Source: an optimization exercise on an open RTL-to-GDS flow (aim: small area). Production flows keep margins and buffers that such runs may drop. Function was checked by simulation only, so behaviour that the tests miss may differ from the original. The series may have gaps, and a smaller design here may also do less where the tests do not look. The flow treats the clock pin as an ideal source, which a real chip does not have.

[design.v]
`default_nettype none
module fifo_16_1024_ft
  (
   input wire        clk,
   input wire        srst,
   input wire [15:0] din,
   input wire        wr_en,
   input wire        rd_en,
   output wire [15:0] dout,
   output wire       full,
   output reg        overflow,
   output wire       empty,
   output wire       valid,
   output reg        underflow,
   output wire       wr_rst_busy,
   output wire       rd_rst_busy
   );
    localparam DEPTH_LOG2 = 4;
    reg [15:0] mem [0:(1<<DEPTH_LOG2)-1];
    reg [DEPTH_LOG2:0] wp;
    reg [DEPTH_LOG2:0] rp;
    assign empty = (wp == rp);
    assign full = (wp[DEPTH_LOG2] != rp[DEPTH_LOG2]) &&
                  (wp[DEPTH_LOG2-1:0] == rp[DEPTH_LOG2-1:0]);
    assign valid = ~empty;
    assign dout = mem[rp[DEPTH_LOG2-1:0]];
    assign wr_rst_busy = 1'b0;
    assign rd_rst_busy = 1'b0;
    always @(posedge clk) begin
	if(wr_en == 1'b1 && full == 1'b0) begin
	    mem[wp[DEPTH_LOG2-1:0]] <= din;
	end
    end
    always @(posedge clk) begin
	if(srst == 1'b1) begin
	    wp <= 0;
	    rp <= 0;
	    overflow <= 1'b0;
	    underflow <= 1'b0;
	end else begin
	    if(wr_en == 1'b1 && full == 1'b0) begin
		wp <= wp + 1'b1;
	    end
	    if(rd_en == 1'b1 && empty == 1'b0) begin
		rp <= rp + 1'b1;
	    end
	    overflow <= wr_en & full;
	    underflow <= rd_en & empty;
	end
    end
endmodule  
`default_nettype wire
`default_nettype none
module ether_rx#(parameter APP_KEY=16'h6000)
(
input wire clk,
input wire reset,
input wire [511:0] recv_data,
input wire recv_valid,
input wire recv_sop,
input wire recv_eop,
input wire [7:0] recv_mty,
output reg [111:0] ether_header_data,
output reg ether_header_valid,
output reg [511:0] ether_data_data,
output reg ether_data_valid,
output reg ether_data_sop,
output reg ether_data_eop,
output reg [7:0] ether_data_mty
);
    enum {IDLE, RECV_ALL, LAST_ONE} state;
    reg [399:0] recv_buf;
    reg [7:0] recv_mty_reg;
    reg ether_data_sop_reg;
    always @(posedge clk) begin
	if(reset == 1'b1) begin
	    state <= IDLE;
	    ether_header_data <= 112'd0;
	    ether_header_valid <= 1'b0;
	    ether_data_data <= 512'd0;
	    ether_data_valid <= 1'b0;
	    ether_data_sop <= 1'b0;
	    ether_data_eop <= 1'b0;
	    ether_data_mty <= 8'd0;
	    recv_buf <= 400'd0;
	    recv_mty_reg <= 8'd0;
	    ether_data_sop_reg <= 1'b0;
	end else begin
	case(state)
	    IDLE: begin
		if(recv_sop == 1'b1 && recv_valid == 1'b1 && recv_data[415:400] == APP_KEY) begin
		    ether_header_data <= recv_data[511:400];
		    ether_header_valid <= 1'b1;
		    if(recv_eop == 1'b1) begin
			ether_data_data <= {recv_data[399:0], 112'd0};
			ether_data_eop <= 1'b1;
			ether_data_sop <= 1'b1;
			ether_data_valid <= 1'b1;
			ether_data_mty <= recv_mty + 14;
			state <= IDLE;
		    end else begin
			ether_data_valid <= 1'b0;
			ether_data_sop_reg <= 1'b1;
			recv_buf <= recv_data[399:0];
			state <= RECV_ALL;
		    end
		end else begin
		    ether_header_data <= 112'd0;
		    ether_header_valid <= 1'b0;
		    ether_data_data <= 512'd0;
		    ether_data_valid <= 1'b0;
		    ether_data_sop <= 1'b0;
		    ether_data_eop <= 1'b0;
		    ether_data_mty <= 8'd0;
		    recv_buf <= 400'd0;
		    recv_mty_reg <= 8'd0;
		    ether_data_sop_reg <= 1'b0;
		end
	    end
	    RECV_ALL: begin
		if(recv_valid == 1'b1) begin
		    ether_data_data <= {recv_buf[399:0], recv_data[511:400]};
		    ether_data_valid <= 1'b1;
		    ether_data_sop <= ether_data_sop_reg;
		    ether_data_sop_reg <= 1'b0;
		    recv_buf <= recv_data[399:0];
		    if(recv_eop == 1'b1) begin
			if(recv_mty >= 50) begin
			    ether_data_mty <= recv_mty - 50;
			    ether_data_eop <= 1'b1;
			    state <= IDLE;
			end else begin
			    ether_data_eop <= 1'b0;
			    recv_mty_reg <= recv_mty + 14;
			    state <= LAST_ONE;
			end
		    end
		end else begin
		    ether_data_valid <= 1'b0;
		end
	    end
	    LAST_ONE: begin
		ether_data_data <= {recv_buf, 112'h0};
		ether_data_valid <= 1'b1;
		ether_data_eop <= 1'b1;
		ether_data_sop <= 1'b0;
		ether_data_mty <= recv_mty_reg;
		state <= IDLE;
	    end
	    default: begin
		state <= IDLE;
	    end
	endcase
	end
    end
endmodule  
`default_nettype wire
`default_nettype none
module ether_tx
(
input wire clk,
input wire reset,
input wire [111:0] ether_header_data,
input wire ether_header_valid,
input wire [511:0] ether_data_data,
input wire ether_data_valid,
input wire ether_data_sop,
input wire ether_data_eop,
input wire [7:0] ether_data_mty,
output reg [511:0] send_data,
output reg send_valid,
output reg send_sop,
output reg send_eop,
output reg [7:0] send_mty
);
    enum {IDLE, RECV_ALL, LAST_ONE} state;
    reg [399:0] send_buf;
    reg [7:0] send_mty_reg;
    always @(posedge clk) begin
	if(reset == 1'b1) begin
	    state <= IDLE;
	    send_data <= 512'd0;
	    send_valid <= 1'b0;
	    send_sop <= 1'b0;
	    send_eop <= 1'b0;
	    send_mty <= 8'd0;
	    send_buf <= 112'd0;
	    send_mty_reg <= 8'd0;
	end else begin
	case(state)
	    IDLE: begin
		if(ether_header_valid == 1'b1 && ether_data_sop == 1'b1 && ether_data_valid == 1'b1) begin
		    send_data <= {ether_header_data, ether_data_data[511:112]};
		    send_valid <= 1'b1;
		    send_sop <= 1'b1;
		    send_buf <= ether_data_data[111:0];
		    if(ether_data_eop == 1'b1) begin
			if(ether_data_mty >= 14) begin
			    send_mty <= ether_data_mty - 14;
			    send_eop <= 1'b1;
			    state <= IDLE;
			end else begin
			    send_mty_reg <= ether_data_mty + 50;
			    send_eop <= 1'b0;
			    state <= LAST_ONE;
			end
		    end else begin
			send_eop <= 1'b0;
			state <= RECV_ALL;
		    end
		end else begin
		    send_data <= 512'd0;
		    send_valid <= 1'b0;
		    send_sop <= 1'b0;
		    send_eop <= 1'b0;
		    send_mty <= 8'd0;
		    send_buf <= 112'd0;
		    send_mty_reg <= 8'd0;
		end
	    end
	    RECV_ALL: begin
		if(ether_data_valid == 1'b1) begin
		    send_data <= {send_buf, ether_data_data[511:112]};
		    send_valid <= 1'b1;
		    send_sop <= 1'b0;
		    send_buf <= ether_data_data[111:0];
		    if(ether_data_eop == 1'b1) begin
			if(ether_data_mty >= 14) begin
			    send_mty <= ether_data_mty - 14;
			    send_eop <= 1'b1;
			    state <= IDLE;
			end else begin
			    send_mty_reg <= ether_data_mty + 50;
			    send_eop <= 1'b0;
			    state <= LAST_ONE;
			end
		    end
		end else begin
		    send_valid <= 1'b0;
		end
	    end
	    LAST_ONE: begin
		send_data <= {send_buf, 400'd0};
		send_valid <= 1'b1;
		send_eop <= 1'b1;
		send_sop <= 1'b0;
		send_mty <= send_mty_reg;
		state <= IDLE;
	    end
	    default: begin
		state <= IDLE;
	    end
	endcase
	end
    end
endmodule  
`default_nettype wire
`default_nettype none
module cmac_usplus_emitter
  (
   input wire clk,
   input wire reset,
   input wire [511:0] din_data,
   input wire din_valid,
   input wire din_sop,
   input wire din_eop,
   input wire [7:0] din_mty,
   output reg [511:0] dout_data,
   output reg dout_valid,
   output wire dout_kick,
   output wire [13:0] dout_bytes,
   input wire cmac_busy,
   input wire cmac_done,
   input wire cmac_tx_rdy
   );
    reg[7:0] data_ready_state;
    reg dout_ready;
    reg [15:0] dout_count;
    always @(posedge clk) begin
	if(reset == 1'b1) begin
	    dout_valid <= 1'b0;
	    dout_ready <= 1'b0;
	    dout_count <= 16'd0;
	    data_ready_state <= 8'd0;
	end else begin
	    dout_data <= din_data;
	    dout_valid <= din_valid;
	    if(data_ready_state == 0) begin
		if(din_valid == 1 && din_sop == 1) begin
		    if(din_eop == 1) begin
			dout_ready <= 1;
			dout_count <= 64 - din_mty;
		    end else begin
			dout_ready <= 0;
			dout_count <= 64;
			data_ready_state <= data_ready_state + 1;
		    end
		end else begin
		    dout_ready <= 0;
		end
	    end else if(data_ready_state == 1) begin
		if(din_valid == 1) begin
		    if(din_eop == 1) begin
			dout_ready <= 1;
			dout_count <= dout_count + (64 - din_mty);
			data_ready_state <= 0;
		    end else begin
			dout_ready <= 0;
			dout_count <= dout_count + 64;
		    end
		end else begin
		    dout_ready <= 0;
		end
	    end else begin
		dout_ready <= 0;
	    end
	end
    end
    reg fifo_rd;
    wire [15:0] fifo_q;
    wire fifo_full, fifo_empty;
    wire fifo_valid;
    wire fifo_overflow, fifo_underflow;
    wire fifo_wr_rst_busy, fifo_rd_rst_busy;
    fifo_16_1024_ft fifo_i(.clk(clk),
			   .srst(reset),
			   .din(dout_count),
			   .wr_en(dout_ready),
			   .rd_en(fifo_rd),
			   .dout(fifo_q),
			   .full(fifo_full),
			   .overflow(fifo_overflow),
			   .empty(fifo_empty),
			   .valid(fifo_valid),
			   .underflow(fifo_underflow),
			   .wr_rst_busy(fifo_wr_rst_busy),
			   .rd_rst_busy(fifo_rd_rst_busy));
    reg [7:0] kick_state;
    reg kick_reg;
    reg [13:0] bytes_reg;
    assign dout_kick = kick_reg;
    assign dout_bytes = bytes_reg;
    always @(posedge clk) begin
	if(reset == 1'b1) begin
	    kick_reg <= 1'b0;
	    bytes_reg <= 14'd0;
	    kick_state <= 8'd0;
	    fifo_rd <= 1'b0;
	end else begin
	    case(kick_state)
		0 : begin
		    if(fifo_valid && cmac_tx_rdy) begin
			kick_reg <= 1'b1;
			kick_state <= kick_state + 1;
			bytes_reg <= fifo_q[13:0];
			fifo_rd <= 1'b1;
		    end else begin
			kick_reg <= 1'b0;
			fifo_rd <= 1'b0;
		    end
		end
		1 : begin
		    fifo_rd <= 1'b0;
		    if(cmac_busy == 1'b1) begin  
			kick_reg <= 1'b0;
			kick_state <= kick_state + 1;
		    end
		end
		2 : begin
		    if(cmac_done == 1'b1) begin  
			kick_state <= 0;
		    end
		end
		default: begin
		    kick_state <= 0;
		    kick_reg <= 1'b0;
		    fifo_rd <= 1'b0;
		end
	    endcase  
	end
    end
endmodule  
`default_nettype wire
`default_nettype none
module ether_echo
  (
   input wire         clk,
   input wire         reset,
   input wire [127:0] rx_dataout0,
   input wire [127:0] rx_dataout1,
   input wire [127:0] rx_dataout2,
   input wire [127:0] rx_dataout3,
   input wire         rx_enaout0,
   input wire         rx_sopout0,
   input wire         rx_eopout0,
   input wire         rx_eopout1,
   input wire         rx_eopout2,
   input wire         rx_eopout3,
   input wire [3:0]   rx_mtyout0,
   input wire [3:0]   rx_mtyout1,
   input wire [3:0]   rx_mtyout2,
   input wire [3:0]   rx_mtyout3,
   output wire [511:0] send_data,
   output wire         send_valid,
   output wire         send_sop,
   output wire         send_eop,
   output wire [7:0]   send_mty,
   output wire         tx_kick,
   output wire [13:0]  tx_bytes,
   input wire          cmac_busy,
   input wire          cmac_done,
   input wire          cmac_tx_rdy
   );
    wire [7:0] recv_mty = rx_eopout3 == 1'b1 ? rx_mtyout3
	       : rx_eopout2 == 1'b1 ? rx_mtyout2 + 8'd16
	       : rx_eopout1 == 1'b1 ? rx_mtyout1 + 8'd32
	       : rx_eopout0 == 1'b1 ? rx_mtyout0 + 8'd48
               : 8'd0;
    wire [111:0] ether_header_data;
    wire         ether_header_valid;
    wire [511:0] ether_data_data;
    wire         ether_data_valid;
    wire         ether_data_sop;
    wire         ether_data_eop;
    wire [7:0]   ether_data_mty;
    ether_rx#(.APP_KEY(16'h3434)) ether_rx_i
      (
       .clk(clk),
       .reset(reset),
       .recv_data({rx_dataout0, rx_dataout1, rx_dataout2, rx_dataout3}),
       .recv_valid(rx_enaout0),
       .recv_sop(rx_sopout0),
       .recv_eop(rx_eopout0 || rx_eopout1 || rx_eopout2 || rx_eopout3),
       .recv_mty(recv_mty),
       .ether_header_data(ether_header_data),
       .ether_header_valid(ether_header_valid),
       .ether_data_data(ether_data_data),
       .ether_data_valid(ether_data_valid),
       .ether_data_sop(ether_data_sop),
       .ether_data_eop(ether_data_eop),
       .ether_data_mty(ether_data_mty)
       );
    ether_tx ether_tx_i
      (
       .clk(clk),
       .reset(reset),
       .ether_header_data({ether_header_data[63:16], ether_header_data[111:64], ether_header_data[15:0]}),  
       .ether_header_valid(ether_header_valid),
       .ether_data_data(ether_data_data),
       .ether_data_valid(ether_data_valid),
       .ether_data_sop(ether_data_sop),
       .ether_data_eop(ether_data_eop),
       .ether_data_mty(ether_data_mty),
       .send_data(send_data),
       .send_valid(send_valid),
       .send_sop(send_sop),
       .send_eop(send_eop),
       .send_mty(send_mty)
       );
    cmac_usplus_emitter cmac_usplus_emitter_i
      (
       .clk(clk),
       .reset(reset),
       .din_data(send_data),
       .din_valid(send_valid),
       .din_sop(send_sop),
       .din_eop(send_eop),
       .din_mty(send_mty),
       .dout_data(),
       .dout_valid(),
       .dout_kick(tx_kick),
       .dout_bytes(tx_bytes),
       .cmac_busy(cmac_busy),
       .cmac_done(cmac_done),
       .cmac_tx_rdy(cmac_tx_rdy)
       );
endmodule  
`default_nettype wire
[run.sh]
#!/bin/bash
# synth_recipe.tcl (not shown) runs the flow's synth.tcl, then flattens the netlist and writes it again
# the make line also repeats each setting of config.mk as NAME=value (left out here)
make -C /OpenROAD-flow-scripts/flow DESIGN_CONFIG=/design/flow/config.mk WORK_HOME=/design/flow/orfs CLKGATE_MAP_FILE= SYNTH_SCRIPT=/design/flow/synth_recipe.tcl finish
[config.mk]
export PLATFORM = sky130hd
export DESIGN_NAME = ether_echo
export DESIGN_NICKNAME = ether_echo
export VERILOG_FILES = /design/flow/design.v
export SDC_FILE = /design/flow/constraint.sdc
export NUM_CORES = 4
export LEC_CHECK = 0
export CAP_MARGIN = 20
export CORE_MARGIN = 2
export CORE_UTILIZATION = 40
export SLEW_MARGIN = 20
[constraint.sdc]
create_clock -name core_clock -period 4.0 [get_ports {clk}]
set_input_delay 0.8000 -clock core_clock [delete_from_list [all_inputs] [get_ports {clk}]]
set_output_delay 0.8000 -clock core_clock [all_outputs]
set_load 0.01 [all_outputs]
### Supply network, run 1

The bar under the picture is 100 um long. Pins as bars on the die edge.
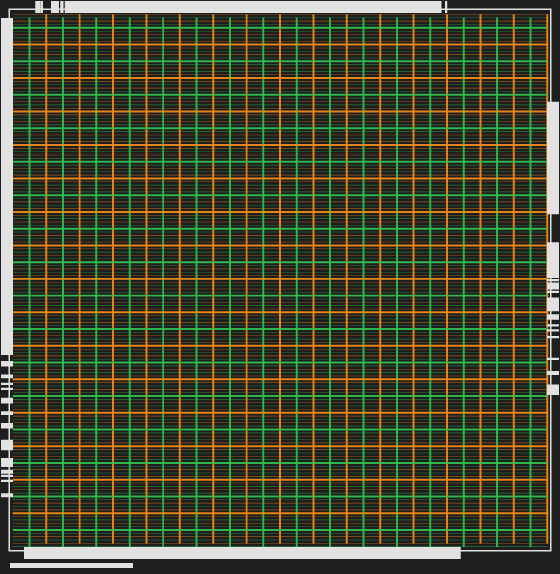
orange -> VDD
green -> VSS
rows = 159
met1 rails = 160
Core Region: 187800 um^2

### Cell classes on the final placement, run 1

The bar under the picture is 100 um long. Fill, decap, tap and diode cells in gray.
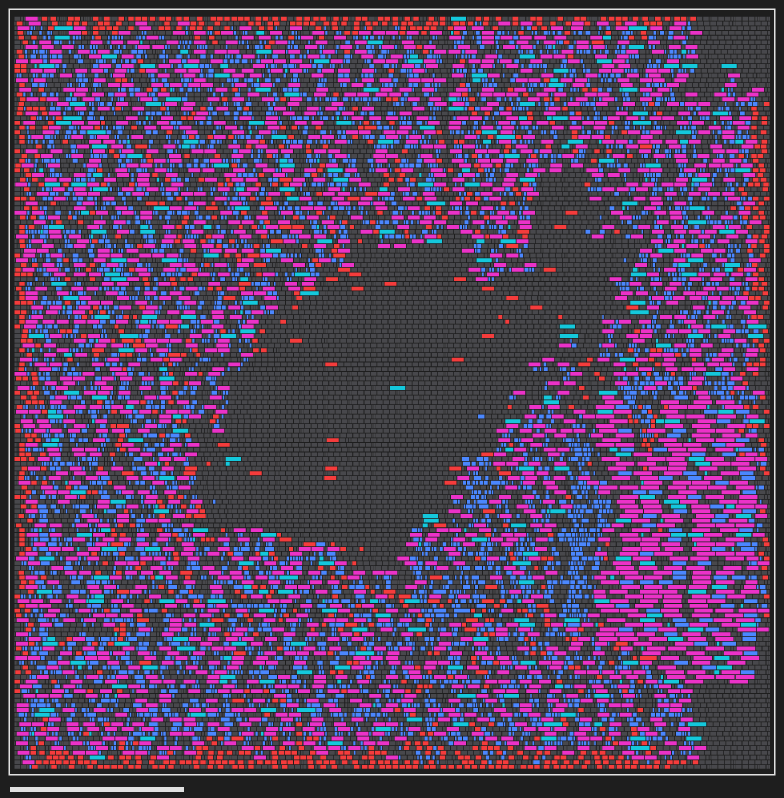
magenta -> flops  # cells 1972
red -> other buffers and delay cells  # cells 1272
cyan -> clock drivers and dummy loads  # cells 383
blue -> all other logic  # cells 4892

==> results.sh, run 1 <==
export IMPL_clockBufferDepth=3
export IMPL_grt_use_total_pct=26.87
export IMPL_postRouteAntennaNets=0
export IMPL_grt_use_met2_pct=42.99
export IMPL_antenna_found_initial=95
export IMPL_path_cells="inv_1 > ha_1 > or3b_2 > nor3_1 > o21bai_1 > ha_1 > a21oi_1 > o221ai_1 > a21o_1 > a221o_1 > xnor2_1 > a41oi_1"
export IMPL_fp_dieH_um=438.8
export IMPL_nonClockInverterCount=35
export IMPL_ys_flop_type="dfxtp_1"
export IMPL_critical_path_top_delay_family="compound AO/OA/AOI/OAI gates"
export IMPL_whs_ns=0.4148
export IMPL_synth_simple_gate_area_share_pct=18.00
export IMPL_final_common_cell="dfxtp_1"
export IMPL_ff2ff_path_depth=12
export IMPL_io_buffers=1076
export IMPL_worst_pin_slew_ns=1.056
export IMPL_synth_compound_area_share_pct=18.70
export IMPL_finalSetupTns_ns=0
export IMPL_busiest_layer="met2"
export IMPL_drtIter0Drc=5027
export IMPL_yosysMostFrequentCell="dfxtp_1"
export IMPL_fin_cells=11090
export IMPL_post_route_min_period_ns=3.660
export IMPL_drt_met1_wl_um=106100
export IMPL_synth_xor_area_share_pct=0.4169
export IMPL_cp_slowest_cell="or3b_2"
export IMPL_cts_sinks=1972
export IMPL_hold_class="in -> reg"
export IMPL_largestClassByArea="sequential cells"
export IMPL_utilization_pct=51.27
export IMPL_grt_start_max_net_pins=160
export IMPL_setup_worst_path_start="ether_tx_i.send_mty[0]"
export IMPL_endpoint_kind="flop"
export IMPL_synth_adder_area_share_pct=0.6551
export IMPL_cts_buffers=205
export IMPL_postSynth_asyncResetShare_pct=0
export IMPL_path_clk_slew_ns=0.06
export IMPL_buffers=1272
export IMPL_postPlaceCellArea_um2=88890
export IMPL_required_ns=4.70
export IMPL_seq_area_um2=41730
export IMPL_synth_area_um2=75630
export IMPL_critPathKind="reg -> reg"
export IMPL_crit_path_end="cmac_usplus_emitter_i.dout_count[13]"
export IMPL_cap_violations=0
export IMPL_postCtsSetupBuffers=0
export IMPL_multi_input_area_um2=30620
export IMPL_die_area_um2=192600
export IMPL_nFillCells=16990
export IMPL_pre_cts_slack_ns=-0.03786
export IMPL_finish_instance_area_um2=96280
export IMPL_synth_commonest_cells="dfxtp_1 (1748), nor2_1 (1038), nand2_1 (668), a21oi_1 (662), a22oi_1 (625)"
export IMPL_fp_dieW_um=438.8
export IMPL_seq_share_pct=43.33
export IMPL_status="finished clean"
export IMPL_drc=0
export IMPL_num_multi_input_gates=4857
export IMPL_wl_met3_um=16520
export IMPL_worst_path_max_fanout=9
export IMPL_grt_pass1_vias=61150
export IMPL_r2r_slack_ns=0.34
export IMPL_synth_warnings=4
export IMPL_synth_cells=7603
export IMPL_cp_start_kind="flop"
export IMPL_grt_first_pass_wirelength_um=398900
export IMPL_place_inst=10630
export IMPL_num_antenna_cells=77
export IMPL_taps=2495
export IMPL_nClkBuffers=297
export IMPL_synth_top_family_by_area="compound AO/OA/AOI/OAI gates"
export IMPL_syn_avg_cell_area_um2=9.947
export IMPL_multi_input_area_share_pct=31.80
export IMPL_cts_htree_levels=4
export IMPL_cts_resized=0
export IMPL_synth_top_area_cell="dfxtp_1"
export IMPL_ioPinCount=1077
export IMPL_holdPathEnd="cmac_usplus_emitter_i.dout_count[2]"
### Clock wires, drivers and flops, run 1

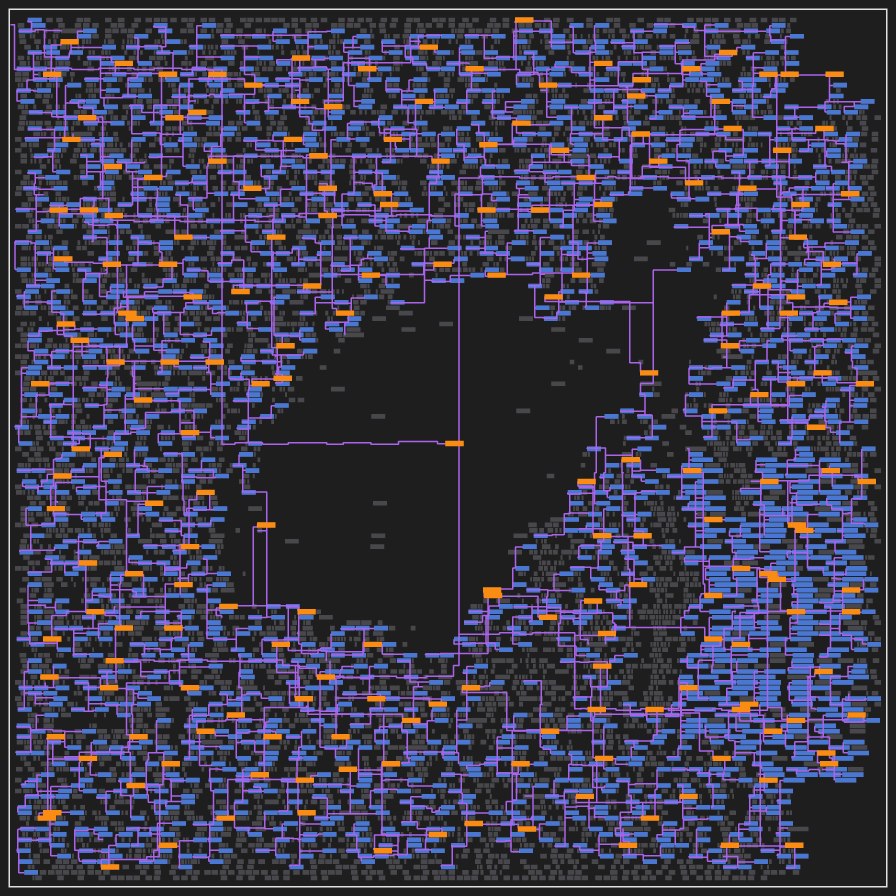
blue -> flip-flops  # count 1972
orange -> cells driving clock nets  # count 205
purple -> clock wires  # length 24.2 mm
flops lie = spread over the die
worst skew pair latency: 0.88 ns
Layout Skew: 0.05751 ns

### Metal layers overlaid, run 1

The bar under the picture is 100 um long.
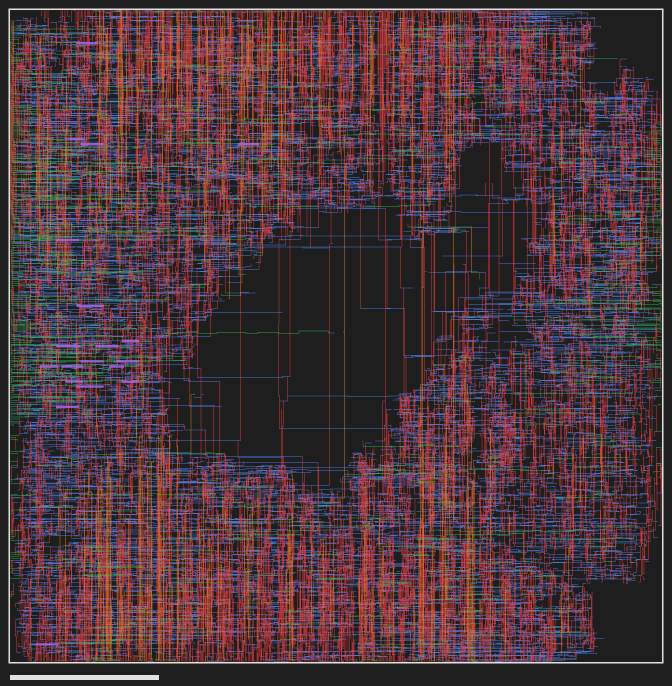
red -> met2  # wire length 129 mm
green -> met3  # wire length 16500 um
orange -> met4  # wire length 17900 um
blue -> met1  # wire length 106 mm
purple -> met5  # wire length 241 um
final wirelength: 269600 um
DR WL/cell: 24.31 um
DR vias: 63350

==> run 2: a larger rewrite; changed files in full <==
==> design.v <==
`default_nettype none
module fifo_16_1024_ft
  (
   input wire        clk,
   input wire        srst,
   input wire [13:0] din,
   input wire        wr_en,
   input wire        rd_en,
   output wire [13:0] dout,
   output wire       valid
   );
    localparam DEPTH_LOG2 = 4;
    reg [13:0] mem [0:(1<<DEPTH_LOG2)-1];
    reg [DEPTH_LOG2:0] wp;
    reg [DEPTH_LOG2:0] rp;
    wire empty = (wp == rp);
    wire full = (wp[DEPTH_LOG2] != rp[DEPTH_LOG2]) &&
                (wp[DEPTH_LOG2-1:0] == rp[DEPTH_LOG2-1:0]);
    assign valid = ~empty;
    assign dout = mem[rp[DEPTH_LOG2-1:0]];
    always @(posedge clk) begin
	if(wr_en == 1'b1 && full == 1'b0) begin
	    mem[wp[DEPTH_LOG2-1:0]] <= din;
	end
    end
    always @(posedge clk) begin
	if(srst == 1'b1) begin
	    wp <= 0;
	    rp <= 0;
	end else begin
	    if(wr_en == 1'b1 && full == 1'b0) begin
		wp <= wp + 1'b1;
	    end
	    if(rd_en == 1'b1 && empty == 1'b0) begin
		rp <= rp + 1'b1;
	    end
	end
    end
endmodule  
`default_nettype wire
`default_nettype none
module cmac_usplus_emitter
  (
   input wire clk,
   input wire reset,
   input wire din_valid,
   input wire din_sop,
   input wire din_eop,
   input wire [5:0] din_mty,
   output wire dout_kick,
   output wire [13:0] dout_bytes,
   input wire cmac_busy,
   input wire cmac_done,
   input wire cmac_tx_rdy
   );
    reg [7:0] beats;
    reg       dout_ready;
    always @(posedge clk) begin
	if(din_valid == 1'b1)
	    beats <= din_sop ? 8'd1 : beats + 8'd1;
    end
    always @(posedge clk) begin
	if(reset == 1'b1)
	    dout_ready <= 1'b0;
	else
	    dout_ready <= din_valid & din_eop;
    end
    reg fifo_rd;
    wire [13:0] fifo_q;
    wire fifo_valid;
    fifo_16_1024_ft fifo_i(.clk(clk),
			   .srst(reset),
			   .din({beats, 6'd0} - {8'd0, din_mty}),
			   .wr_en(dout_ready),
			   .rd_en(fifo_rd),
			   .dout(fifo_q),
			   .valid(fifo_valid));
    reg kick_reg, wait_done;
    reg [13:0] bytes_reg;
    assign dout_kick = kick_reg;
    assign dout_bytes = bytes_reg;
    wire start = !kick_reg && !wait_done && fifo_valid && cmac_tx_rdy;
    always @(posedge clk) begin
	if(start == 1'b1)
	    bytes_reg <= fifo_q;
    end
    always @(posedge clk) begin
	if(reset == 1'b1) begin
	    kick_reg <= 1'b0;
	    wait_done <= 1'b0;
	    fifo_rd <= 1'b0;
	end else begin
	    fifo_rd <= start;
	    if(start == 1'b1)
		kick_reg <= 1'b1;
	    else if(kick_reg == 1'b1 && cmac_busy == 1'b1) begin
		kick_reg <= 1'b0;
		wait_done <= 1'b1;
	    end else if(wait_done == 1'b1 && cmac_done == 1'b1)
		wait_done <= 1'b0;
	end
    end
endmodule  
`default_nettype wire
`default_nettype none
module ether_echo
  (
   input wire         clk,
   input wire         reset,
   input wire [127:0] rx_dataout0,
   input wire [127:0] rx_dataout1,
   input wire [127:0] rx_dataout2,
   input wire [127:0] rx_dataout3,
   input wire         rx_enaout0,
   input wire         rx_sopout0,
   input wire         rx_eopout0,
   input wire         rx_eopout1,
   input wire         rx_eopout2,
   input wire         rx_eopout3,
   input wire [3:0]   rx_mtyout0,
   input wire [3:0]   rx_mtyout1,
   input wire [3:0]   rx_mtyout2,
   input wire [3:0]   rx_mtyout3,
   output reg  [511:0] send_data,
   output reg          send_valid,
   output reg          send_sop,
   output reg          send_eop,
   output wire [7:0]   send_mty,
   output wire         tx_kick,
   output wire [13:0]  tx_bytes,
   input wire          cmac_busy,
   input wire          cmac_done,
   input wire          cmac_tx_rdy
   );
    localparam [15:0] APP_KEY = 16'h3434;
    wire [5:0] recv_mty = rx_eopout3 == 1'b1 ? {2'd0, rx_mtyout3}
	       : rx_eopout2 == 1'b1 ? {2'd1, rx_mtyout2}
	       : rx_eopout1 == 1'b1 ? {2'd2, rx_mtyout1}
	       : rx_eopout0 == 1'b1 ? {2'd3, rx_mtyout0}
               : 6'd0;
    wire recv_eop = rx_eopout0 | rx_eopout1 | rx_eopout2 | rx_eopout3;
    wire [511:0] recv_data = {rx_dataout0, rx_dataout1, rx_dataout2, rx_dataout3};
    reg in_frame;
    wire first = !in_frame && rx_enaout0 && rx_sopout0 && recv_data[415:400] == APP_KEY;
    wire acc = first || (in_frame && rx_enaout0);
    always @(posedge clk) begin
	if(reset == 1'b1)
	    in_frame <= 1'b0;
	else if(first && !recv_eop)
	    in_frame <= 1'b1;
	else if(in_frame && rx_enaout0 && recv_eop)
	    in_frame <= 1'b0;
    end
    reg [511:0] din_q;
    reg         acc_q, first_q, last_q;
    reg [5:0]   mty_q;
    wire swap = !in_frame && rx_sopout0;
    always @(posedge clk) begin
	din_q <= swap ? {recv_data[463:416], recv_data[511:464], recv_data[415:0]} : recv_data;
	mty_q <= recv_mty;
	first_q <= first;
	last_q <= recv_eop;
    end
    always @(posedge clk) begin
	if(reset == 1'b1)
	    acc_q <= 1'b0;
	else
	    acc_q <= acc;
    end
    reg [511:0] hold_q;
    reg         pend, hold_first, hold_last;
    reg [5:0]   hold_mty;
    wire single = acc_q && first_q && last_q;
    wire flush = !acc_q && pend && hold_last;
    always @(posedge clk) begin
	if(acc_q == 1'b1) begin
	    hold_q <= din_q;
	    hold_first <= first_q;
	    hold_last <= last_q;
	    hold_mty <= mty_q;
	end
    end
    always @(posedge clk) begin
	if(reset == 1'b1)
	    pend <= 1'b0;
	else if(acc_q == 1'b1)
	    pend <= !single;
	else if(flush == 1'b1)
	    pend <= 1'b0;
    end
    reg [5:0] send_mty_q;
    assign send_mty = {2'd0, send_mty_q};
    always @(posedge clk) begin
	send_data <= single ? din_q : hold_q;
	send_sop <= single ? 1'b1 : hold_first;
	send_eop <= single ? 1'b1 : flush;
	if(single)
	    send_mty_q <= mty_q;
	else if(flush)
	    send_mty_q <= hold_mty;
    end
    always @(posedge clk) begin
	if(reset == 1'b1)
	    send_valid <= 1'b0;
	else
	    send_valid <= single || flush || (acc_q && pend);
    end
    cmac_usplus_emitter cmac_usplus_emitter_i
      (
       .clk(clk),
       .reset(reset),
       .din_valid(send_valid),
       .din_sop(send_sop),
       .din_eop(send_eop),
       .din_mty(send_mty_q),
       .dout_kick(tx_kick),
       .dout_bytes(tx_bytes),
       .cmac_busy(cmac_busy),
       .cmac_done(cmac_done),
       .cmac_tx_rdy(cmac_tx_rdy)
       );
endmodule  
`default_nettype wire
==> run 2 against run 1 <==
Effect of this change:
- utilization is 3.2 points higher
- first-iteration DRC count decreased by 63%
- clock-buffer cell count shrank 6
- via count down 54%
- die area fell by 27%
- sequential share of layout area up 17 points
- non-clock buffer count shrank 149
- setup slack better by 0.58 ns
- wire length fell by 42%
- critical path type is now reg -> out
- sequential cell count down 148
==> results.sh, run 2 <==
export IMPL_core_area_um2=135600
export IMPL_seq_area_um2=44250
export IMPL_synth_warnings=3
export IMPL_skew_ns=0.02161
export IMPL_setup_worst_path_start="send_mty_q[0]"
export IMPL_yosysMostFrequentCell="dfxtp_1"
export IMPL_num_multi_input_gates=1106
export IMPL_wl_met3_um=13390
export IMPL_synth_compound_area_share_pct=0.7641
export IMPL_grt_use_total_pct=21.81
export IMPL_vias=29300
export IMPL_place_inst=5846
export IMPL_r2r_slack_ns=1.40
export IMPL_finish_instance_area_um2=73820
export IMPL_worst_pin_slew_ns=1.093
export IMPL_num_antenna_cells=10
export IMPL_largestClassByArea="sequential cells"
export IMPL_path_cells="clkdlybuf4s50_1"
export IMPL_synth_commonest_cells="dfxtp_1 (1052), edfxtp_1 (772), mux2_2 (518), nand2_1 (306), mux4_2 (56)"
export IMPL_wl_per_cell_um=25.16
export IMPL_wirelength_um=156000
export IMPL_utilization_pct=54.43
export IMPL_grt_start_max_net_pins=132
export IMPL_grt_use_met2_pct=37.32
export IMPL_nClkBuffers=291
export IMPL_post_route_min_period_ns=3.079
export IMPL_grt_first_pass_wirelength_um=215800
export IMPL_pre_cts_slack_ns=1.104
export IMPL_nFillCells=10920
export IMPL_fp_dieW_um=373.8
export IMPL_finalSetupTns_ns=0
export IMPL_grt_pass1_vias=28770
export IMPL_synth_top_area_cell="edfxtp_1"
export IMPL_drc=0
export IMPL_worst_path_max_fanout=20
export IMPL_synth_top_family_by_area="multiplexers"
export IMPL_buffers=1123
export IMPL_ff2ff_path_depth=4
export IMPL_postSynth_asyncResetShare_pct=0
export IMPL_cts_resized=0
export IMPL_synth_cells=3057
export IMPL_ys_flop_type="dfxtp_1"
export IMPL_multi_input_area_um2=9916
export IMPL_synth_area_um2=54690
export IMPL_taps=1781
export IMPL_fp_dieH_um=373.8
export IMPL_nonClockInverterCount=12
export IMPL_drt_met1_wl_um=60590
export IMPL_required_ns=3.20
export IMPL_busiest_layer="met2"
export IMPL_io_buffers=1074
export IMPL_cts_sinks=1824
export IMPL_clk_latency_ns=0.77
export IMPL_status="finished clean"
export IMPL_synth_xor_area_share_pct=0.3843
export IMPL_endpoint_kind="output port"
### Cell placement, run 2

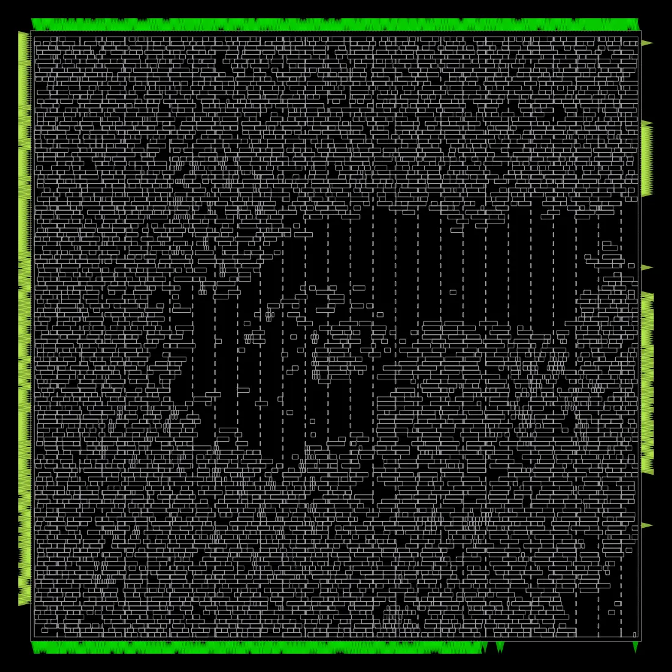
Seq area share: 59.95%
count of sequential standard cells: 1824

### Clock wires, drivers and flops, run 2

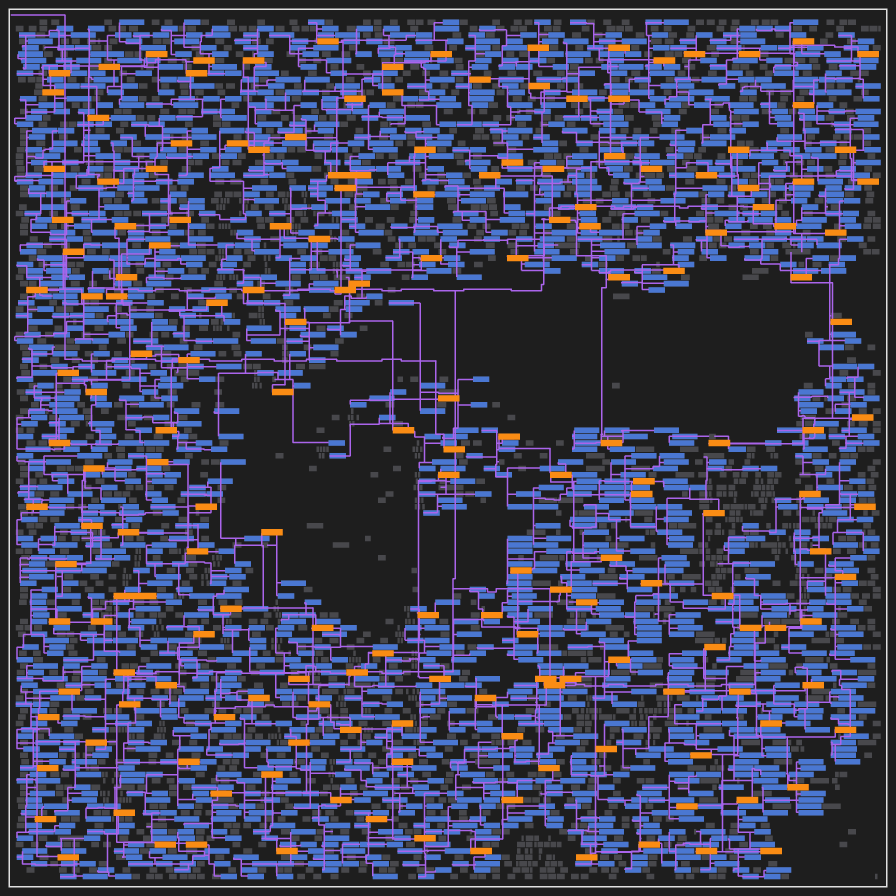
blue -> flip-flops  # count 1824
orange -> cells driving clock nets  # count 183
purple -> clock wires  # length 20.3 mm
flops lie = spread over the die

==> run 3: changes to the inputs <==
==> flow/run.sh (new file) <==
#!/bin/bash
# Standard ORFS layout (standard.sh: the standard flow's synthesis, floorplan, power grid
# and tap cells unchanged), with two changes to how the layout is built:
#  - port buffers are buf_1 cells instead of the default clkdlybuf4s50_1
#  - clock tree synthesis inserts no dummy loads
set -euo pipefail
cd "$(dirname "$0")/.."
bash standard.sh \
  "BUFFER_PORTS_ARGS=-buffer_cell sky130_fd_sc_hd__buf_1" \
  "CTS_ARGS=-sink_clustering_enable -repair_clock_nets -dont_use_dummy_load" \
  finish > flow_standard.log 2>&1
==> standard.sh (new file) <==
#!/bin/bash
# synth_recipe.tcl (not shown) runs the flow's synth.tcl, then flattens the netlist and writes it again
# the make line also repeats each setting of config.mk as NAME=value (left out here)
make -C /OpenROAD-flow-scripts/flow DESIGN_CONFIG=/design/flow/config.mk WORK_HOME=/design/flow/orfs CLKGATE_MAP_FILE= SYNTH_SCRIPT=/design/flow/synth_recipe.tcl "${@:-finish}"
removed: run.sh
==> run 3 against run 2 <==
Effect of this change:
- still clean on timing, DRC and antenna
- first-iteration DRC count up 0.37%
- clock-buffer cell count down 113
- setup slack better by 0.30 ns
- final cell count down 2.9%
- critical path type is now reg -> reg
- highest routed layer unchanged
==> results.sh, run 3 <==
export IMPL_fmax_ghz=0.3603
export IMPL_met2_length_um=73090
export IMPL_dpl_hpwl_um=108700
export IMPL_antenna_found_initial=56
export IMPL_core_area_um2=135600
export IMPL_io_buffers=1074
export IMPL_pre_cts_slack_ns=1.220
export IMPL_synth_warnings=3
export IMPL_synth_xor_area_share_pct=0.3843
export IMPL_crit_path_end="cmac_usplus_emitter_i.fifo_i.mem[11][9]"
export IMPL_path_cells="xnor2_1 > and4_1 > a21oi_4 > and4_1"
export IMPL_cts_sinks=1824
export IMPL_final_common_cell="buf_1"
export IMPL_critical_path_top_delay_family="simple AND/OR/NAND/NOR gates"
export IMPL_cts_tree="done"
export IMPL_synth_adder_area_share_pct=0.1830
export IMPL_grt_start_max_net_pins=132
export IMPL_grt_pass1_vias=28540
export IMPL_fin_cells=6020
export IMPL_reg2reg_to="cmac_usplus_emitter_i.fifo_i.mem[11][9]"
export IMPL_r2r_slack_ns=1.22
export IMPL_drc=0
export IMPL_ys_types=47
export IMPL_synth_compound_area_share_pct=0.7641
export IMPL_synth_simple_gate_area_share_pct=3.296
export IMPL_top_regs="din_q x512, hold_q x512, send_data x512"
export IMPL_setup_viol=0
export IMPL_post_route_min_period_ns=2.775
export IMPL_drt_met1_wl_um=58750
export IMPL_globalRouteMet3Util_pct=7.535
export IMPL_drtIter0Drc=1891
export IMPL_synth_commonest_cells="dfxtp_1 (1052), edfxtp_1 (772), mux2_2 (518), nand2_1 (306), mux4_2 (56)"
export IMPL_cp_slowest_cell="and4_1"
export IMPL_wl_met3_um=12710
export IMPL_required_ns=4.35
export IMPL_seq_area_um2=44250
export IMPL_wl_per_cell_um=24.61
export IMPL_status="finished clean"
export IMPL_finalSetupTns_ns=0
export IMPL_fin_ws_ns=1.225
export IMPL_largestClassByArea="sequential cells"
export IMPL_worst_path_max_fanout=23
export IMPL_skew_ns=0.09435
export IMPL_cp_start_kind="flop"
export IMPL_muxShareOfSynthArea_pct=13.33
export IMPL_postCtsSetupBuffers=0
export IMPL_cts_buffers=178
export IMPL_nonClockInverterCount=12
export IMPL_path_clk_slew_ns=0.07
export IMPL_vias=28910
export IMPL_multi_input_area_share_pct=15.13
export IMPL_die_area_um2=139700
export IMPL_slew_violations=0
export IMPL_clkCellAreaFrac_pct=6.815
export IMPL_synth_seq_cells=1824
export IMPL_grt_util_met1_pct=25.26
export IMPL_ys_flop_type="dfxtp_1"
export IMPL_cpPeakStageDelay_ns=0.83
export IMPL_nFillCells=11640
export IMPL_num_multi_input_gates=1106
export IMPL_synth_top_family_by_area="multiplexers"
export IMPL_syn_avg_cell_area_um2=17.89
export IMPL_synth_top_area_cell="edfxtp_1"
export IMPL_hold_class="in -> reg"
export IMPL_worst_pin_slew_ns=1.084
export IMPL_ff2ff_path_depth=4
export IMPL_clockBufferDepth=3
export IMPL_ioPinCount=1077
export IMPL_cts_resized=0
export IMPL_endpoint_kind="flop"
export IMPL_postRouteAntennaNets=0
export IMPL_fp_dieW_um=373.8
export IMPL_nClkBuffers=178
export IMPL_grt_first_pass_wirelength_um=206300
export IMPL_clk_latency_ns=0.78
export IMPL_postPlaceCellArea_um2=60870
export IMPL_num_antenna_cells=11
export IMPL_whs_ns=0.09892
export IMPL_path_depth=4
export IMPL_yosysMostFrequentCell="dfxtp_1"
export IMPL_multi_input_area_um2=9886
export IMPL_seq_cells=1824
export IMPL_crit_buf_inv=0
export IMPL_fp_dieH_um=373.8
export IMPL_taps=1781
export IMPL_synth_cells=3057
export IMPL_cts_htree_levels=4
export IMPL_critPathKind="reg -> reg"
export IMPL_postSynth_asyncResetShare_pct=0
export IMPL_wirelength_um=148200
export IMPL_setup_worst_path_start="cmac_usplus_emitter_i.fifo_i.rp[0]"
export IMPL_holdPathEnd="din_q[113]"
export IMPL_synth_area_um2=54690
export IMPL_grt_use_total_pct=20.65
export IMPL_buffers=1108
export IMPL_cap_violations=0
export IMPL_seq_share_pct=67.71
export IMPL_hold_viol=0
export IMPL_place_inst=5831
### Routing congestion map, run 3

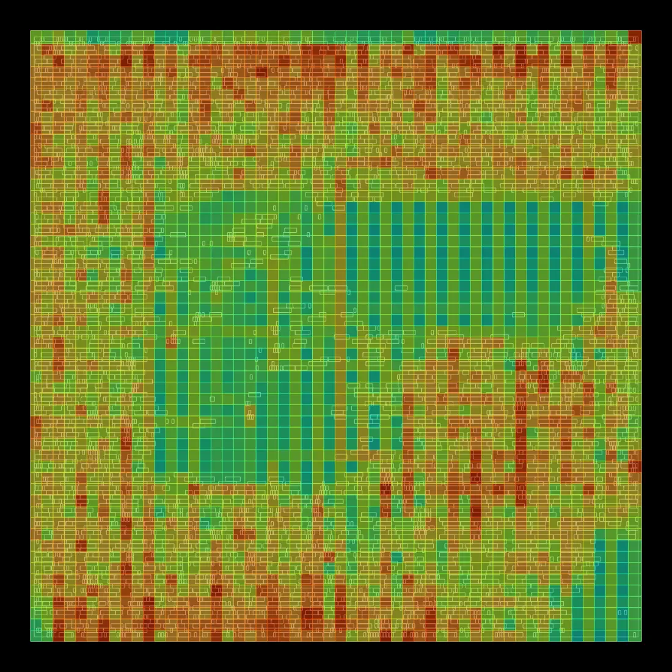
met2 Usage GRT: 34.57%
grt peak-use layer: met2

### Cell classes on the final placement, run 3

The bar under the picture is 100 um long. Fill, decap, tap and diode cells in gray.
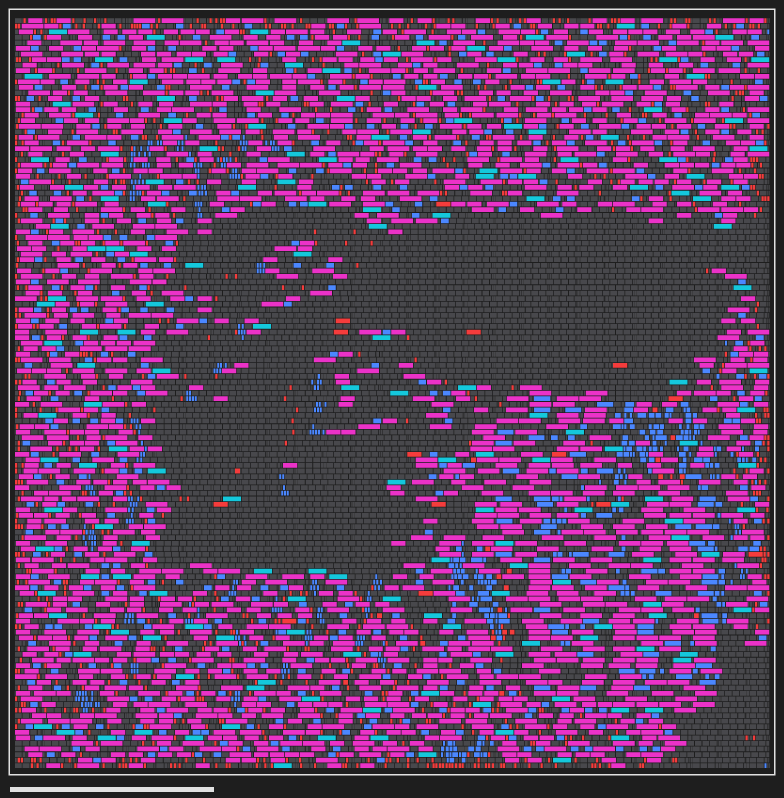
cyan -> cells driving clock nets  # cells 178
blue -> all other logic  # cells 1118
magenta -> flops  # cells 1824
red -> other buffers and delay cells  # cells 1108
Final Util: 48.18%
design area: 65360 um^2
row cnt: 135

==> run 4: changes to the inputs <==
--- a/flow/run.sh
+++ b/flow/run.sh
@@ -8,4 +8,4 @@
 bash standard.sh \
   "BUFFER_PORTS_ARGS=-buffer_cell sky130_fd_sc_hd__buf_1" \
-  "CTS_ARGS=-sink_clustering_enable -repair_clock_nets -dont_use_dummy_load" \
+  "CTS_ARGS=-sink_clustering_enable -repair_clock_nets -dont_use_dummy_load -buf_list sky130_fd_sc_hd__clkbuf_8 -sink_clustering_size 20 -sink_clustering_max_diameter 60" \
   finish > flow_standard.log 2>&1
==> run 4 against run 3 <==
Effect of this change:
- cell area is 1.9% higher
- area after synthesis stayed put
- first-iteration DRC count is 0.63% higher
- worst hold slack worse by 0.0039 ns
- setup slack worse by 0.039 ns
- wire length is 1.1% higher
- clock skew is 0.0034 ns higher
- non-clock buffer count is 380 higher
- clock-buffer cell count is 42 lower
- critical path type unchanged
- critical endpoint is now cmac_usplus_emitter_i.fifo_i.mem[14][3]
==> results.sh, run 4 <==
export IMPL_status="finished clean"
export IMPL_whs_ns=0.09497
export IMPL_endpoint_kind="flop"
export IMPL_synth_simple_gate_area_share_pct=3.296
export IMPL_drtIter0Drc=1903
export IMPL_hold_viol=0
export IMPL_cts_buffers=136
export IMPL_clk_latency_ns=0.83
export IMPL_met2_length_um=72810
export IMPL_crit_path_end="cmac_usplus_emitter_i.fifo_i.mem[14][3]"
export IMPL_fin_cells=6359
export IMPL_finish_instance_area_um2=66580
export IMPL_io_buffers=1074
export IMPL_critical_path_top_delay_family="simple AND/OR/NAND/NOR gates"
export IMPL_antenna_found_initial=49
export IMPL_fin_ws_ns=1.186
export IMPL_required_ns=4.39
export IMPL_cts_sinks=1824
export IMPL_buffers=1488
export IMPL_postCtsSetupBuffers=0
export IMPL_num_antenna_cells=12
export IMPL_grt_first_pass_wirelength_um=211000
export IMPL_synth_xor_area_share_pct=0.3843
export IMPL_cap_violations=0
export IMPL_row_count=135
export IMPL_multi_input_area_um2=9886
export IMPL_reg2reg_to="cmac_usplus_emitter_i.fifo_i.mem[14][3]"
export IMPL_place_inst=5831
export IMPL_wl_met3_um=11600
export IMPL_postSynth_asyncResetShare_pct=0
export IMPL_path_clk_slew_ns=0.12
export IMPL_synth_top_area_cell="edfxtp_1"
export IMPL_syn_avg_cell_area_um2=17.89
export IMPL_cts_resized=0
export IMPL_synth_warnings=3
export IMPL_worst_pin_slew_ns=1.107
export IMPL_finalSetupTns_ns=0
export IMPL_vias=30080
export IMPL_seq_area_um2=44250
export IMPL_setup_worst_path_start="cmac_usplus_emitter_i.fifo_i.rp[0]"
export IMPL_nFillCells=11600
export IMPL_postPlaceCellArea_um2=60870
export IMPL_post_route_min_period_ns=2.814
export IMPL_postRouteAntennaNets=0
export IMPL_num_multi_input_gates=1106
export IMPL_drc=0
export IMPL_slew_violations=0
export IMPL_drt_met1_wl_um=60390
export IMPL_synth_area_um2=54690
export IMPL_critPathKind="reg -> reg"
export IMPL_muxShareOfSynthArea_pct=13.33
export IMPL_cpPeakStageDelay_ns=0.84
export IMPL_worst_path_max_fanout=23
export IMPL_taps=1781
export IMPL_ff2ff_path_depth=4
export IMPL_path_cells="xnor2_1 > and4_1 > a21oi_4 > and4_1"
export IMPL_wirelength_um=149800
export IMPL_path_depth=4
export IMPL_ys_flop_type="dfxtp_1"
export IMPL_holdPathEnd="din_q[259]"
export IMPL_synth_cells=3057
export IMPL_cp_start_kind="flop"
export IMPL_yosysMostFrequentCell="dfxtp_1"
export IMPL_r2r_slack_ns=1.19
export IMPL_globalRouteMet3Util_pct=6.656
export IMPL_nonClockInverterCount=12
export IMPL_hold_class="in -> reg"
export IMPL_skew_ns=0.09776
export IMPL_fmax_ghz=0.3553
export IMPL_largestClassByArea="sequential cells"
export IMPL_nClkBuffers=136
export IMPL_pre_cts_slack_ns=1.220
export IMPL_crit_buf_inv=0
export IMPL_grt_use_met2_pct=34.77
export IMPL_cts_htree_levels=4
export IMPL_grt_start_max_net_pins=132
export IMPL_die_area_um2=139700
export IMPL_wl_per_cell_um=23.56
export IMPL_clkCellAreaFrac_pct=2.811
export IMPL_final_common_cell="buf_1"
export IMPL_seq_cells=1824
export IMPL_busiest_layer="met2"
export IMPL_clockBufferDepth=3
export IMPL_grt_use_total_pct=20.88
export IMPL_synth_adder_area_share_pct=0.1830
export IMPL_cts_tree="done"
### Clock wires, drivers and flops, run 4

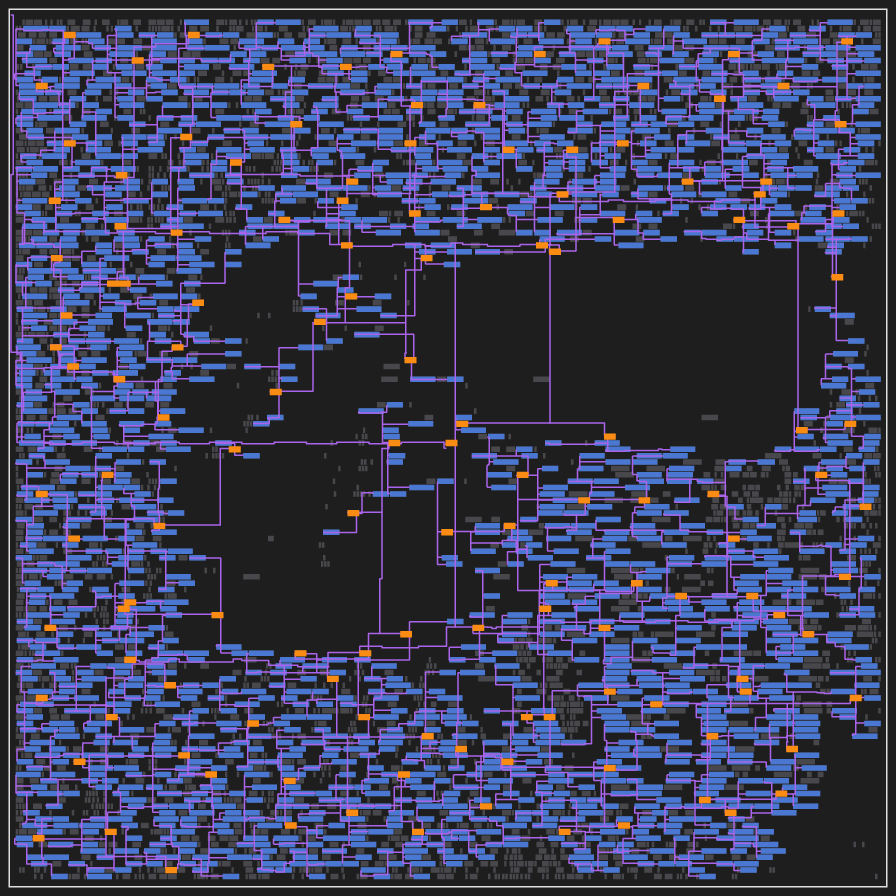
purple -> clock wires  # length 19100 um
orange -> cells driving clock nets  # count 136
blue -> flip-flops  # count 1824
routed clock nets = 137
flops lie = spread over the die

### Cell placement, run 4

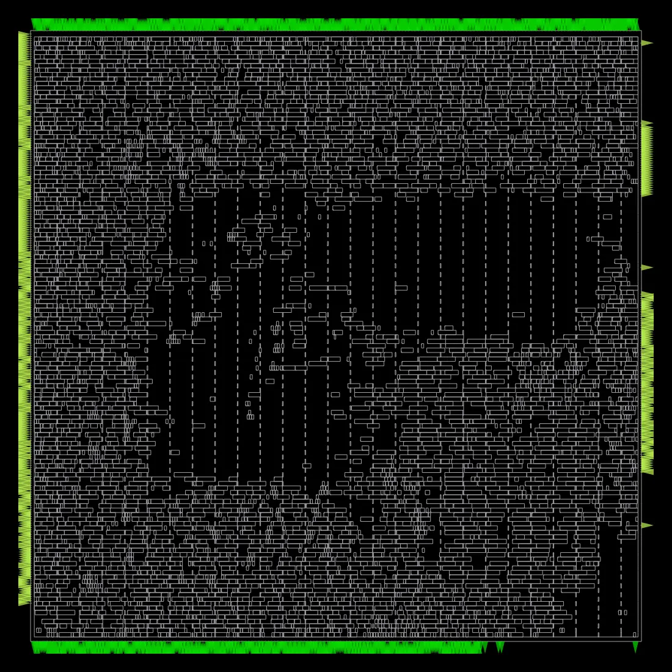
Seq area share: 66.47%
Core Region: 135600 um^2

==> run 5: changes to the inputs <==
--- a/flow/run.sh
+++ b/flow/run.sh
@@ -8,4 +8,4 @@
 bash standard.sh \
   "BUFFER_PORTS_ARGS=-buffer_cell sky130_fd_sc_hd__buf_1" \
-  "CTS_ARGS=-sink_clustering_enable -repair_clock_nets -dont_use_dummy_load -buf_list sky130_fd_sc_hd__clkbuf_8 -sink_clustering_size 20 -sink_clustering_max_diameter 60" \
+  "CTS_ARGS=-sink_clustering_enable -repair_clock_nets -dont_use_dummy_load -buf_list sky130_fd_sc_hd__clkbuf_16 -sink_clustering_size 25 -sink_clustering_max_diameter 100" \
   finish > flow_standard.log 2>&1
==> run 5 against run 4 <==
Effect of this change:
- still clean on timing, DRC and antenna
- global-route usage down 0.55 points
- die area unchanged
- non-clock buffer count shrank 380
- cell area down 5.3%
- critical path type unchanged
- highest routed layer unchanged
==> results.sh, run 5 <==
export IMPL_synth_area_um2=54690
export IMPL_synth_xor_area_share_pct=0.3843
export IMPL_ff2ff_path_depth=4
export IMPL_postPlaceCellArea_um2=60870
export IMPL_seq_area_um2=44250
export IMPL_buffers=1108
export IMPL_critPathKind="reg -> reg"
export IMPL_yosysSeqAreaShare_pct=80.89
export IMPL_syn_avg_cell_area_um2=17.89
export IMPL_synth_commonest_cells="dfxtp_1 (1052), edfxtp_1 (772), mux2_2 (518), nand2_1 (306), mux4_2 (56)"
export IMPL_clkCellAreaFrac_pct=3.413
export IMPL_cpPeakStageDelay_ns=0.84
export IMPL_drtIter0Drc=1887
export IMPL_setup_worst_path_start="cmac_usplus_emitter_i.fifo_i.rp[0]"
export IMPL_fmax_ghz=0.3528
export IMPL_wirelength_um=146300
export IMPL_hold_viol=0
export IMPL_pre_cts_slack_ns=1.220
export IMPL_clockBufferDepth=3
export IMPL_hold_class="in -> reg"
export IMPL_core_area_um2=135600
export IMPL_clk_latency_ns=0.73
export IMPL_final_common_cell="buf_1"
export IMPL_busiest_layer="met2"
export IMPL_yosysTopAreaCellShare_pct=42.38
export IMPL_cp_slowest_cell="and4_1"
export IMPL_seq_cells=1824
export IMPL_path_depth=4
export IMPL_num_antenna_cells=11
export IMPL_synth_warnings=3
export IMPL_synth_top_family_by_area="multiplexers"
export IMPL_fin_cells=5928
export IMPL_worst_path_max_fanout=23
export IMPL_synth_adder_area_share_pct=0.1830
export IMPL_cts_sinks=1824
export IMPL_root_buffer="clkbuf_16"
export IMPL_top_regs="din_q x512, hold_q x512, send_data x512"
export IMPL_grt_start_max_net_pins=132
export IMPL_syn_to_final_growth_pct=15.28
export IMPL_cts_resized=0
export IMPL_postSynth_asyncResetShare_pct=0
export IMPL_grt_pass1_vias=27650
export IMPL_row_count=135
export IMPL_nClkBuffers=86
export IMPL_wl_met3_um=11790
export IMPL_largestClassByArea="sequential cells"
export IMPL_cp_common_cell="and4_1"
export IMPL_fp_dieW_um=373.8
export IMPL_drt_met1_wl_um=58490
export IMPL_cp_start_kind="flop"
export IMPL_grt_first_pass_wirelength_um=202800
export IMPL_muxShareOfSynthArea_pct=13.33
export IMPL_worst_pin_slew_ns=1.085
export IMPL_whs_path_depth=1
export IMPL_finalSetupTns_ns=0
export IMPL_io_buffers=1074
export IMPL_num_multi_input_gates=1106
export IMPL_cts_buffers=86
export IMPL_taps=1781
export IMPL_slew_violations=0
export IMPL_antenna_found_initial=60
export IMPL_skew_ns=0.08798
export IMPL_synth_cells=3057
export IMPL_dpl_hpwl_um=108700
export IMPL_setup_viol=0
export IMPL_crit_path_end="cmac_usplus_emitter_i.fifo_i.mem[14][3]"
export IMPL_ys_types=47
export IMPL_post_route_min_period_ns=2.834
export IMPL_place_inst=5831
export IMPL_ys_flop_type="dfxtp_1"
export IMPL_fp_dieH_um=373.8
export IMPL_required_ns=4.26
export IMPL_postCtsSetupBuffers=0
export IMPL_nonClockInverterCount=12
export IMPL_multi_input_area_um2=9886
export IMPL_slew_headroom_pct=27.70
export IMPL_grt_use_total_pct=20.32
export IMPL_postRouteAntennaNets=0
export IMPL_grt_util_met1_pct=25.32
export IMPL_finish_instance_area_um2=63050
export IMPL_r2r_slack_ns=1.17
export IMPL_drc=0
export IMPL_wl_per_cell_um=24.67
export IMPL_whs_ns=0.1488
export IMPL_grt_use_met2_pct=34.40
export IMPL_multi_input_area_share_pct=15.68
export IMPL_utilization_pct=46.49
export IMPL_holdPathEnd="din_q[233]"
export IMPL_cap_violations=0
export IMPL_crit_buf_inv=0
export IMPL_synth_simple_gate_area_share_pct=3.296
export IMPL_path_clk_slew_ns=0.10
export IMPL_synth_top_area_cell="edfxtp_1"
export IMPL_synth_seq_cells=1824
export IMPL_synth_compound_area_share_pct=0.7641
export IMPL_nFillCells=11850
export IMPL_fin_ws_ns=1.166
export IMPL_path_cells="xnor2_1 > and4_1 > a21oi_4 > and4_1"
export IMPL_reg2reg_to="cmac_usplus_emitter_i.fifo_i.mem[14][3]"
export IMPL_ioPinCount=1077
export IMPL_status="finished clean"
export IMPL_yosysMostFrequentCell="dfxtp_1"
export IMPL_cts_htree_levels=3
export IMPL_endpoint_kind="flop"
export IMPL_die_area_um2=139700
export IMPL_met2_length_um=72780
export IMPL_vias=28300
export IMPL_seq_share_pct=70.18
export IMPL_cts_tree="done"
export IMPL_globalRouteMet3Util_pct=6.610
export IMPL_critical_path_top_delay_family="simple AND/OR/NAND/NOR gates"
export IMPL_mostFrequentLayoutCells="buf_1 (1074), dfxtp_1 (1048), edfxtp_1 (772)"
### Supply network, run 5

The bar under the picture is 100 um long. Pins as bars on the die edge.
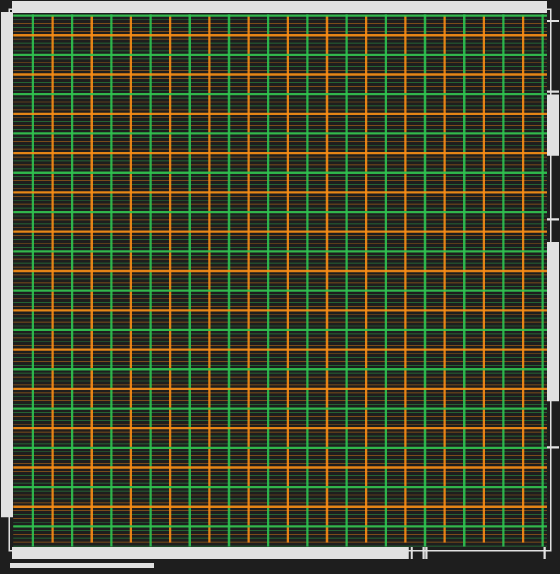
orange -> VDD
green -> VSS
rows = 135
met1 rails = 136
met4 straps = 27
signal pins = 1077
met5 straps = 27

### Cell classes on the final placement, run 5

The bar under the picture is 100 um long. Fill, decap, tap and diode cells in gray.
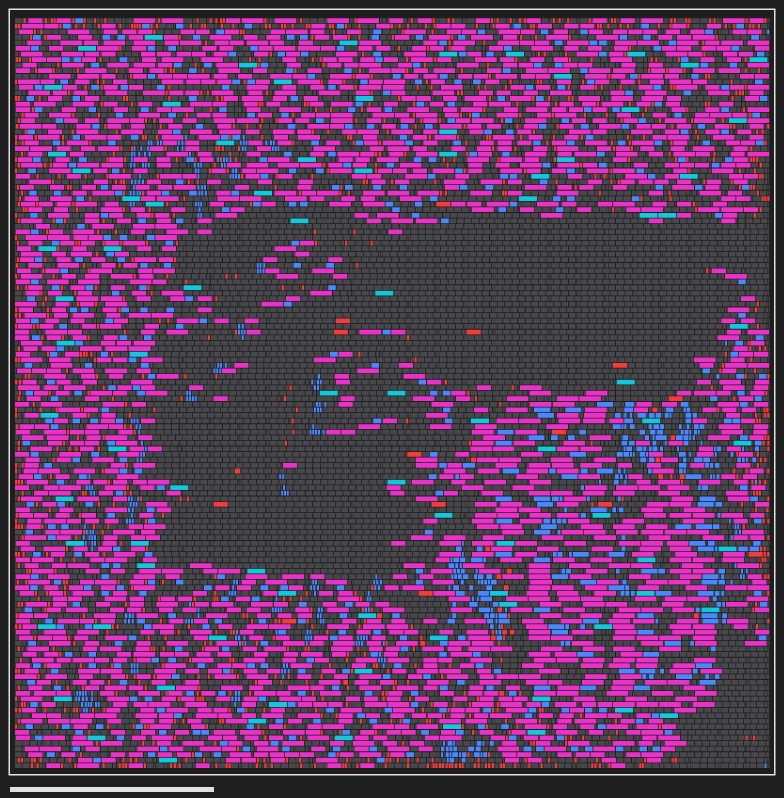
cyan -> cells driving clock nets  # cells 86
blue -> all other logic  # cells 1118
red -> other buffers and delay cells  # cells 1108
magenta -> flops  # cells 1824

==> run 6: changes to the inputs <==
--- a/flow/run.sh
+++ b/flow/run.sh
@@ -3,5 +3,6 @@
 # and tap cells unchanged), with two changes to how the layout is built:
 #  - port buffers are buf_1 cells instead of the default clkdlybuf4s50_1
-#  - clock tree synthesis inserts no dummy loads
+#  - clock tree synthesis inserts no dummy loads and clusters more sinks
+#    per clkbuf_16 leaf buffer
 set -euo pipefail
 cd "$(dirname "$0")/.."
==> run 6 against run 5 <==
Effect of this change:
- wire length unchanged
- worst hold slack unchanged
- setup slack unchanged
- area after synthesis unchanged
- still clean on timing, DRC and antenna
- first-iteration DRC count unchanged
- critical path type unchanged
- die area unchanged
- via count unchanged
- register-to-register slack about the same
- cell area unchanged
==> results.sh, run 6 <==
export IMPL_status="finished clean"
export IMPL_slew_headroom_pct=27.70
export IMPL_synth_warnings=3
export IMPL_root_buffer="clkbuf_16"
export IMPL_ys_types=47
export IMPL_worst_pin_slew_ns=1.085
export IMPL_endpoint_kind="flop"
export IMPL_yosysTopAreaCellShare_pct=42.38
export IMPL_postPlaceCellArea_um2=60870
export IMPL_postSynth_asyncResetShare_pct=0
export IMPL_cts_buffers=86
export IMPL_multi_input_area_share_pct=15.68
export IMPL_required_ns=4.26
export IMPL_cts_resized=0
export IMPL_path_depth=4
export IMPL_crit_buf_inv=0
export IMPL_drc=0
export IMPL_wl_per_cell_um=24.67
export IMPL_fp_dieW_um=373.8
export IMPL_critical_path_top_delay_family="simple AND/OR/NAND/NOR gates"
export IMPL_globalRouteMet3Util_pct=6.610
export IMPL_setup_worst_path_start="cmac_usplus_emitter_i.fifo_i.rp[0]"
export IMPL_die_area_um2=139700
export IMPL_num_multi_input_gates=1106
export IMPL_seq_area_um2=44250
export IMPL_setup_viol=0
export IMPL_taps=1781
export IMPL_wl_met3_um=11790
export IMPL_drtIter0Drc=1887
export IMPL_holdPathEnd="din_q[233]"
export IMPL_whs_ns=0.1488
export IMPL_synth_xor_area_share_pct=0.3843
export IMPL_top_regs="din_q x512, hold_q x512, send_data x512"
export IMPL_multi_input_area_um2=9886
export IMPL_cap_violations=0
export IMPL_dpl_hpwl_um=108700
export IMPL_muxShareOfSynthArea_pct=13.33
export IMPL_finish_instance_area_um2=63050
export IMPL_mostFrequentLayoutCells="buf_1 (1074), dfxtp_1 (1048), edfxtp_1 (772)"
export IMPL_fp_dieH_um=373.8
export IMPL_syn_avg_cell_area_um2=17.89
export IMPL_pre_cts_slack_ns=1.220
export IMPL_grt_start_max_net_pins=132
export IMPL_finalSetupTns_ns=0
export IMPL_largestClassByArea="sequential cells"
export IMPL_cp_common_cell="and4_1"
export IMPL_postRouteAntennaNets=0
export IMPL_ys_flop_type="dfxtp_1"
export IMPL_hold_class="in -> reg"
export IMPL_syn_to_final_growth_pct=15.28
export IMPL_drt_met1_wl_um=58490
export IMPL_crit_path_end="cmac_usplus_emitter_i.fifo_i.mem[14][3]"
export IMPL_yosysMostFrequentCell="dfxtp_1"
export IMPL_busiest_layer="met2"
export IMPL_clockBufferDepth=3
export IMPL_utilization_pct=46.49
### Cell placement, run 6

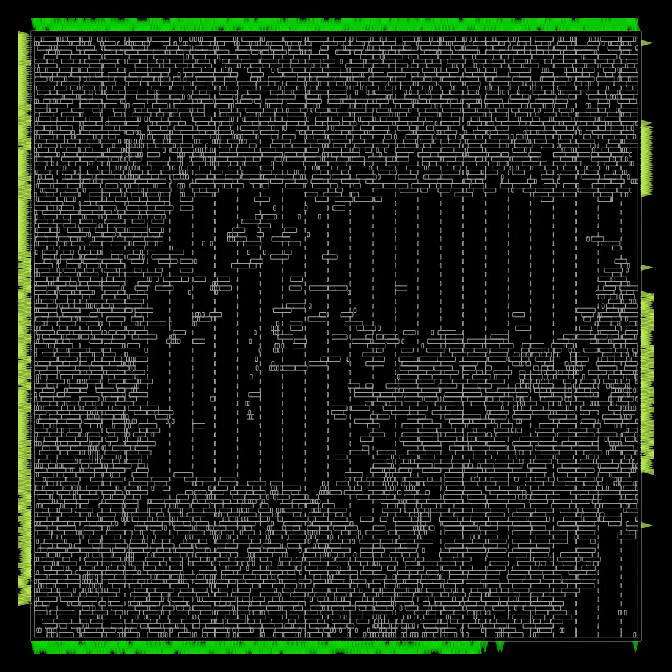
Final Instance Count excl. Fillers: 5928
Filler cells: 11850
Seq area share: 70.18%

### Clock wires, drivers and flops, run 6

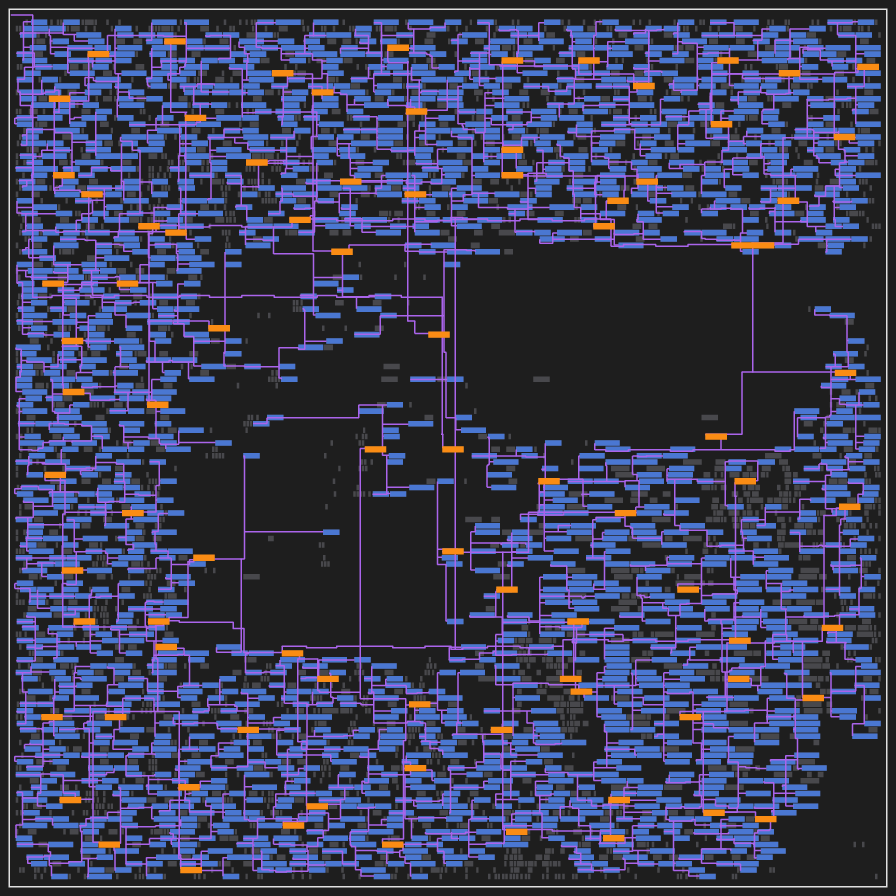
orange -> cells driving clock nets  # count 86
blue -> flip-flops  # count 1824
purple -> clock wires  # length 18200 um
flops lie = spread over the die
worst skew pair latency: 0.73 ns
Layout Skew: 0.08798 ns

==> run 7: changes to the inputs <==
==> flow/run.sh (replaced) <==
#!/bin/bash
# Standard ORFS layout (standard.sh: the standard flow's synthesis, floorplan, power grid
# and tap cells unchanged), with two changes to how the layout is built:
#  - port buffers are buf_1 cells instead of the default clkdlybuf4s50_1
#  - clock tree synthesis inserts no dummy loads
set -euo pipefail
cd "$(dirname "$0")/.."
bash standard.sh \
  "BUFFER_PORTS_ARGS=-buffer_cell sky130_fd_sc_hd__buf_1" \
  "CTS_ARGS=-sink_clustering_enable -repair_clock_nets -dont_use_dummy_load -buf_list sky130_fd_sc_hd__clkbuf_16 -sink_clustering_size 30 -sink_clustering_max_diameter 80" \
  finish > flow_standard.log 2>&1
--- a/config.mk
+++ b/config.mk
@@ -8,4 +8,4 @@
 export CAP_MARGIN = 20
 export CORE_MARGIN = 2
-export CORE_UTILIZATION = 40
+export CORE_UTILIZATION = 60
 export SLEW_MARGIN = 20
==> run 7 against run 6 <==
Effect of this change:
- area after synthesis unchanged
- first-iteration DRC count rose by 51%
- sequential share of layout area increased by 1.2 points
- fmax is 1.5% higher
- setup slack improved by 0.043 ns
- critical path depth grew 1
- via count rose by 2.2%
- register-to-register slack better by 0.04 ns
- die area fell by 33%
- critical path type unchanged
- critical endpoint is now cmac_usplus_emitter_i.bytes_reg[6]
==> results.sh, run 7 <==
export IMPL_status="finished clean"
export IMPL_seq_area_um2=44250
export IMPL_cts_tree="done"
export IMPL_multi_input_area_share_pct=15.96
export IMPL_wirelength_um=145200
export IMPL_grt_use_total_pct=30.34
export IMPL_fin_cells=5336
export IMPL_postCtsSetupBuffers=0
export IMPL_ff2ff_path_depth=5
export IMPL_syn_avg_cell_area_um2=17.89
export IMPL_synth_top_family_by_area="multiplexers"
export IMPL_buffers=1113
export IMPL_wl_met3_um=14850
export IMPL_cts_htree_levels=3
export IMPL_ys_types=47
export IMPL_fp_dieW_um=305.9
export IMPL_cp_start_kind="flop"
export IMPL_post_drt_via_cell_ratio=5.421
export IMPL_finish_instance_area_um2=62000
export IMPL_synth_seq_cells=1824
export IMPL_yosysMostFrequentCell="dfxtp_1"
export IMPL_postSynth_asyncResetShare_pct=0
export IMPL_slew_violations=0
export IMPL_synth_commonest_cells="dfxtp_1 (1052), edfxtp_1 (772), mux2_2 (518), nand2_1 (306), mux4_2 (56)"
export IMPL_synth_area_um2=54690
export IMPL_synth_area_top_cells="edfxtp_1 (42%), dfxtp_1 (39%), mux2_2 (11%)"
export IMPL_crit_arrival_ns=3.18
export IMPL_seq_share_pct=71.38
export IMPL_nFillCells=6414
export IMPL_worst_path_max_fanout=35
export IMPL_initial_core_util_pct=60.67
export IMPL_drc=0
export IMPL_drt_met1_wl_um=57570
export IMPL_syn_to_final_growth_pct=13.35
export IMPL_worst_pin_slew_ns=1.093
export IMPL_grt_first_pass_wirelength_um=198700
export IMPL_top_regs="din_q x512, hold_q x512, send_data x512"
export IMPL_clkCellAreaFrac_pct=2.866
export IMPL_final_common_cell="buf_1"
export IMPL_setup_viol=0
export IMPL_ioPinCount=1077
export IMPL_synth_cells=3057
export IMPL_vias=28930
export IMPL_setup_worst_path_start="cmac_usplus_emitter_i.fifo_i.rp[0]"
export IMPL_wl_per_cell_um=27.21
export IMPL_cts_sinks=1824
export IMPL_place_inst=5231
export IMPL_cpPeakStageDelay_ns=0.69
export IMPL_grt_use_met2_pct=48.78
export IMPL_nonClockInverterCount=12
export IMPL_postPlaceCellArea_um2=60110
export IMPL_post_route_min_period_ns=2.791
export IMPL_grt_start_max_net_pins=152
export IMPL_die_area_um2=93590
export IMPL_synth_top_area_cell="edfxtp_1"
export IMPL_buffer_area_share_pct=7.217
export IMPL_taps=1176
export IMPL_finalSetupTns_ns=0
export IMPL_pre_cts_slack_ns=1.107
export IMPL_synth_xor_area_share_pct=0.3843
export IMPL_grt_ovfl_total=0
export IMPL_path_depth=5
export IMPL_crit_path_end="cmac_usplus_emitter_i.bytes_reg[6]"
export IMPL_muxShareOfSynthArea_pct=13.33
export IMPL_nClkBuffers=71
export IMPL_reg2reg_to="cmac_usplus_emitter_i.bytes_reg[6]"
export IMPL_ys_flop_type="dfxtp_1"
export IMPL_crit_buf_inv=1
export IMPL_synth_warnings=3
export IMPL_num_antenna_cells=34
export IMPL_critical_path_top_delay_family="flip-flops"
export IMPL_seq_cells=1824
export IMPL_postCtsHoldBufs=0
export IMPL_clk_latency_ns=0.67
export IMPL_fin_ws_ns=1.209
export IMPL_skew_ns=0.04558
export IMPL_multi_input_area_um2=9892
export IMPL_fin_crit_sh_pct=69.78
export IMPL_hold_viol=0
export IMPL_holdPathEnd="din_q[5]"
export IMPL_cts_buffers=71
export IMPL_met2_length_um=69000
export IMPL_synth_compound_area_share_pct=0.7641
export IMPL_critPathKind="reg -> reg"
export IMPL_busiest_layer="met2"
export IMPL_largestClassByArea="sequential cells"
export IMPL_path_clk_slew_ns=0.11
export IMPL_cp_slowest_cell="dfxtp_4"
export IMPL_dpl_hpwl_um=110800
export IMPL_row_count=110
export IMPL_required_ns=4.39
export IMPL_layout_drive_gt1_share_pct=16.94
export IMPL_place_congestion=0.8875
export IMPL_antenna_found_initial=62
export IMPL_num_multi_input_gates=1106
export IMPL_whs_ns=0.2055
export IMPL_synth_edff_count=772
export IMPL_grt_util_met1_pct=40.28
export IMPL_nNetsFinal=4675
export IMPL_drtIter0Drc=2852
export IMPL_whs_path_depth=1
export IMPL_top_layer_used="met5"
export IMPL_io_buffers=1074
export IMPL_drtPass1Iterations=5
export IMPL_yosysSeqAreaShare_pct=80.89
export IMPL_r2r_slack_ns=1.21
export IMPL_globalRouteMet3Util_pct=9.663
export IMPL_root_buffer="clkbuf_16"
export IMPL_endpoint_kind="flop"
export IMPL_grt_pass1_vias=27200
export IMPL_hold_class="in -> reg"
export IMPL_r2r_start="cmac_usplus_emitter_i.fifo_i.rp[0]"
export IMPL_synth_adder_area_share_pct=0.1830
export IMPL_slew_headroom_pct=26.87
export IMPL_utilization_pct=68.77
export IMPL_yosysTopAreaCellShare_pct=42.38
export IMPL_cts_resized=0
export IMPL_path_cells="buf_4 > mux4_2 > nor2b_1 > a211oi_1 > a21oi_1"
export IMPL_mostFrequentLayoutCells="buf_1 (1074), dfxtp_1 (1048), edfxtp_1 (772)"
export IMPL_cap_violations=0
export IMPL_postRouteAntennaNets=0
export IMPL_fmax_ghz=0.3582
export IMPL_hold_path_startpoint="rx_dataout3[5]"
export IMPL_rsz0062_at_grt="false"
export IMPL_synth_simple_gate_area_share_pct=3.296
export IMPL_clockBufferDepth=3
### Cell classes on the final placement, run 7

The bar under the picture is 100 um long. Fill, decap, tap and diode cells in gray.
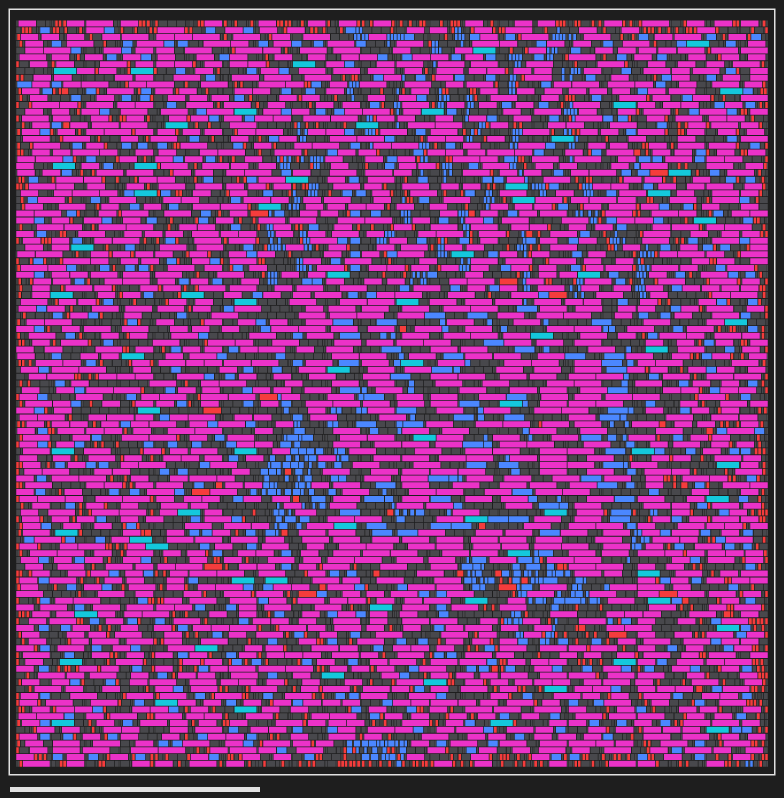
cyan -> cells driving clock nets  # cells 71
magenta -> flops  # cells 1824
red -> other buffers and delay cells  # cells 1113
blue -> all other logic  # cells 1118

### Supply network, run 7

The bar under the picture is 100 um long. Pins as bars on the die edge.
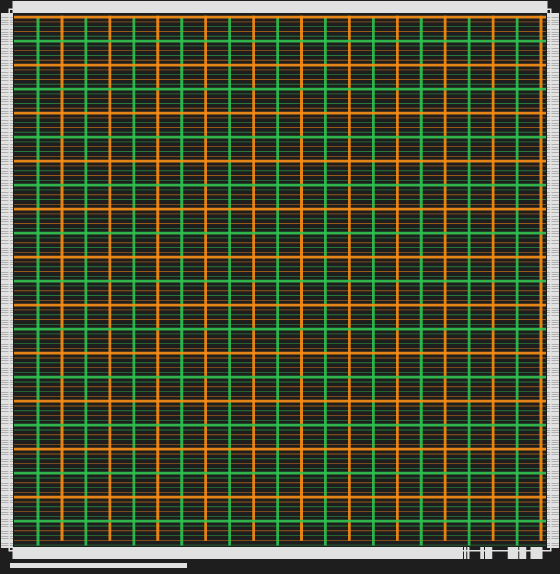
green -> VSS
orange -> VDD
met4 straps = 22
met1 rails = 111
signal pins = 1077
Core Region: 90150 um^2
Die Y: 305.9 um

==> run 8: changes to the inputs <==
--- a/flow/run.sh
+++ b/flow/run.sh
@@ -8,4 +8,4 @@
 bash standard.sh \
   "BUFFER_PORTS_ARGS=-buffer_cell sky130_fd_sc_hd__buf_1" \
-  "CTS_ARGS=-sink_clustering_enable -repair_clock_nets -dont_use_dummy_load -buf_list sky130_fd_sc_hd__clkbuf_16 -sink_clustering_size 30 -sink_clustering_max_diameter 80" \
+  "CTS_ARGS=-sink_clustering_enable -repair_clock_nets -dont_use_dummy_load -buf_list sky130_fd_sc_hd__clkbuf_16 -sink_clustering_size 35 -sink_clustering_max_diameter 80" \
   finish > flow_standard.log 2>&1
--- a/config.mk
+++ b/config.mk
@@ -8,4 +8,4 @@
 export CAP_MARGIN = 20
 export CORE_MARGIN = 2
-export CORE_UTILIZATION = 60
+export CORE_UTILIZATION = 70
 export SLEW_MARGIN = 20
==> run 8 against run 7 <==
Effect of this change:
- the flow now stops in 3_2_place_iop
- area after synthesis is the same
- synthesized cell count did not move
==> results.sh, run 8 <==
export IMPL_synth_adder_area_share_pct=0.1830
export IMPL_fp_dieW_um=283.5
export IMPL_synth_seq_cells=1824
export IMPL_muxShareOfSynthArea_pct=13.33
export IMPL_ys_types=47
export IMPL_synth_cells=3057
export IMPL_lastStage="3_2_place_iop"
export IMPL_yosysSeqAreaShare_pct=80.89
export IMPL_synth_top_area_cell="edfxtp_1"
export IMPL_synth_area_top_cells="edfxtp_1 (42%), dfxtp_1 (39%), mux2_2 (11%)"
export IMPL_initial_core_util_pct=70.60
export IMPL_synth_commonest_cells="dfxtp_1 (1052), edfxtp_1 (772), mux2_2 (518), nand2_1 (306), mux4_2 (56)"
export IMPL_ys_flop_type="dfxtp_1"
export IMPL_yosysTopAreaCellShare_pct=42.38
export IMPL_row_count=102
export IMPL_synth_area_um2=54690
export IMPL_syn_avg_cell_area_um2=17.89
export IMPL_synth_top_family_by_area="multiplexers"
export IMPL_synth_warnings=3
export IMPL_synth_edff_count=772
export IMPL_synth_simple_gate_area_share_pct=3.296
export IMPL_error="[ERROR PPL-0024] Number of IO pins (1077) exceeds maximum number of available positions (1022). Increase the die perimeter from 1134.10um to 1464.72um."
export IMPL_synth_compound_area_share_pct=0.7641
export IMPL_yosysMostFrequentCell="dfxtp_1"
export IMPL_fp_dieH_um=283.5
export IMPL_postSynth_asyncResetShare_pct=0
export IMPL_synth_xor_area_share_pct=0.3843
export IMPL_status="did not finish"
==> run 9: changes to the inputs <==
--- a/flow/run.sh
+++ b/flow/run.sh
@@ -8,4 +8,4 @@
 bash standard.sh \
   "BUFFER_PORTS_ARGS=-buffer_cell sky130_fd_sc_hd__buf_1" \
-  "CTS_ARGS=-sink_clustering_enable -repair_clock_nets -dont_use_dummy_load -buf_list sky130_fd_sc_hd__clkbuf_16 -sink_clustering_size 35 -sink_clustering_max_diameter 80" \
+  "CTS_ARGS=-sink_clustering_enable -repair_clock_nets -dont_use_dummy_load -buf_list sky130_fd_sc_hd__clkbuf_16 -sink_clustering_size 30 -sink_clustering_max_diameter 60" \
   finish > flow_standard.log 2>&1
--- a/config.mk
+++ b/config.mk
@@ -8,4 +8,4 @@
 export CAP_MARGIN = 20
 export CORE_MARGIN = 2
-export CORE_UTILIZATION = 70
+export CORE_UTILIZATION = 60
 export SLEW_MARGIN = 20
==> run 9 against run 8 <==
Effect of this change:
- now clean on timing, DRC and antenna
- synthesized cell count did not move
- area after synthesis did not move
==> results.sh, run 9 <==
export IMPL_holdPathEnd="din_q[202]"
export IMPL_mostFrequentLayoutCells="buf_1 (1074), dfxtp_1 (1048), edfxtp_1 (772)"
export IMPL_ys_types=47
export IMPL_synth_warnings=3
export IMPL_drt_met1_wl_um=56720
export IMPL_synth_top_family_by_area="multiplexers"
export IMPL_critical_path_top_delay_family="flip-flops"
export IMPL_io_buffers=1074
export IMPL_synth_cells=3057
export IMPL_path_clk_slew_ns=0.10
export IMPL_drtIter0Drc=2701
export IMPL_row_count=110
export IMPL_cts_sinks=1824
export IMPL_synth_area_um2=54690
export IMPL_r2r_start="cmac_usplus_emitter_i.fifo_i.rp[0]"
export IMPL_rsz0062_at_grt="false"
export IMPL_status="finished clean"
export IMPL_fin_crit_sh_pct=70.51
export IMPL_synth_top_area_cell="edfxtp_1"
export IMPL_cts_tree="done"
export IMPL_hold_viol=0
export IMPL_num_multi_input_gates=1106
export IMPL_synth_adder_area_share_pct=0.1830
export IMPL_pre_cts_slack_ns=1.107
export IMPL_taps=1176
export IMPL_drtPass1Iterations=7
export IMPL_crit_path_end="cmac_usplus_emitter_i.bytes_reg[6]"
export IMPL_path_cells="buf_4 > mux4_2 > nor2b_1 > a211oi_1 > a21oi_1"
export IMPL_root_buffer="clkbuf_16"
export IMPL_layout_drive_gt1_share_pct=17.64
export IMPL_ys_flop_type="dfxtp_1"
export IMPL_initial_core_util_pct=60.67
export IMPL_syn_avg_cell_area_um2=17.89
export IMPL_drc=0
export IMPL_fin_ws_ns=1.180
export IMPL_worst_path_max_fanout=35
export IMPL_finish_instance_area_um2=62870
export IMPL_antenna_found_initial=63
export IMPL_slew_violations=0
export IMPL_ioPinCount=1077
export IMPL_wirelength_um=146100
export IMPL_setup_worst_path_start="cmac_usplus_emitter_i.fifo_i.rp[0]"
export IMPL_r2r_slack_ns=1.18
export IMPL_skew_ns=0.07575
export IMPL_nonClockInverterCount=12
export IMPL_synth_simple_gate_area_share_pct=3.296
export IMPL_grt_first_pass_wirelength_um=200400
export IMPL_wl_met3_um=15920
export IMPL_place_congestion=0.8875
export IMPL_dpl_hpwl_um=110800
export IMPL_buffers=1113
export IMPL_post_route_min_period_ns=2.820
export IMPL_nFillCells=6315
export IMPL_postCtsSetupBuffers=0
export IMPL_slew_headroom_pct=27.71
export IMPL_postRouteAntennaNets=0
export IMPL_vias=29060
export IMPL_hold_class="in -> reg"
export IMPL_synth_xor_area_share_pct=0.3843
### Metal layers overlaid, run 9

The bar under the picture is 100 um long.
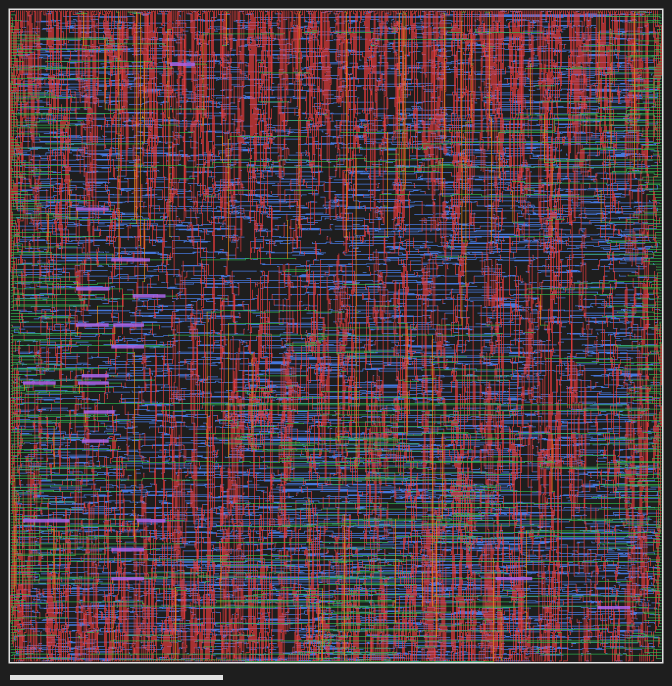
green -> met3  # wire length 15900 um
purple -> met5  # wire length 259 um
orange -> met4  # wire length 3380 um
red -> met2  # wire length 69.9 mm
blue -> met1  # wire length 56.7 mm

### Routing congestion map, run 9

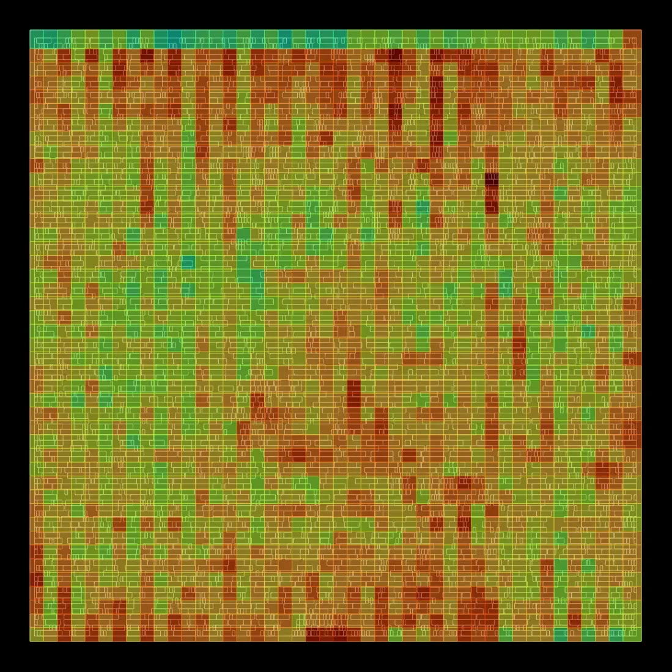
Final Util: 69.74%
met2 Usage GRT: 48.92%
M1 GR Usage: 40.11%
GRT met3 Usage: 10.54%

==> run 10: changes to the inputs <==
--- a/flow/run.sh
+++ b/flow/run.sh
@@ -8,4 +8,4 @@
 bash standard.sh \
   "BUFFER_PORTS_ARGS=-buffer_cell sky130_fd_sc_hd__buf_1" \
-  "CTS_ARGS=-sink_clustering_enable -repair_clock_nets -dont_use_dummy_load -buf_list sky130_fd_sc_hd__clkbuf_16 -sink_clustering_size 30 -sink_clustering_max_diameter 60" \
+  "CTS_ARGS=-sink_clustering_enable -repair_clock_nets -dont_use_dummy_load -buf_list sky130_fd_sc_hd__clkbuf_16 -sink_clustering_size 35 -sink_clustering_max_diameter 60" \
   finish > flow_standard.log 2>&1
--- a/config.mk
+++ b/config.mk
@@ -9,3 +9,4 @@
 export CORE_MARGIN = 2
 export CORE_UTILIZATION = 60
+export PLACE_DENSITY = 0.85
 export SLEW_MARGIN = 20
==> run 10 against run 9 <==
Effect of this change:
- synthesized cell count is the same
- area after synthesis is the same
- global-route usage grew 1.5 points
- via count grew 3.0%
- register-to-register slack lost 0.08 ns
- die area is the same
- first-iteration DRC count grew 23%
==> results.sh, run 10 <==
export IMPL_whs_path_depth=1
export IMPL_cts_buffers=107
export IMPL_cts_tree="done"
export IMPL_syn_avg_cell_area_um2=17.89
export IMPL_final_common_cell="buf_1"
export IMPL_buffer_area_share_pct=7.023
export IMPL_root_buffer="clkbuf_16"
export IMPL_finish_instance_area_um2=62820
export IMPL_synth_seq_cells=1824
export IMPL_cp_slowest_cell="dfxtp_2"
export IMPL_drt_met1_wl_um=56330
export IMPL_slew_violations=0
export IMPL_grt_use_total_pct=32.04
export IMPL_path_cells="xnor2_1 > and4_1 > a21oi_4 > and3_1"
export IMPL_cts_resized=0
export IMPL_initial_core_util_pct=60.67
export IMPL_die_area_um2=93590
export IMPL_syn_to_final_growth_pct=14.85
export IMPL_grt_first_pass_wirelength_um=209100
export IMPL_synth_top_area_cell="edfxtp_1"
export IMPL_ff2ff_path_depth=4
export IMPL_synth_top_family_by_area="multiplexers"
export IMPL_synth_edff_count=772
export IMPL_seq_area_um2=44250
export IMPL_grt_start_max_net_pins=153
export IMPL_layout_drive_gt1_share_pct=17.54
export IMPL_postCtsSetupBuffers=0
export IMPL_path_clk_slew_ns=0.12
export IMPL_multi_input_area_share_pct=15.74
export IMPL_yosysSeqAreaShare_pct=80.89
export IMPL_worst_pin_slew_ns=1.258
export IMPL_postPlaceCellArea_um2=60070
export IMPL_finalSetupTns_ns=0
export IMPL_fmax_ghz=0.3444
export IMPL_cp_start_kind="flop"
export IMPL_cap_violations=0
export IMPL_fin_ws_ns=1.097
export IMPL_synth_warnings=3
export IMPL_busiest_layer="met2"
export IMPL_synth_compound_area_share_pct=0.7641
export IMPL_muxShareOfSynthArea_pct=13.33
export IMPL_critical_path_top_delay_family="simple AND/OR/NAND/NOR gates"
export IMPL_top_layer_used="met5"
export IMPL_worst_path_max_fanout=29
export IMPL_dpl_hpwl_um=116100
export IMPL_nNetsFinal=4706
export IMPL_synth_xor_area_share_pct=0.3843
export IMPL_whs_ns=0.1305
export IMPL_drc=0
export IMPL_crit_arrival_ns=3.17
export IMPL_synth_commonest_cells="dfxtp_1 (1052), edfxtp_1 (772), mux2_2 (518), nand2_1 (306), mux4_2 (56)"
export IMPL_fp_dieW_um=305.9
export IMPL_ys_types=47
export IMPL_drtIter0Drc=3313
export IMPL_holdPathEnd="din_q[18]"
export IMPL_buffers=1108
export IMPL_hold_path_startpoint="rx_dataout3[18]"
export IMPL_reg2reg_to="cmac_usplus_emitter_i.fifo_i.mem[2][9]"
export IMPL_globalRouteMet3Util_pct=16.34
export IMPL_drtPass1Iterations=5
export IMPL_cts_htree_levels=3
export IMPL_grt_pass1_vias=29070
export IMPL_r2r_slack_ns=1.10
export IMPL_hold_class="in -> reg"
export IMPL_postRouteAntennaNets=0
export IMPL_multi_input_area_um2=9886
export IMPL_grt_ovfl_total=0
export IMPL_top_regs="din_q x512, hold_q x512, send_data x512"
export IMPL_vias=29920
export IMPL_io_buffers=1074
export IMPL_met2_length_um=67810
export IMPL_crit_buf_inv=0
export IMPL_post_route_min_period_ns=2.903
export IMPL_setup_worst_path_start="cmac_usplus_emitter_i.fifo_i.rp[1]"
export IMPL_postCtsHoldBufs=0
export IMPL_grt_use_met2_pct=47.26
export IMPL_pre_cts_slack_ns=1.140
export IMPL_crit_path_end="cmac_usplus_emitter_i.fifo_i.mem[2][9]"
export IMPL_place_inst=5226
export IMPL_r2r_start="cmac_usplus_emitter_i.fifo_i.rp[1]"
export IMPL_synth_cells=3057
export IMPL_cpPeakStageDelay_ns=0.80
export IMPL_seq_cells=1824
export IMPL_endpoint_kind="flop"
export IMPL_yosysMostFrequentCell="dfxtp_1"
export IMPL_synth_area_top_cells="edfxtp_1 (42%), dfxtp_1 (39%), mux2_2 (11%)"
export IMPL_hold_viol=0
export IMPL_place_congestion=0.9542
export IMPL_rsz0062_at_grt="false"
export IMPL_nonClockInverterCount=12
export IMPL_status="finished clean"
export IMPL_num_antenna_cells=29
export IMPL_antenna_found_initial=71
export IMPL_yosysTopAreaCellShare_pct=42.38
export IMPL_wl_met3_um=22870
export IMPL_mostFrequentLayoutCells="buf_1 (1074), dfxtp_1 (1048), edfxtp_1 (772)"
export IMPL_wirelength_um=153700
export IMPL_ys_flop_type="dfxtp_1"
export IMPL_grt_util_met1_pct=40.60
export IMPL_critPathKind="reg -> reg"
export IMPL_clkCellAreaFrac_pct=4.263
export IMPL_fin_crit_sh_pct=72.59
export IMPL_core_area_um2=90150
export IMPL_nClkBuffers=107
export IMPL_synth_adder_area_share_pct=0.1830
export IMPL_taps=1176
export IMPL_synth_area_um2=54690
export IMPL_required_ns=4.26
export IMPL_ioPinCount=1077
### Clock wires, drivers and flops, run 10

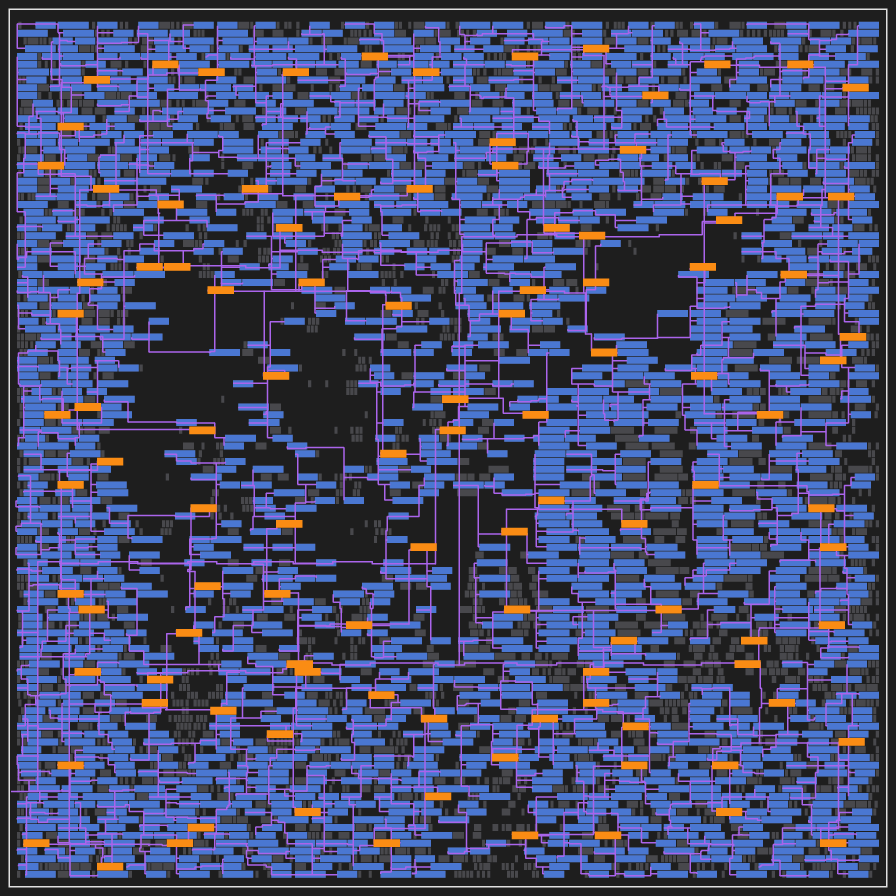
blue -> flip-flops  # count 1824
orange -> cells driving clock nets  # count 107
purple -> clock wires  # length 16100 um
routed clock nets = 108
worst skew pair latency: 0.75 ns

### Cell placement, run 10

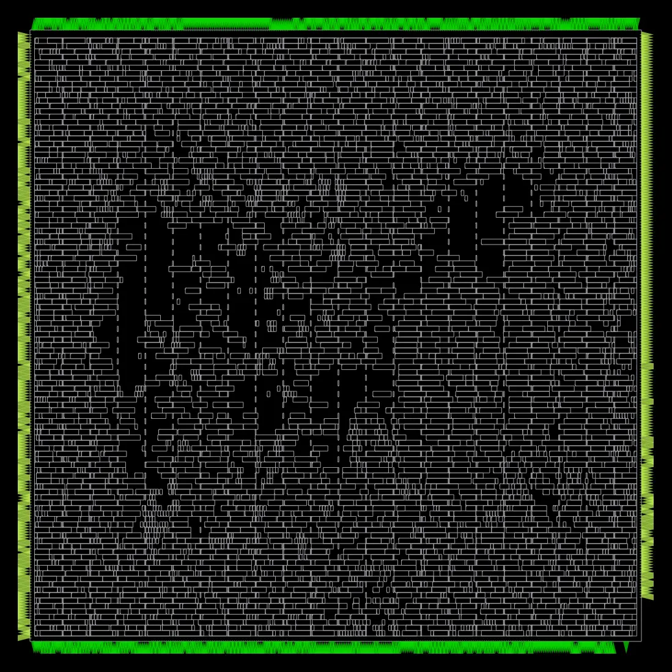
Filler cells: 5838
Seq area share: 70.45%
row cnt: 110
Final Util: 69.68%
Final Instance Count excl. Fillers: 5362

==> run 11: changes to the inputs <==
--- a/design.v
+++ b/design.v
@@ -141,21 +141,25 @@
     wire recv_eop = rx_eopout0 | rx_eopout1 | rx_eopout2 | rx_eopout3;
     wire [511:0] recv_data = {rx_dataout0, rx_dataout1, rx_dataout2, rx_dataout3};
-    reg in_frame;
+    reg in_frame, idle;
     wire first = !in_frame && rx_enaout0 && rx_sopout0 && recv_data[415:400] == APP_KEY;
     wire acc = first || (in_frame && rx_enaout0);
-    always @(posedge clk) begin
-	if(reset == 1'b1)
+    wire in_frame_next = (first && !recv_eop) || (in_frame && !(rx_enaout0 && recv_eop));
+    always @(posedge clk) begin
+	if(reset == 1'b1) begin
 	    in_frame <= 1'b0;
-	else if(first && !recv_eop)
-	    in_frame <= 1'b1;
-	else if(in_frame && rx_enaout0 && recv_eop)
-	    in_frame <= 1'b0;
+	    idle <= 1'b1;
+	end else begin
+	    in_frame <= in_frame_next;
+	    idle <= !in_frame_next;
+	end
     end
     reg [511:0] din_q;
-    reg         acc_q, first_q, last_q;
+    reg         acc_q, hold_q_keep, first_q, last_q, single_q;
     reg [5:0]   mty_q;
-    wire swap = !in_frame && rx_sopout0;
-    always @(posedge clk) begin
-	din_q <= swap ? {recv_data[463:416], recv_data[511:464], recv_data[415:0]} : recv_data;
+    wire [95:0] recv_macs = recv_data[511:416];
+    wire [95:0] recv_swapped = {recv_macs[47:0], recv_macs[95:48]};
+    always @(posedge clk) begin
+	din_q[511:416] <= ({96{idle}} & recv_swapped) | ({96{in_frame}} & recv_macs);
+	din_q[415:0] <= recv_data[415:0];
 	mty_q <= recv_mty;
 	first_q <= first;
@@ -163,17 +167,23 @@
     end
     always @(posedge clk) begin
-	if(reset == 1'b1)
+	if(reset == 1'b1) begin
 	    acc_q <= 1'b0;
-	else
+	    hold_q_keep <= 1'b1;
+	    single_q <= 1'b0;
+	end else begin
 	    acc_q <= acc;
+	    hold_q_keep <= !acc;
+	    single_q <= first && recv_eop;
+	end
     end
     reg [511:0] hold_q;
     reg         pend, hold_first, hold_last;
     reg [5:0]   hold_mty;
-    wire single = acc_q && first_q && last_q;
     wire flush = !acc_q && pend && hold_last;
     always @(posedge clk) begin
+	hold_q <= ({512{acc_q}} & din_q) | ({512{hold_q_keep}} & hold_q);
+    end
+    always @(posedge clk) begin
 	if(acc_q == 1'b1) begin
-	    hold_q <= din_q;
 	    hold_first <= first_q;
 	    hold_last <= last_q;
@@ -185,5 +195,5 @@
 	    pend <= 1'b0;
 	else if(acc_q == 1'b1)
-	    pend <= !single;
+	    pend <= !single_q;
 	else if(flush == 1'b1)
 	    pend <= 1'b0;
@@ -192,11 +202,8 @@
     assign send_mty = {2'd0, send_mty_q};
     always @(posedge clk) begin
-	send_data <= single ? din_q : hold_q;
-	send_sop <= single ? 1'b1 : hold_first;
-	send_eop <= single ? 1'b1 : flush;
-	if(single)
-	    send_mty_q <= mty_q;
-	else if(flush)
-	    send_mty_q <= hold_mty;
+	send_data <= ({512{single_q}} & din_q) | ({512{pend}} & hold_q);
+	send_sop <= single_q | hold_first;
+	send_eop <= single_q | flush;
+	send_mty_q <= single_q ? mty_q : hold_mty;
     end
     always @(posedge clk) begin
@@ -204,5 +211,5 @@
 	    send_valid <= 1'b0;
 	else
-	    send_valid <= single || flush || (acc_q && pend);
+	    send_valid <= single_q || flush || (acc_q && pend);
     end
     cmac_usplus_emitter cmac_usplus_emitter_i
==> flow/run.sh (replaced) <==
#!/bin/bash
# Standard ORFS layout (standard.sh: the standard flow's synthesis, floorplan, power grid
# and tap cells unchanged), with two changes to how the layout is built:
#  - port buffers are buf_1 cells instead of the default clkdlybuf4s50_1
#  - clock tree synthesis inserts no dummy loads and clusters more sinks
#    per clkbuf_16 leaf buffer
set -euo pipefail
cd "$(dirname "$0")/.."
bash standard.sh \
  "BUFFER_PORTS_ARGS=-buffer_cell sky130_fd_sc_hd__buf_1" \
  "CTS_ARGS=-sink_clustering_enable -repair_clock_nets -dont_use_dummy_load -buf_list sky130_fd_sc_hd__clkbuf_16 -sink_clustering_size 25 -sink_clustering_max_diameter 100" \
  finish > flow_standard.log 2>&1
--- a/config.mk
+++ b/config.mk
@@ -8,5 +8,4 @@
 export CAP_MARGIN = 20
 export CORE_MARGIN = 2
-export CORE_UTILIZATION = 60
-export PLACE_DENSITY = 0.85
+export CORE_UTILIZATION = 40
 export SLEW_MARGIN = 20
==> run 11 against run 10 <==
Effect of this change:
- still clean on timing, DRC and antenna
- via count grew 12%
- fmax grew 2.7%
- critical path depth is the same
- die area grew 45%
- sequential share of layout area shrank 6.5 points
- clock-buffer cell count shrank 22
- area after synthesis shrank 2.8%
- largest cell class unchanged
- highest routed layer unchanged
==> results.sh, run 11 <==
export IMPL_status="finished clean"
export IMPL_grt_first_pass_wirelength_um=222300
export IMPL_multi_input_area_share_pct=21.00
export IMPL_yosysSeqAreaShare_pct=73.61
export IMPL_r2r_slack_ns=1.17
export IMPL_seq_area_um2=39150
export IMPL_cp_start_kind="flop"
export IMPL_cp_slowest_cell="dfxtp_4"
export IMPL_grt_start_max_net_pins=100
export IMPL_clockBufferDepth=3
export IMPL_num_multi_input_gates=1427
export IMPL_buffers=1147
export IMPL_setup_viol=0
export IMPL_seq_share_pct=63.91
export IMPL_vias=33420
export IMPL_drtIter0Drc=2490
export IMPL_drtPass1Iterations=5
export IMPL_place_congestion=0.9085
export IMPL_seq_cells=1827
export IMPL_grt_pass1_vias=32250
export IMPL_multi_input_area_um2=12860
export IMPL_synth_area_top_cells="dfxtp_1 (59%), a22o_1 (18%), edfxtp_1 (14%)"
export IMPL_yosysMostFrequentCell="dfxtp_1"
export IMPL_postRouteAntennaNets=0
export IMPL_met2_length_um=72300
export IMPL_finish_instance_area_um2=61260
export IMPL_row_count=133
export IMPL_cts_resized=0
export IMPL_post_route_min_period_ns=2.827
export IMPL_syn_avg_cell_area_um2=14.94
export IMPL_reg2reg_to="cmac_usplus_emitter_i.fifo_i.mem[5][6]"
export IMPL_antenna_found_initial=39
export IMPL_root_buffer="clkbuf_16"
export IMPL_crit_path_end="cmac_usplus_emitter_i.fifo_i.mem[5][6]"
export IMPL_synth_simple_gate_area_share_pct=1.375
export IMPL_io_buffers=1074
export IMPL_wl_met3_um=13060
export IMPL_initial_core_util_pct=40.37
export IMPL_ys_types=47
export IMPL_clk_latency_ns=0.72
export IMPL_top_layer_used="met5"
export IMPL_nonClockInverterCount=14
export IMPL_yosysTopAreaCellShare_pct=59.26
export IMPL_ff2ff_path_depth=4
export IMPL_cpPeakStageDelay_ns=0.78
export IMPL_slew_violations=0
export IMPL_endpoint_kind="flop"
export IMPL_synth_top_family_by_area="compound AO/OA/AOI/OAI gates"
export IMPL_synth_area_um2=53140
export IMPL_hold_class="in -> reg"
export IMPL_nNetsFinal=5049
export IMPL_synth_xor_area_share_pct=0.3956
export IMPL_critPathKind="reg -> reg"
export IMPL_fin_cells=6278
export IMPL_postPlaceCellArea_um2=59030
export IMPL_synth_top_area_cell="dfxtp_1"
export IMPL_buffer_area_share_pct=7.862
export IMPL_rsz0062_at_grt="false"
export IMPL_muxShareOfSynthArea_pct=2.868
export IMPL_holdPathEnd="din_q[131]"
export IMPL_busiest_layer="met2"
export IMPL_ys_flop_type="dfxtp_1"
export IMPL_taps=1755
export IMPL_cts_buffers=85
export IMPL_mostFrequentLayoutCells="dfxtp_1 (1564), a22o_1 (1120), buf_1 (1073)"
export IMPL_fin_ws_ns=1.173
export IMPL_synth_warnings=3
export IMPL_synth_seq_cells=1827
export IMPL_fin_crit_sh_pct=70.68
export IMPL_r2r_start="cmac_usplus_emitter_i.fifo_i.rp[0]"
export IMPL_crit_arrival_ns=3.13
export IMPL_pre_cts_slack_ns=1.058
export IMPL_required_ns=4.30
export IMPL_nFillCells=11860
export IMPL_finalSetupTns_ns=0
export IMPL_hold_viol=0
export IMPL_post_drt_via_cell_ratio=5.323
export IMPL_critical_path_top_delay_family="simple AND/OR/NAND/NOR gates"
export IMPL_cts_htree_levels=3
export IMPL_postCtsHoldBufs=0
export IMPL_whs_path_depth=1
export IMPL_synth_compound_area_share_pct=19.25
export IMPL_drc=0
export IMPL_cts_sinks=1827
export IMPL_clkCellAreaFrac_pct=3.472
export IMPL_synth_cells=3556
export IMPL_largestClassByArea="sequential cells"
export IMPL_synth_edff_count=254
export IMPL_synth_commonest_cells="dfxtp_1 (1573), a22o_1 (1120), edfxtp_1 (254), clkbuf_1 (239), mux4_2 (56)"
export IMPL_worst_pin_slew_ns=1.003
export IMPL_wirelength_um=155900
export IMPL_postSynth_asyncResetShare_pct=0
export IMPL_final_common_cell="dfxtp_1"
export IMPL_syn_to_final_growth_pct=15.28
export IMPL_worst_path_max_fanout=34
export IMPL_die_area_um2=135800
export IMPL_path_depth=4
export IMPL_drt_met1_wl_um=65410
export IMPL_path_cells="xnor2_1 > and4_1 > a21oi_4 > and3_1"
export IMPL_cts_tree="done"
export IMPL_layout_drive_gt1_share_pct=5.422
export IMPL_ioPinCount=1077
export IMPL_grt_util_met1_pct=28.77
export IMPL_path_clk_slew_ns=0.10
export IMPL_utilization_pct=46.54
export IMPL_synth_adder_area_share_pct=0.1884
export IMPL_dpl_hpwl_um=110900
export IMPL_crit_buf_inv=0
export IMPL_nClkBuffers=85
export IMPL_setup_worst_path_start="cmac_usplus_emitter_i.fifo_i.rp[0]"
export IMPL_grt_ovfl_total=0
export IMPL_globalRouteMet3Util_pct=6.585
export IMPL_place_inst=6170
export IMPL_grt_use_met2_pct=34.55
export IMPL_fmax_ghz=0.3537
export IMPL_top_regs="din_q x512, hold_q x512, send_data x512"
export IMPL_postCtsSetupBuffers=0
export IMPL_hold_path_startpoint="rx_dataout2[3]"
export IMPL_cap_violations=0
export IMPL_skew_ns=0.06501
export IMPL_slew_headroom_pct=33.17
export IMPL_whs_ns=0.1568
export IMPL_num_antenna_cells=23
### Routing congestion map, run 11

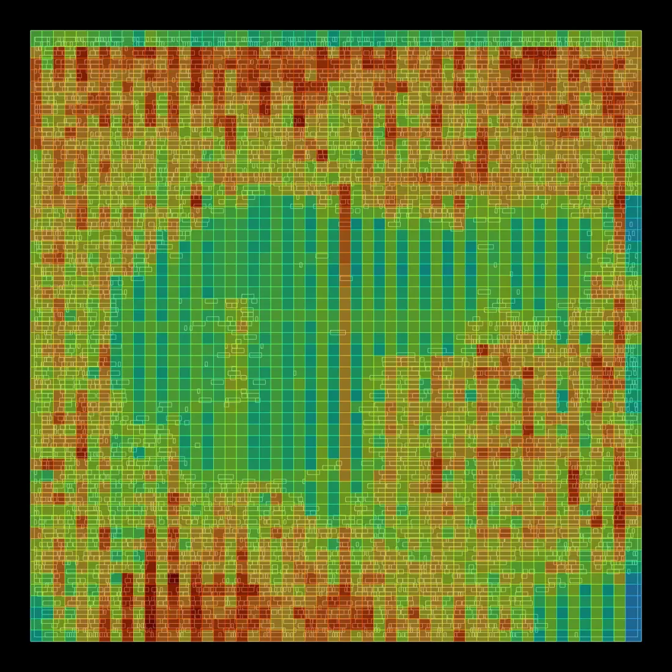
DR WL/cell: 24.84 um
GRT Overall Usage: 21.91%

### Supply network, run 11

The bar under the picture is 100 um long. Pins as bars on the die edge.
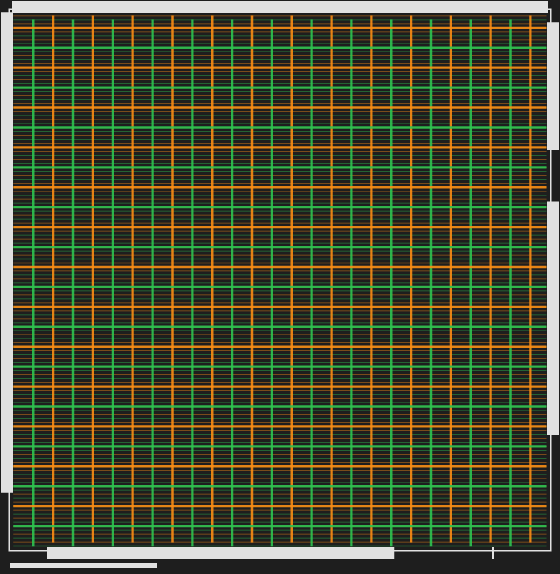
green -> VSS
orange -> VDD
signal pins = 1077
met5 straps = 26
rows = 133
met4 straps = 26
met1 rails = 134
Core Region: 131600 um^2
chip width: 368.5 um

==> run 12: changes to the inputs <==
--- a/flow/run.sh
+++ b/flow/run.sh
@@ -9,4 +9,4 @@
 bash standard.sh \
   "BUFFER_PORTS_ARGS=-buffer_cell sky130_fd_sc_hd__buf_1" \
-  "CTS_ARGS=-sink_clustering_enable -repair_clock_nets -dont_use_dummy_load -buf_list sky130_fd_sc_hd__clkbuf_16 -sink_clustering_size 25 -sink_clustering_max_diameter 100" \
+  "CTS_ARGS=-sink_clustering_enable -repair_clock_nets -dont_use_dummy_load -buf_list sky130_fd_sc_hd__clkbuf_16 -sink_clustering_size 30 -sink_clustering_max_diameter 80" \
   finish > flow_standard.log 2>&1
--- a/config.mk
+++ b/config.mk
@@ -8,4 +8,4 @@
 export CAP_MARGIN = 20
 export CORE_MARGIN = 2
-export CORE_UTILIZATION = 40
+export CORE_UTILIZATION = 60
 export SLEW_MARGIN = 20
==> run 12 against run 11 <==
Effect of this change:
- synthesized cell count did not move
- die area is 33% lower
- still clean
- fmax down 0.87%
- highest routed layer unchanged
- sequential share of layout area grew 1.2 points
- utilization is 22 points higher
- cell area is 1.8% lower
- clock skew fell by 0.0012 ns
==> results.sh, run 12 <==
export IMPL_holdPathEnd="din_q[109]"
export IMPL_seq_share_pct=65.11
export IMPL_ys_flop_type="dfxtp_1"
export IMPL_reg2reg_to="cmac_usplus_emitter_i.fifo_i.mem[12][7]"
export IMPL_r2r_start="cmac_usplus_emitter_i.fifo_i.rp[0]"
export IMPL_drtPass1Iterations=6
export IMPL_vias=34090
export IMPL_path_clk_slew_ns=0.11
export IMPL_initial_core_util_pct=60.31
export IMPL_clkCellAreaFrac_pct=2.955
export IMPL_seq_area_um2=39150
export IMPL_r2r_slack_ns=1.15
export IMPL_cpPeakStageDelay_ns=0.85
export IMPL_synth_adder_area_share_pct=0.1884
export IMPL_critical_path_top_delay_family="simple AND/OR/NAND/NOR gates"
export IMPL_multi_input_area_share_pct=21.36
export IMPL_hold_path_startpoint="rx_dataout3[109]"
export IMPL_slew_headroom_pct=27.55
export IMPL_wirelength_um=158100
export IMPL_critPathKind="reg -> reg"
export IMPL_slew_violations=0
export IMPL_finish_instance_area_um2=60130
export IMPL_setup_viol=0
export IMPL_whs_path_depth=1
export IMPL_taps=1165
export IMPL_status="finished clean"
export IMPL_wl_met3_um=18650
export IMPL_dpl_hpwl_um=115100
export IMPL_fin_ws_ns=1.148
export IMPL_final_common_cell="dfxtp_1"
export IMPL_rsz0062_at_grt="false"
export IMPL_core_area_um2=88100
export IMPL_io_buffers=1074
export IMPL_place_congestion=0.9228
export IMPL_cts_tree="done"
export IMPL_nNetsFinal=5018
export IMPL_fp_dieH_um=301.6
export IMPL_syn_avg_cell_area_um2=14.94
export IMPL_largestClassByArea="sequential cells"
export IMPL_place_inst=5563
export IMPL_syn_to_final_growth_pct=13.15
export IMPL_num_multi_input_gates=1427
export IMPL_muxShareOfSynthArea_pct=2.868
export IMPL_crit_path_end="cmac_usplus_emitter_i.fifo_i.mem[12][7]"
export IMPL_hold_class="in -> reg"
export IMPL_root_buffer="clkbuf_16"
export IMPL_grt_pass1_vias=31250
export IMPL_whs_ns=0.2020
export IMPL_synth_top_area_cell="dfxtp_1"
export IMPL_antenna_found_initial=70
export IMPL_crit_arrival_ns=3.10
export IMPL_post_drt_via_cell_ratio=6.013
export IMPL_buffers=1130
export IMPL_path_depth=4
export IMPL_num_antenna_cells=35
export IMPL_endpoint_kind="flop"
export IMPL_drtIter0Drc=3424
export IMPL_synth_area_um2=53140
export IMPL_worst_path_max_fanout=30
export IMPL_cp_start_kind="flop"
export IMPL_fp_dieW_um=301.6
export IMPL_grt_ovfl_total=0
export IMPL_top_layer_used="met5"
export IMPL_postCtsHoldBufs=0
export IMPL_synth_commonest_cells="dfxtp_1 (1573), a22o_1 (1120), edfxtp_1 (254), clkbuf_1 (239), mux4_2 (56)"
export IMPL_yosysSeqAreaShare_pct=73.61
export IMPL_required_ns=4.25
export IMPL_synth_area_top_cells="dfxtp_1 (59%), a22o_1 (18%), edfxtp_1 (14%)"
export IMPL_synth_seq_cells=1827
export IMPL_layout_drive_gt1_share_pct=4.677
export IMPL_cts_sinks=1827
export IMPL_cp_common_cell="and4_1"
export IMPL_setup_worst_path_start="cmac_usplus_emitter_i.fifo_i.rp[0]"
export IMPL_fmax_ghz=0.3506
export IMPL_ff2ff_path_depth=4
export IMPL_ys_types=47
export IMPL_grt_start_max_net_pins=134
export IMPL_cp_slowest_cell="and4_1"
export IMPL_synth_top_family_by_area="compound AO/OA/AOI/OAI gates"
export IMPL_path_cells="xnor2_1 > and4_1 > a21oi_4 > and4_1"
### Routing congestion map, run 12

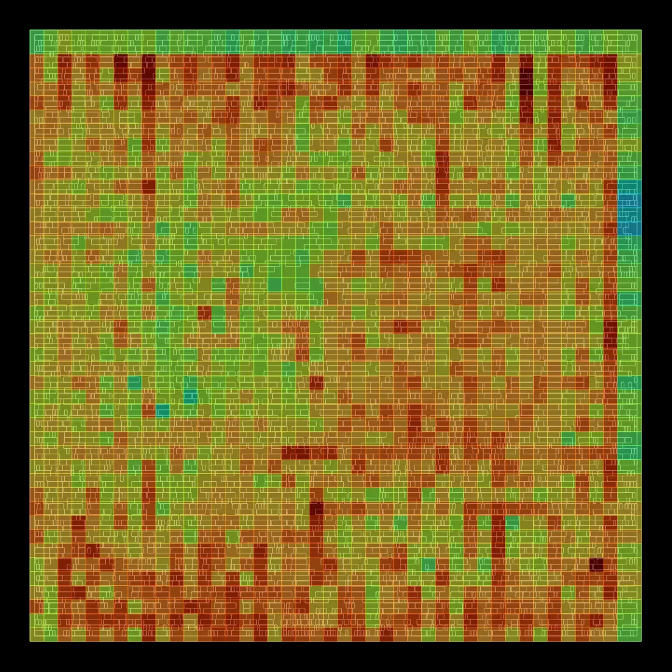
met2 Usage GRT: 49.26%
GRT Overall Usage: 33.22%
DR WL/cell: 27.88 um
Final Util: 68.25%
M1 GR Usage: 44.94%

### Clock wires, drivers and flops, run 12

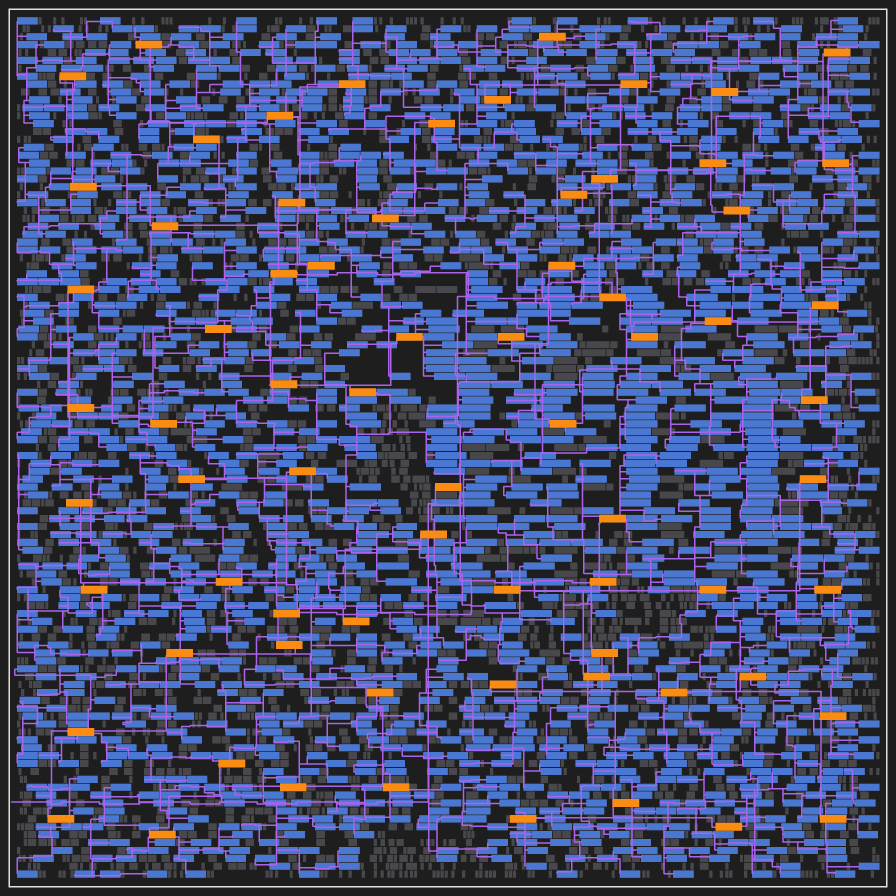
purple -> clock wires  # length 15600 um
orange -> cells driving clock nets  # count 71
blue -> flip-flops  # count 1827
routed clock nets = 72
worst skew pair latency: 0.68 ns
Layout Skew: 0.06380 ns

==> run 13: changes to the inputs <==
--- a/config.mk
+++ b/config.mk
@@ -6,6 +6,6 @@
 export NUM_CORES = 4
 export LEC_CHECK = 0
-export CAP_MARGIN = 20
+export CAP_MARGIN = 0
 export CORE_MARGIN = 2
 export CORE_UTILIZATION = 60
-export SLEW_MARGIN = 20
+export SLEW_MARGIN = 0
==> run 13 against run 12 <==
Effect of this change:
- area after synthesis did not move
- clock-buffer cell count did not move
- cell area barely moved
- sequential cell count did not move
- sequential share of layout area barely moved
- die area did not move
- largest cell class unchanged
==> results.sh, run 13 <==
export IMPL_status="finished clean"
export IMPL_multi_input_area_share_pct=21.32
export IMPL_drt_met1_wl_um=62580
export IMPL_busiest_layer="met2"
export IMPL_postPlaceCellArea_um2=58220
export IMPL_cts_tree="done"
export IMPL_synth_commonest_cells="dfxtp_1 (1573), a22o_1 (1120), edfxtp_1 (254), clkbuf_1 (239), mux4_2 (56)"
export IMPL_synth_simple_gate_area_share_pct=1.375
export IMPL_syn_avg_cell_area_um2=14.94
export IMPL_cts_resized=0
export IMPL_seq_share_pct=65.12
export IMPL_pre_cts_slack_ns=1.109
export IMPL_postCtsHoldBufs=0
export IMPL_grt_start_max_net_pins=134
export IMPL_grt_ovfl_total=0
export IMPL_crit_path_end="cmac_usplus_emitter_i.fifo_i.mem[12][13]"
export IMPL_fin_ws_ns=1.146
export IMPL_fin_crit_sh_pct=71.36
export IMPL_fmax_ghz=0.3503
export IMPL_place_inst=5563
export IMPL_postSynth_asyncResetShare_pct=0
export IMPL_top_layer_used="met5"
export IMPL_hold_viol=0
export IMPL_worst_path_max_fanout=30
export IMPL_cap_violations=0
export IMPL_finish_instance_area_um2=60120
export IMPL_rsz0062_at_grt="false"
export IMPL_nClkBuffers=71
export IMPL_skew_ns=0.05473
export IMPL_muxShareOfSynthArea_pct=2.868
export IMPL_cts_sinks=1827
export IMPL_critPathKind="reg -> reg"
export IMPL_synth_edff_count=254
export IMPL_drtPass1Iterations=5
export IMPL_fp_dieW_um=301.6
export IMPL_wirelength_um=157800
export IMPL_synth_top_area_cell="dfxtp_1"
export IMPL_grt_util_met1_pct=44.57
export IMPL_grt_first_pass_wirelength_um=218100
export IMPL_nonClockInverterCount=14
export IMPL_reg2reg_to="cmac_usplus_emitter_i.fifo_i.mem[12][13]"
export IMPL_final_common_cell="dfxtp_1"
export IMPL_fin_cells=5675
export IMPL_post_route_min_period_ns=2.854
export IMPL_fp_dieH_um=301.6
export IMPL_grt_use_met2_pct=48.89
export IMPL_initial_core_util_pct=60.31
export IMPL_crit_buf_inv=0
export IMPL_num_multi_input_gates=1427
export IMPL_postRouteAntennaNets=0
export IMPL_io_buffers=1074
export IMPL_top_regs="din_q x512, hold_q x512, send_data x512"
export IMPL_required_ns=4.26
export IMPL_setup_worst_path_start="cmac_usplus_emitter_i.fifo_i.rp[0]"
export IMPL_hold_class="in -> reg"
export IMPL_largestClassByArea="sequential cells"
export IMPL_crit_arrival_ns=3.12
export IMPL_yosysTopAreaCellShare_pct=59.26
export IMPL_syn_to_final_growth_pct=13.13
export IMPL_nFillCells=6492
export IMPL_vias=33970
export IMPL_synth_compound_area_share_pct=19.25
export IMPL_drtIter0Drc=3403
export IMPL_nNetsFinal=5018
export IMPL_path_depth=4
export IMPL_row_count=109
export IMPL_yosysSeqAreaShare_pct=73.61
export IMPL_r2r_start="cmac_usplus_emitter_i.fifo_i.rp[0]"
export IMPL_path_cells="xnor2_1 > and4_1 > a21oi_4 > and4_1"
export IMPL_path_clk_slew_ns=0.11
export IMPL_slew_headroom_pct=22.64
export IMPL_yosysMostFrequentCell="dfxtp_1"
### Metal layers overlaid, run 13

The bar under the picture is 100 um long.
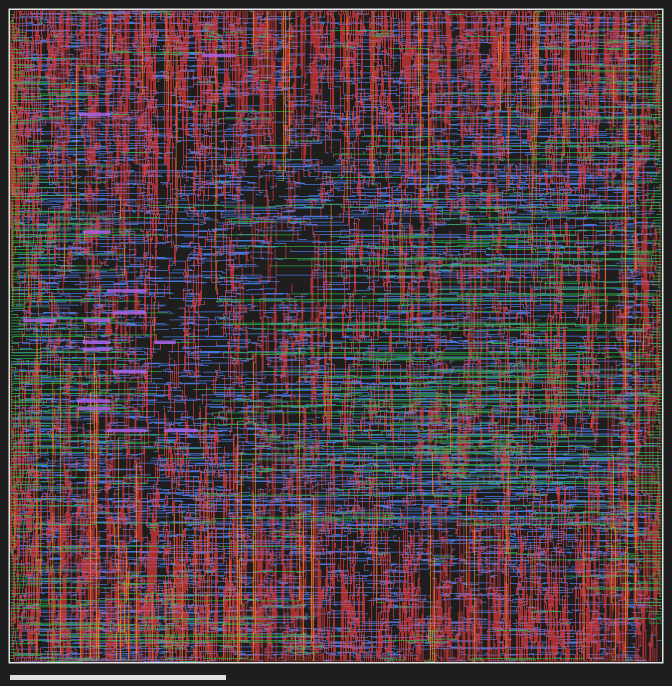
red -> met2  # wire length 70.2 mm
green -> met3  # wire length 19100 um
blue -> met1  # wire length 62.6 mm
orange -> met4  # wire length 5760 um
purple -> met5  # wire length 195 um

### Routing congestion map, run 13

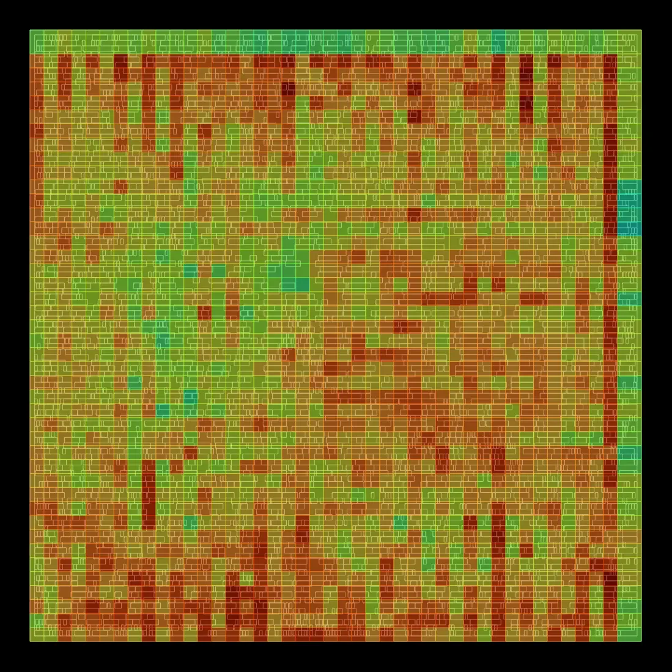
DR WL/cell: 27.81 um
GRT Overall Usage: 33.18%

[port drivers added, routing unchanged]
The flow's constraints put no driver on any port. The routed layouts listed below were extracted and timed again, unchanged, in two steps.
Step 1 (the two cells are an assumption about what drives the block):
set clk [get_ports {clk}]
set_driving_cell -lib_cell sky130_fd_sc_hd__clkbuf_16 $clk
set_driving_cell -lib_cell sky130_fd_sc_hd__buf_2 [delete_from_list [all_inputs] $clk]
Step 2 adds t to the input delays and takes it off the output delays; t is the mean of the earliest and latest rising clock arrival at the registers after step 1. Input paths then give back, and output paths get back, about the clock's delay inside the block.
Three values: no drivers, after step 1, after step 2; two values: the first two.
run | t, ns | setup WS [ns] | latest minus earliest clock arrival (ns) | worst slew at a driven data input, ns | pins driven straight from the clock port
run 1 | 0.943 | 0.340 / 0.340 / -0.147 | 0.061 / 0.061 | 0.23 | 1
run 2 | 0.841 | 0.921 / 0.841 / 1.108 | 0.036 / 0.035 | 0.22 | 1
run 3 | 0.812 | 1.225 / 1.225 / 1.225 | 0.115 / 0.115 | 0.22 | 1
run 4 | 0.891 | 1.186 / 1.186 / 1.186 | 0.148 / 0.148 | 0.22 | 1
run 5 | 0.767 | 1.166 / 1.166 / 1.166 | 0.097 / 0.097 | 0.21 | 1
run 6 | 0.767 | 1.166 / 1.166 / 1.166 | 0.097 / 0.097 | 0.21 | 1
run 7 | 0.725 | 1.209 / 1.209 / 1.209 | 0.051 / 0.052 | 0.27 | 1
run 9 | 0.756 | 1.180 / 1.180 / 1.180 | 0.089 / 0.089 | 0.27 | 1
run 10 | 0.763 | 1.097 / 1.097 / 1.097 | 0.117 / 0.116 | 0.32 | 1
run 11 | 0.766 | 1.173 / 1.173 / 1.173 | 0.082 / 0.082 | 0.19 | 1
run 12 | 0.716 | 1.148 / 1.148 / 1.148 | 0.072 / 0.071 | 0.16 | 1
run 13 | 0.709 | 1.146 / 1.146 / 1.146 | 0.059 / 0.059 | 0.17 | 1
Met with ideal ports but missed after step 2: setup timing in run 1. The setup slack of run 1, which loses most, moves by 0.000 ns with the drivers and by -0.487 ns with both steps.
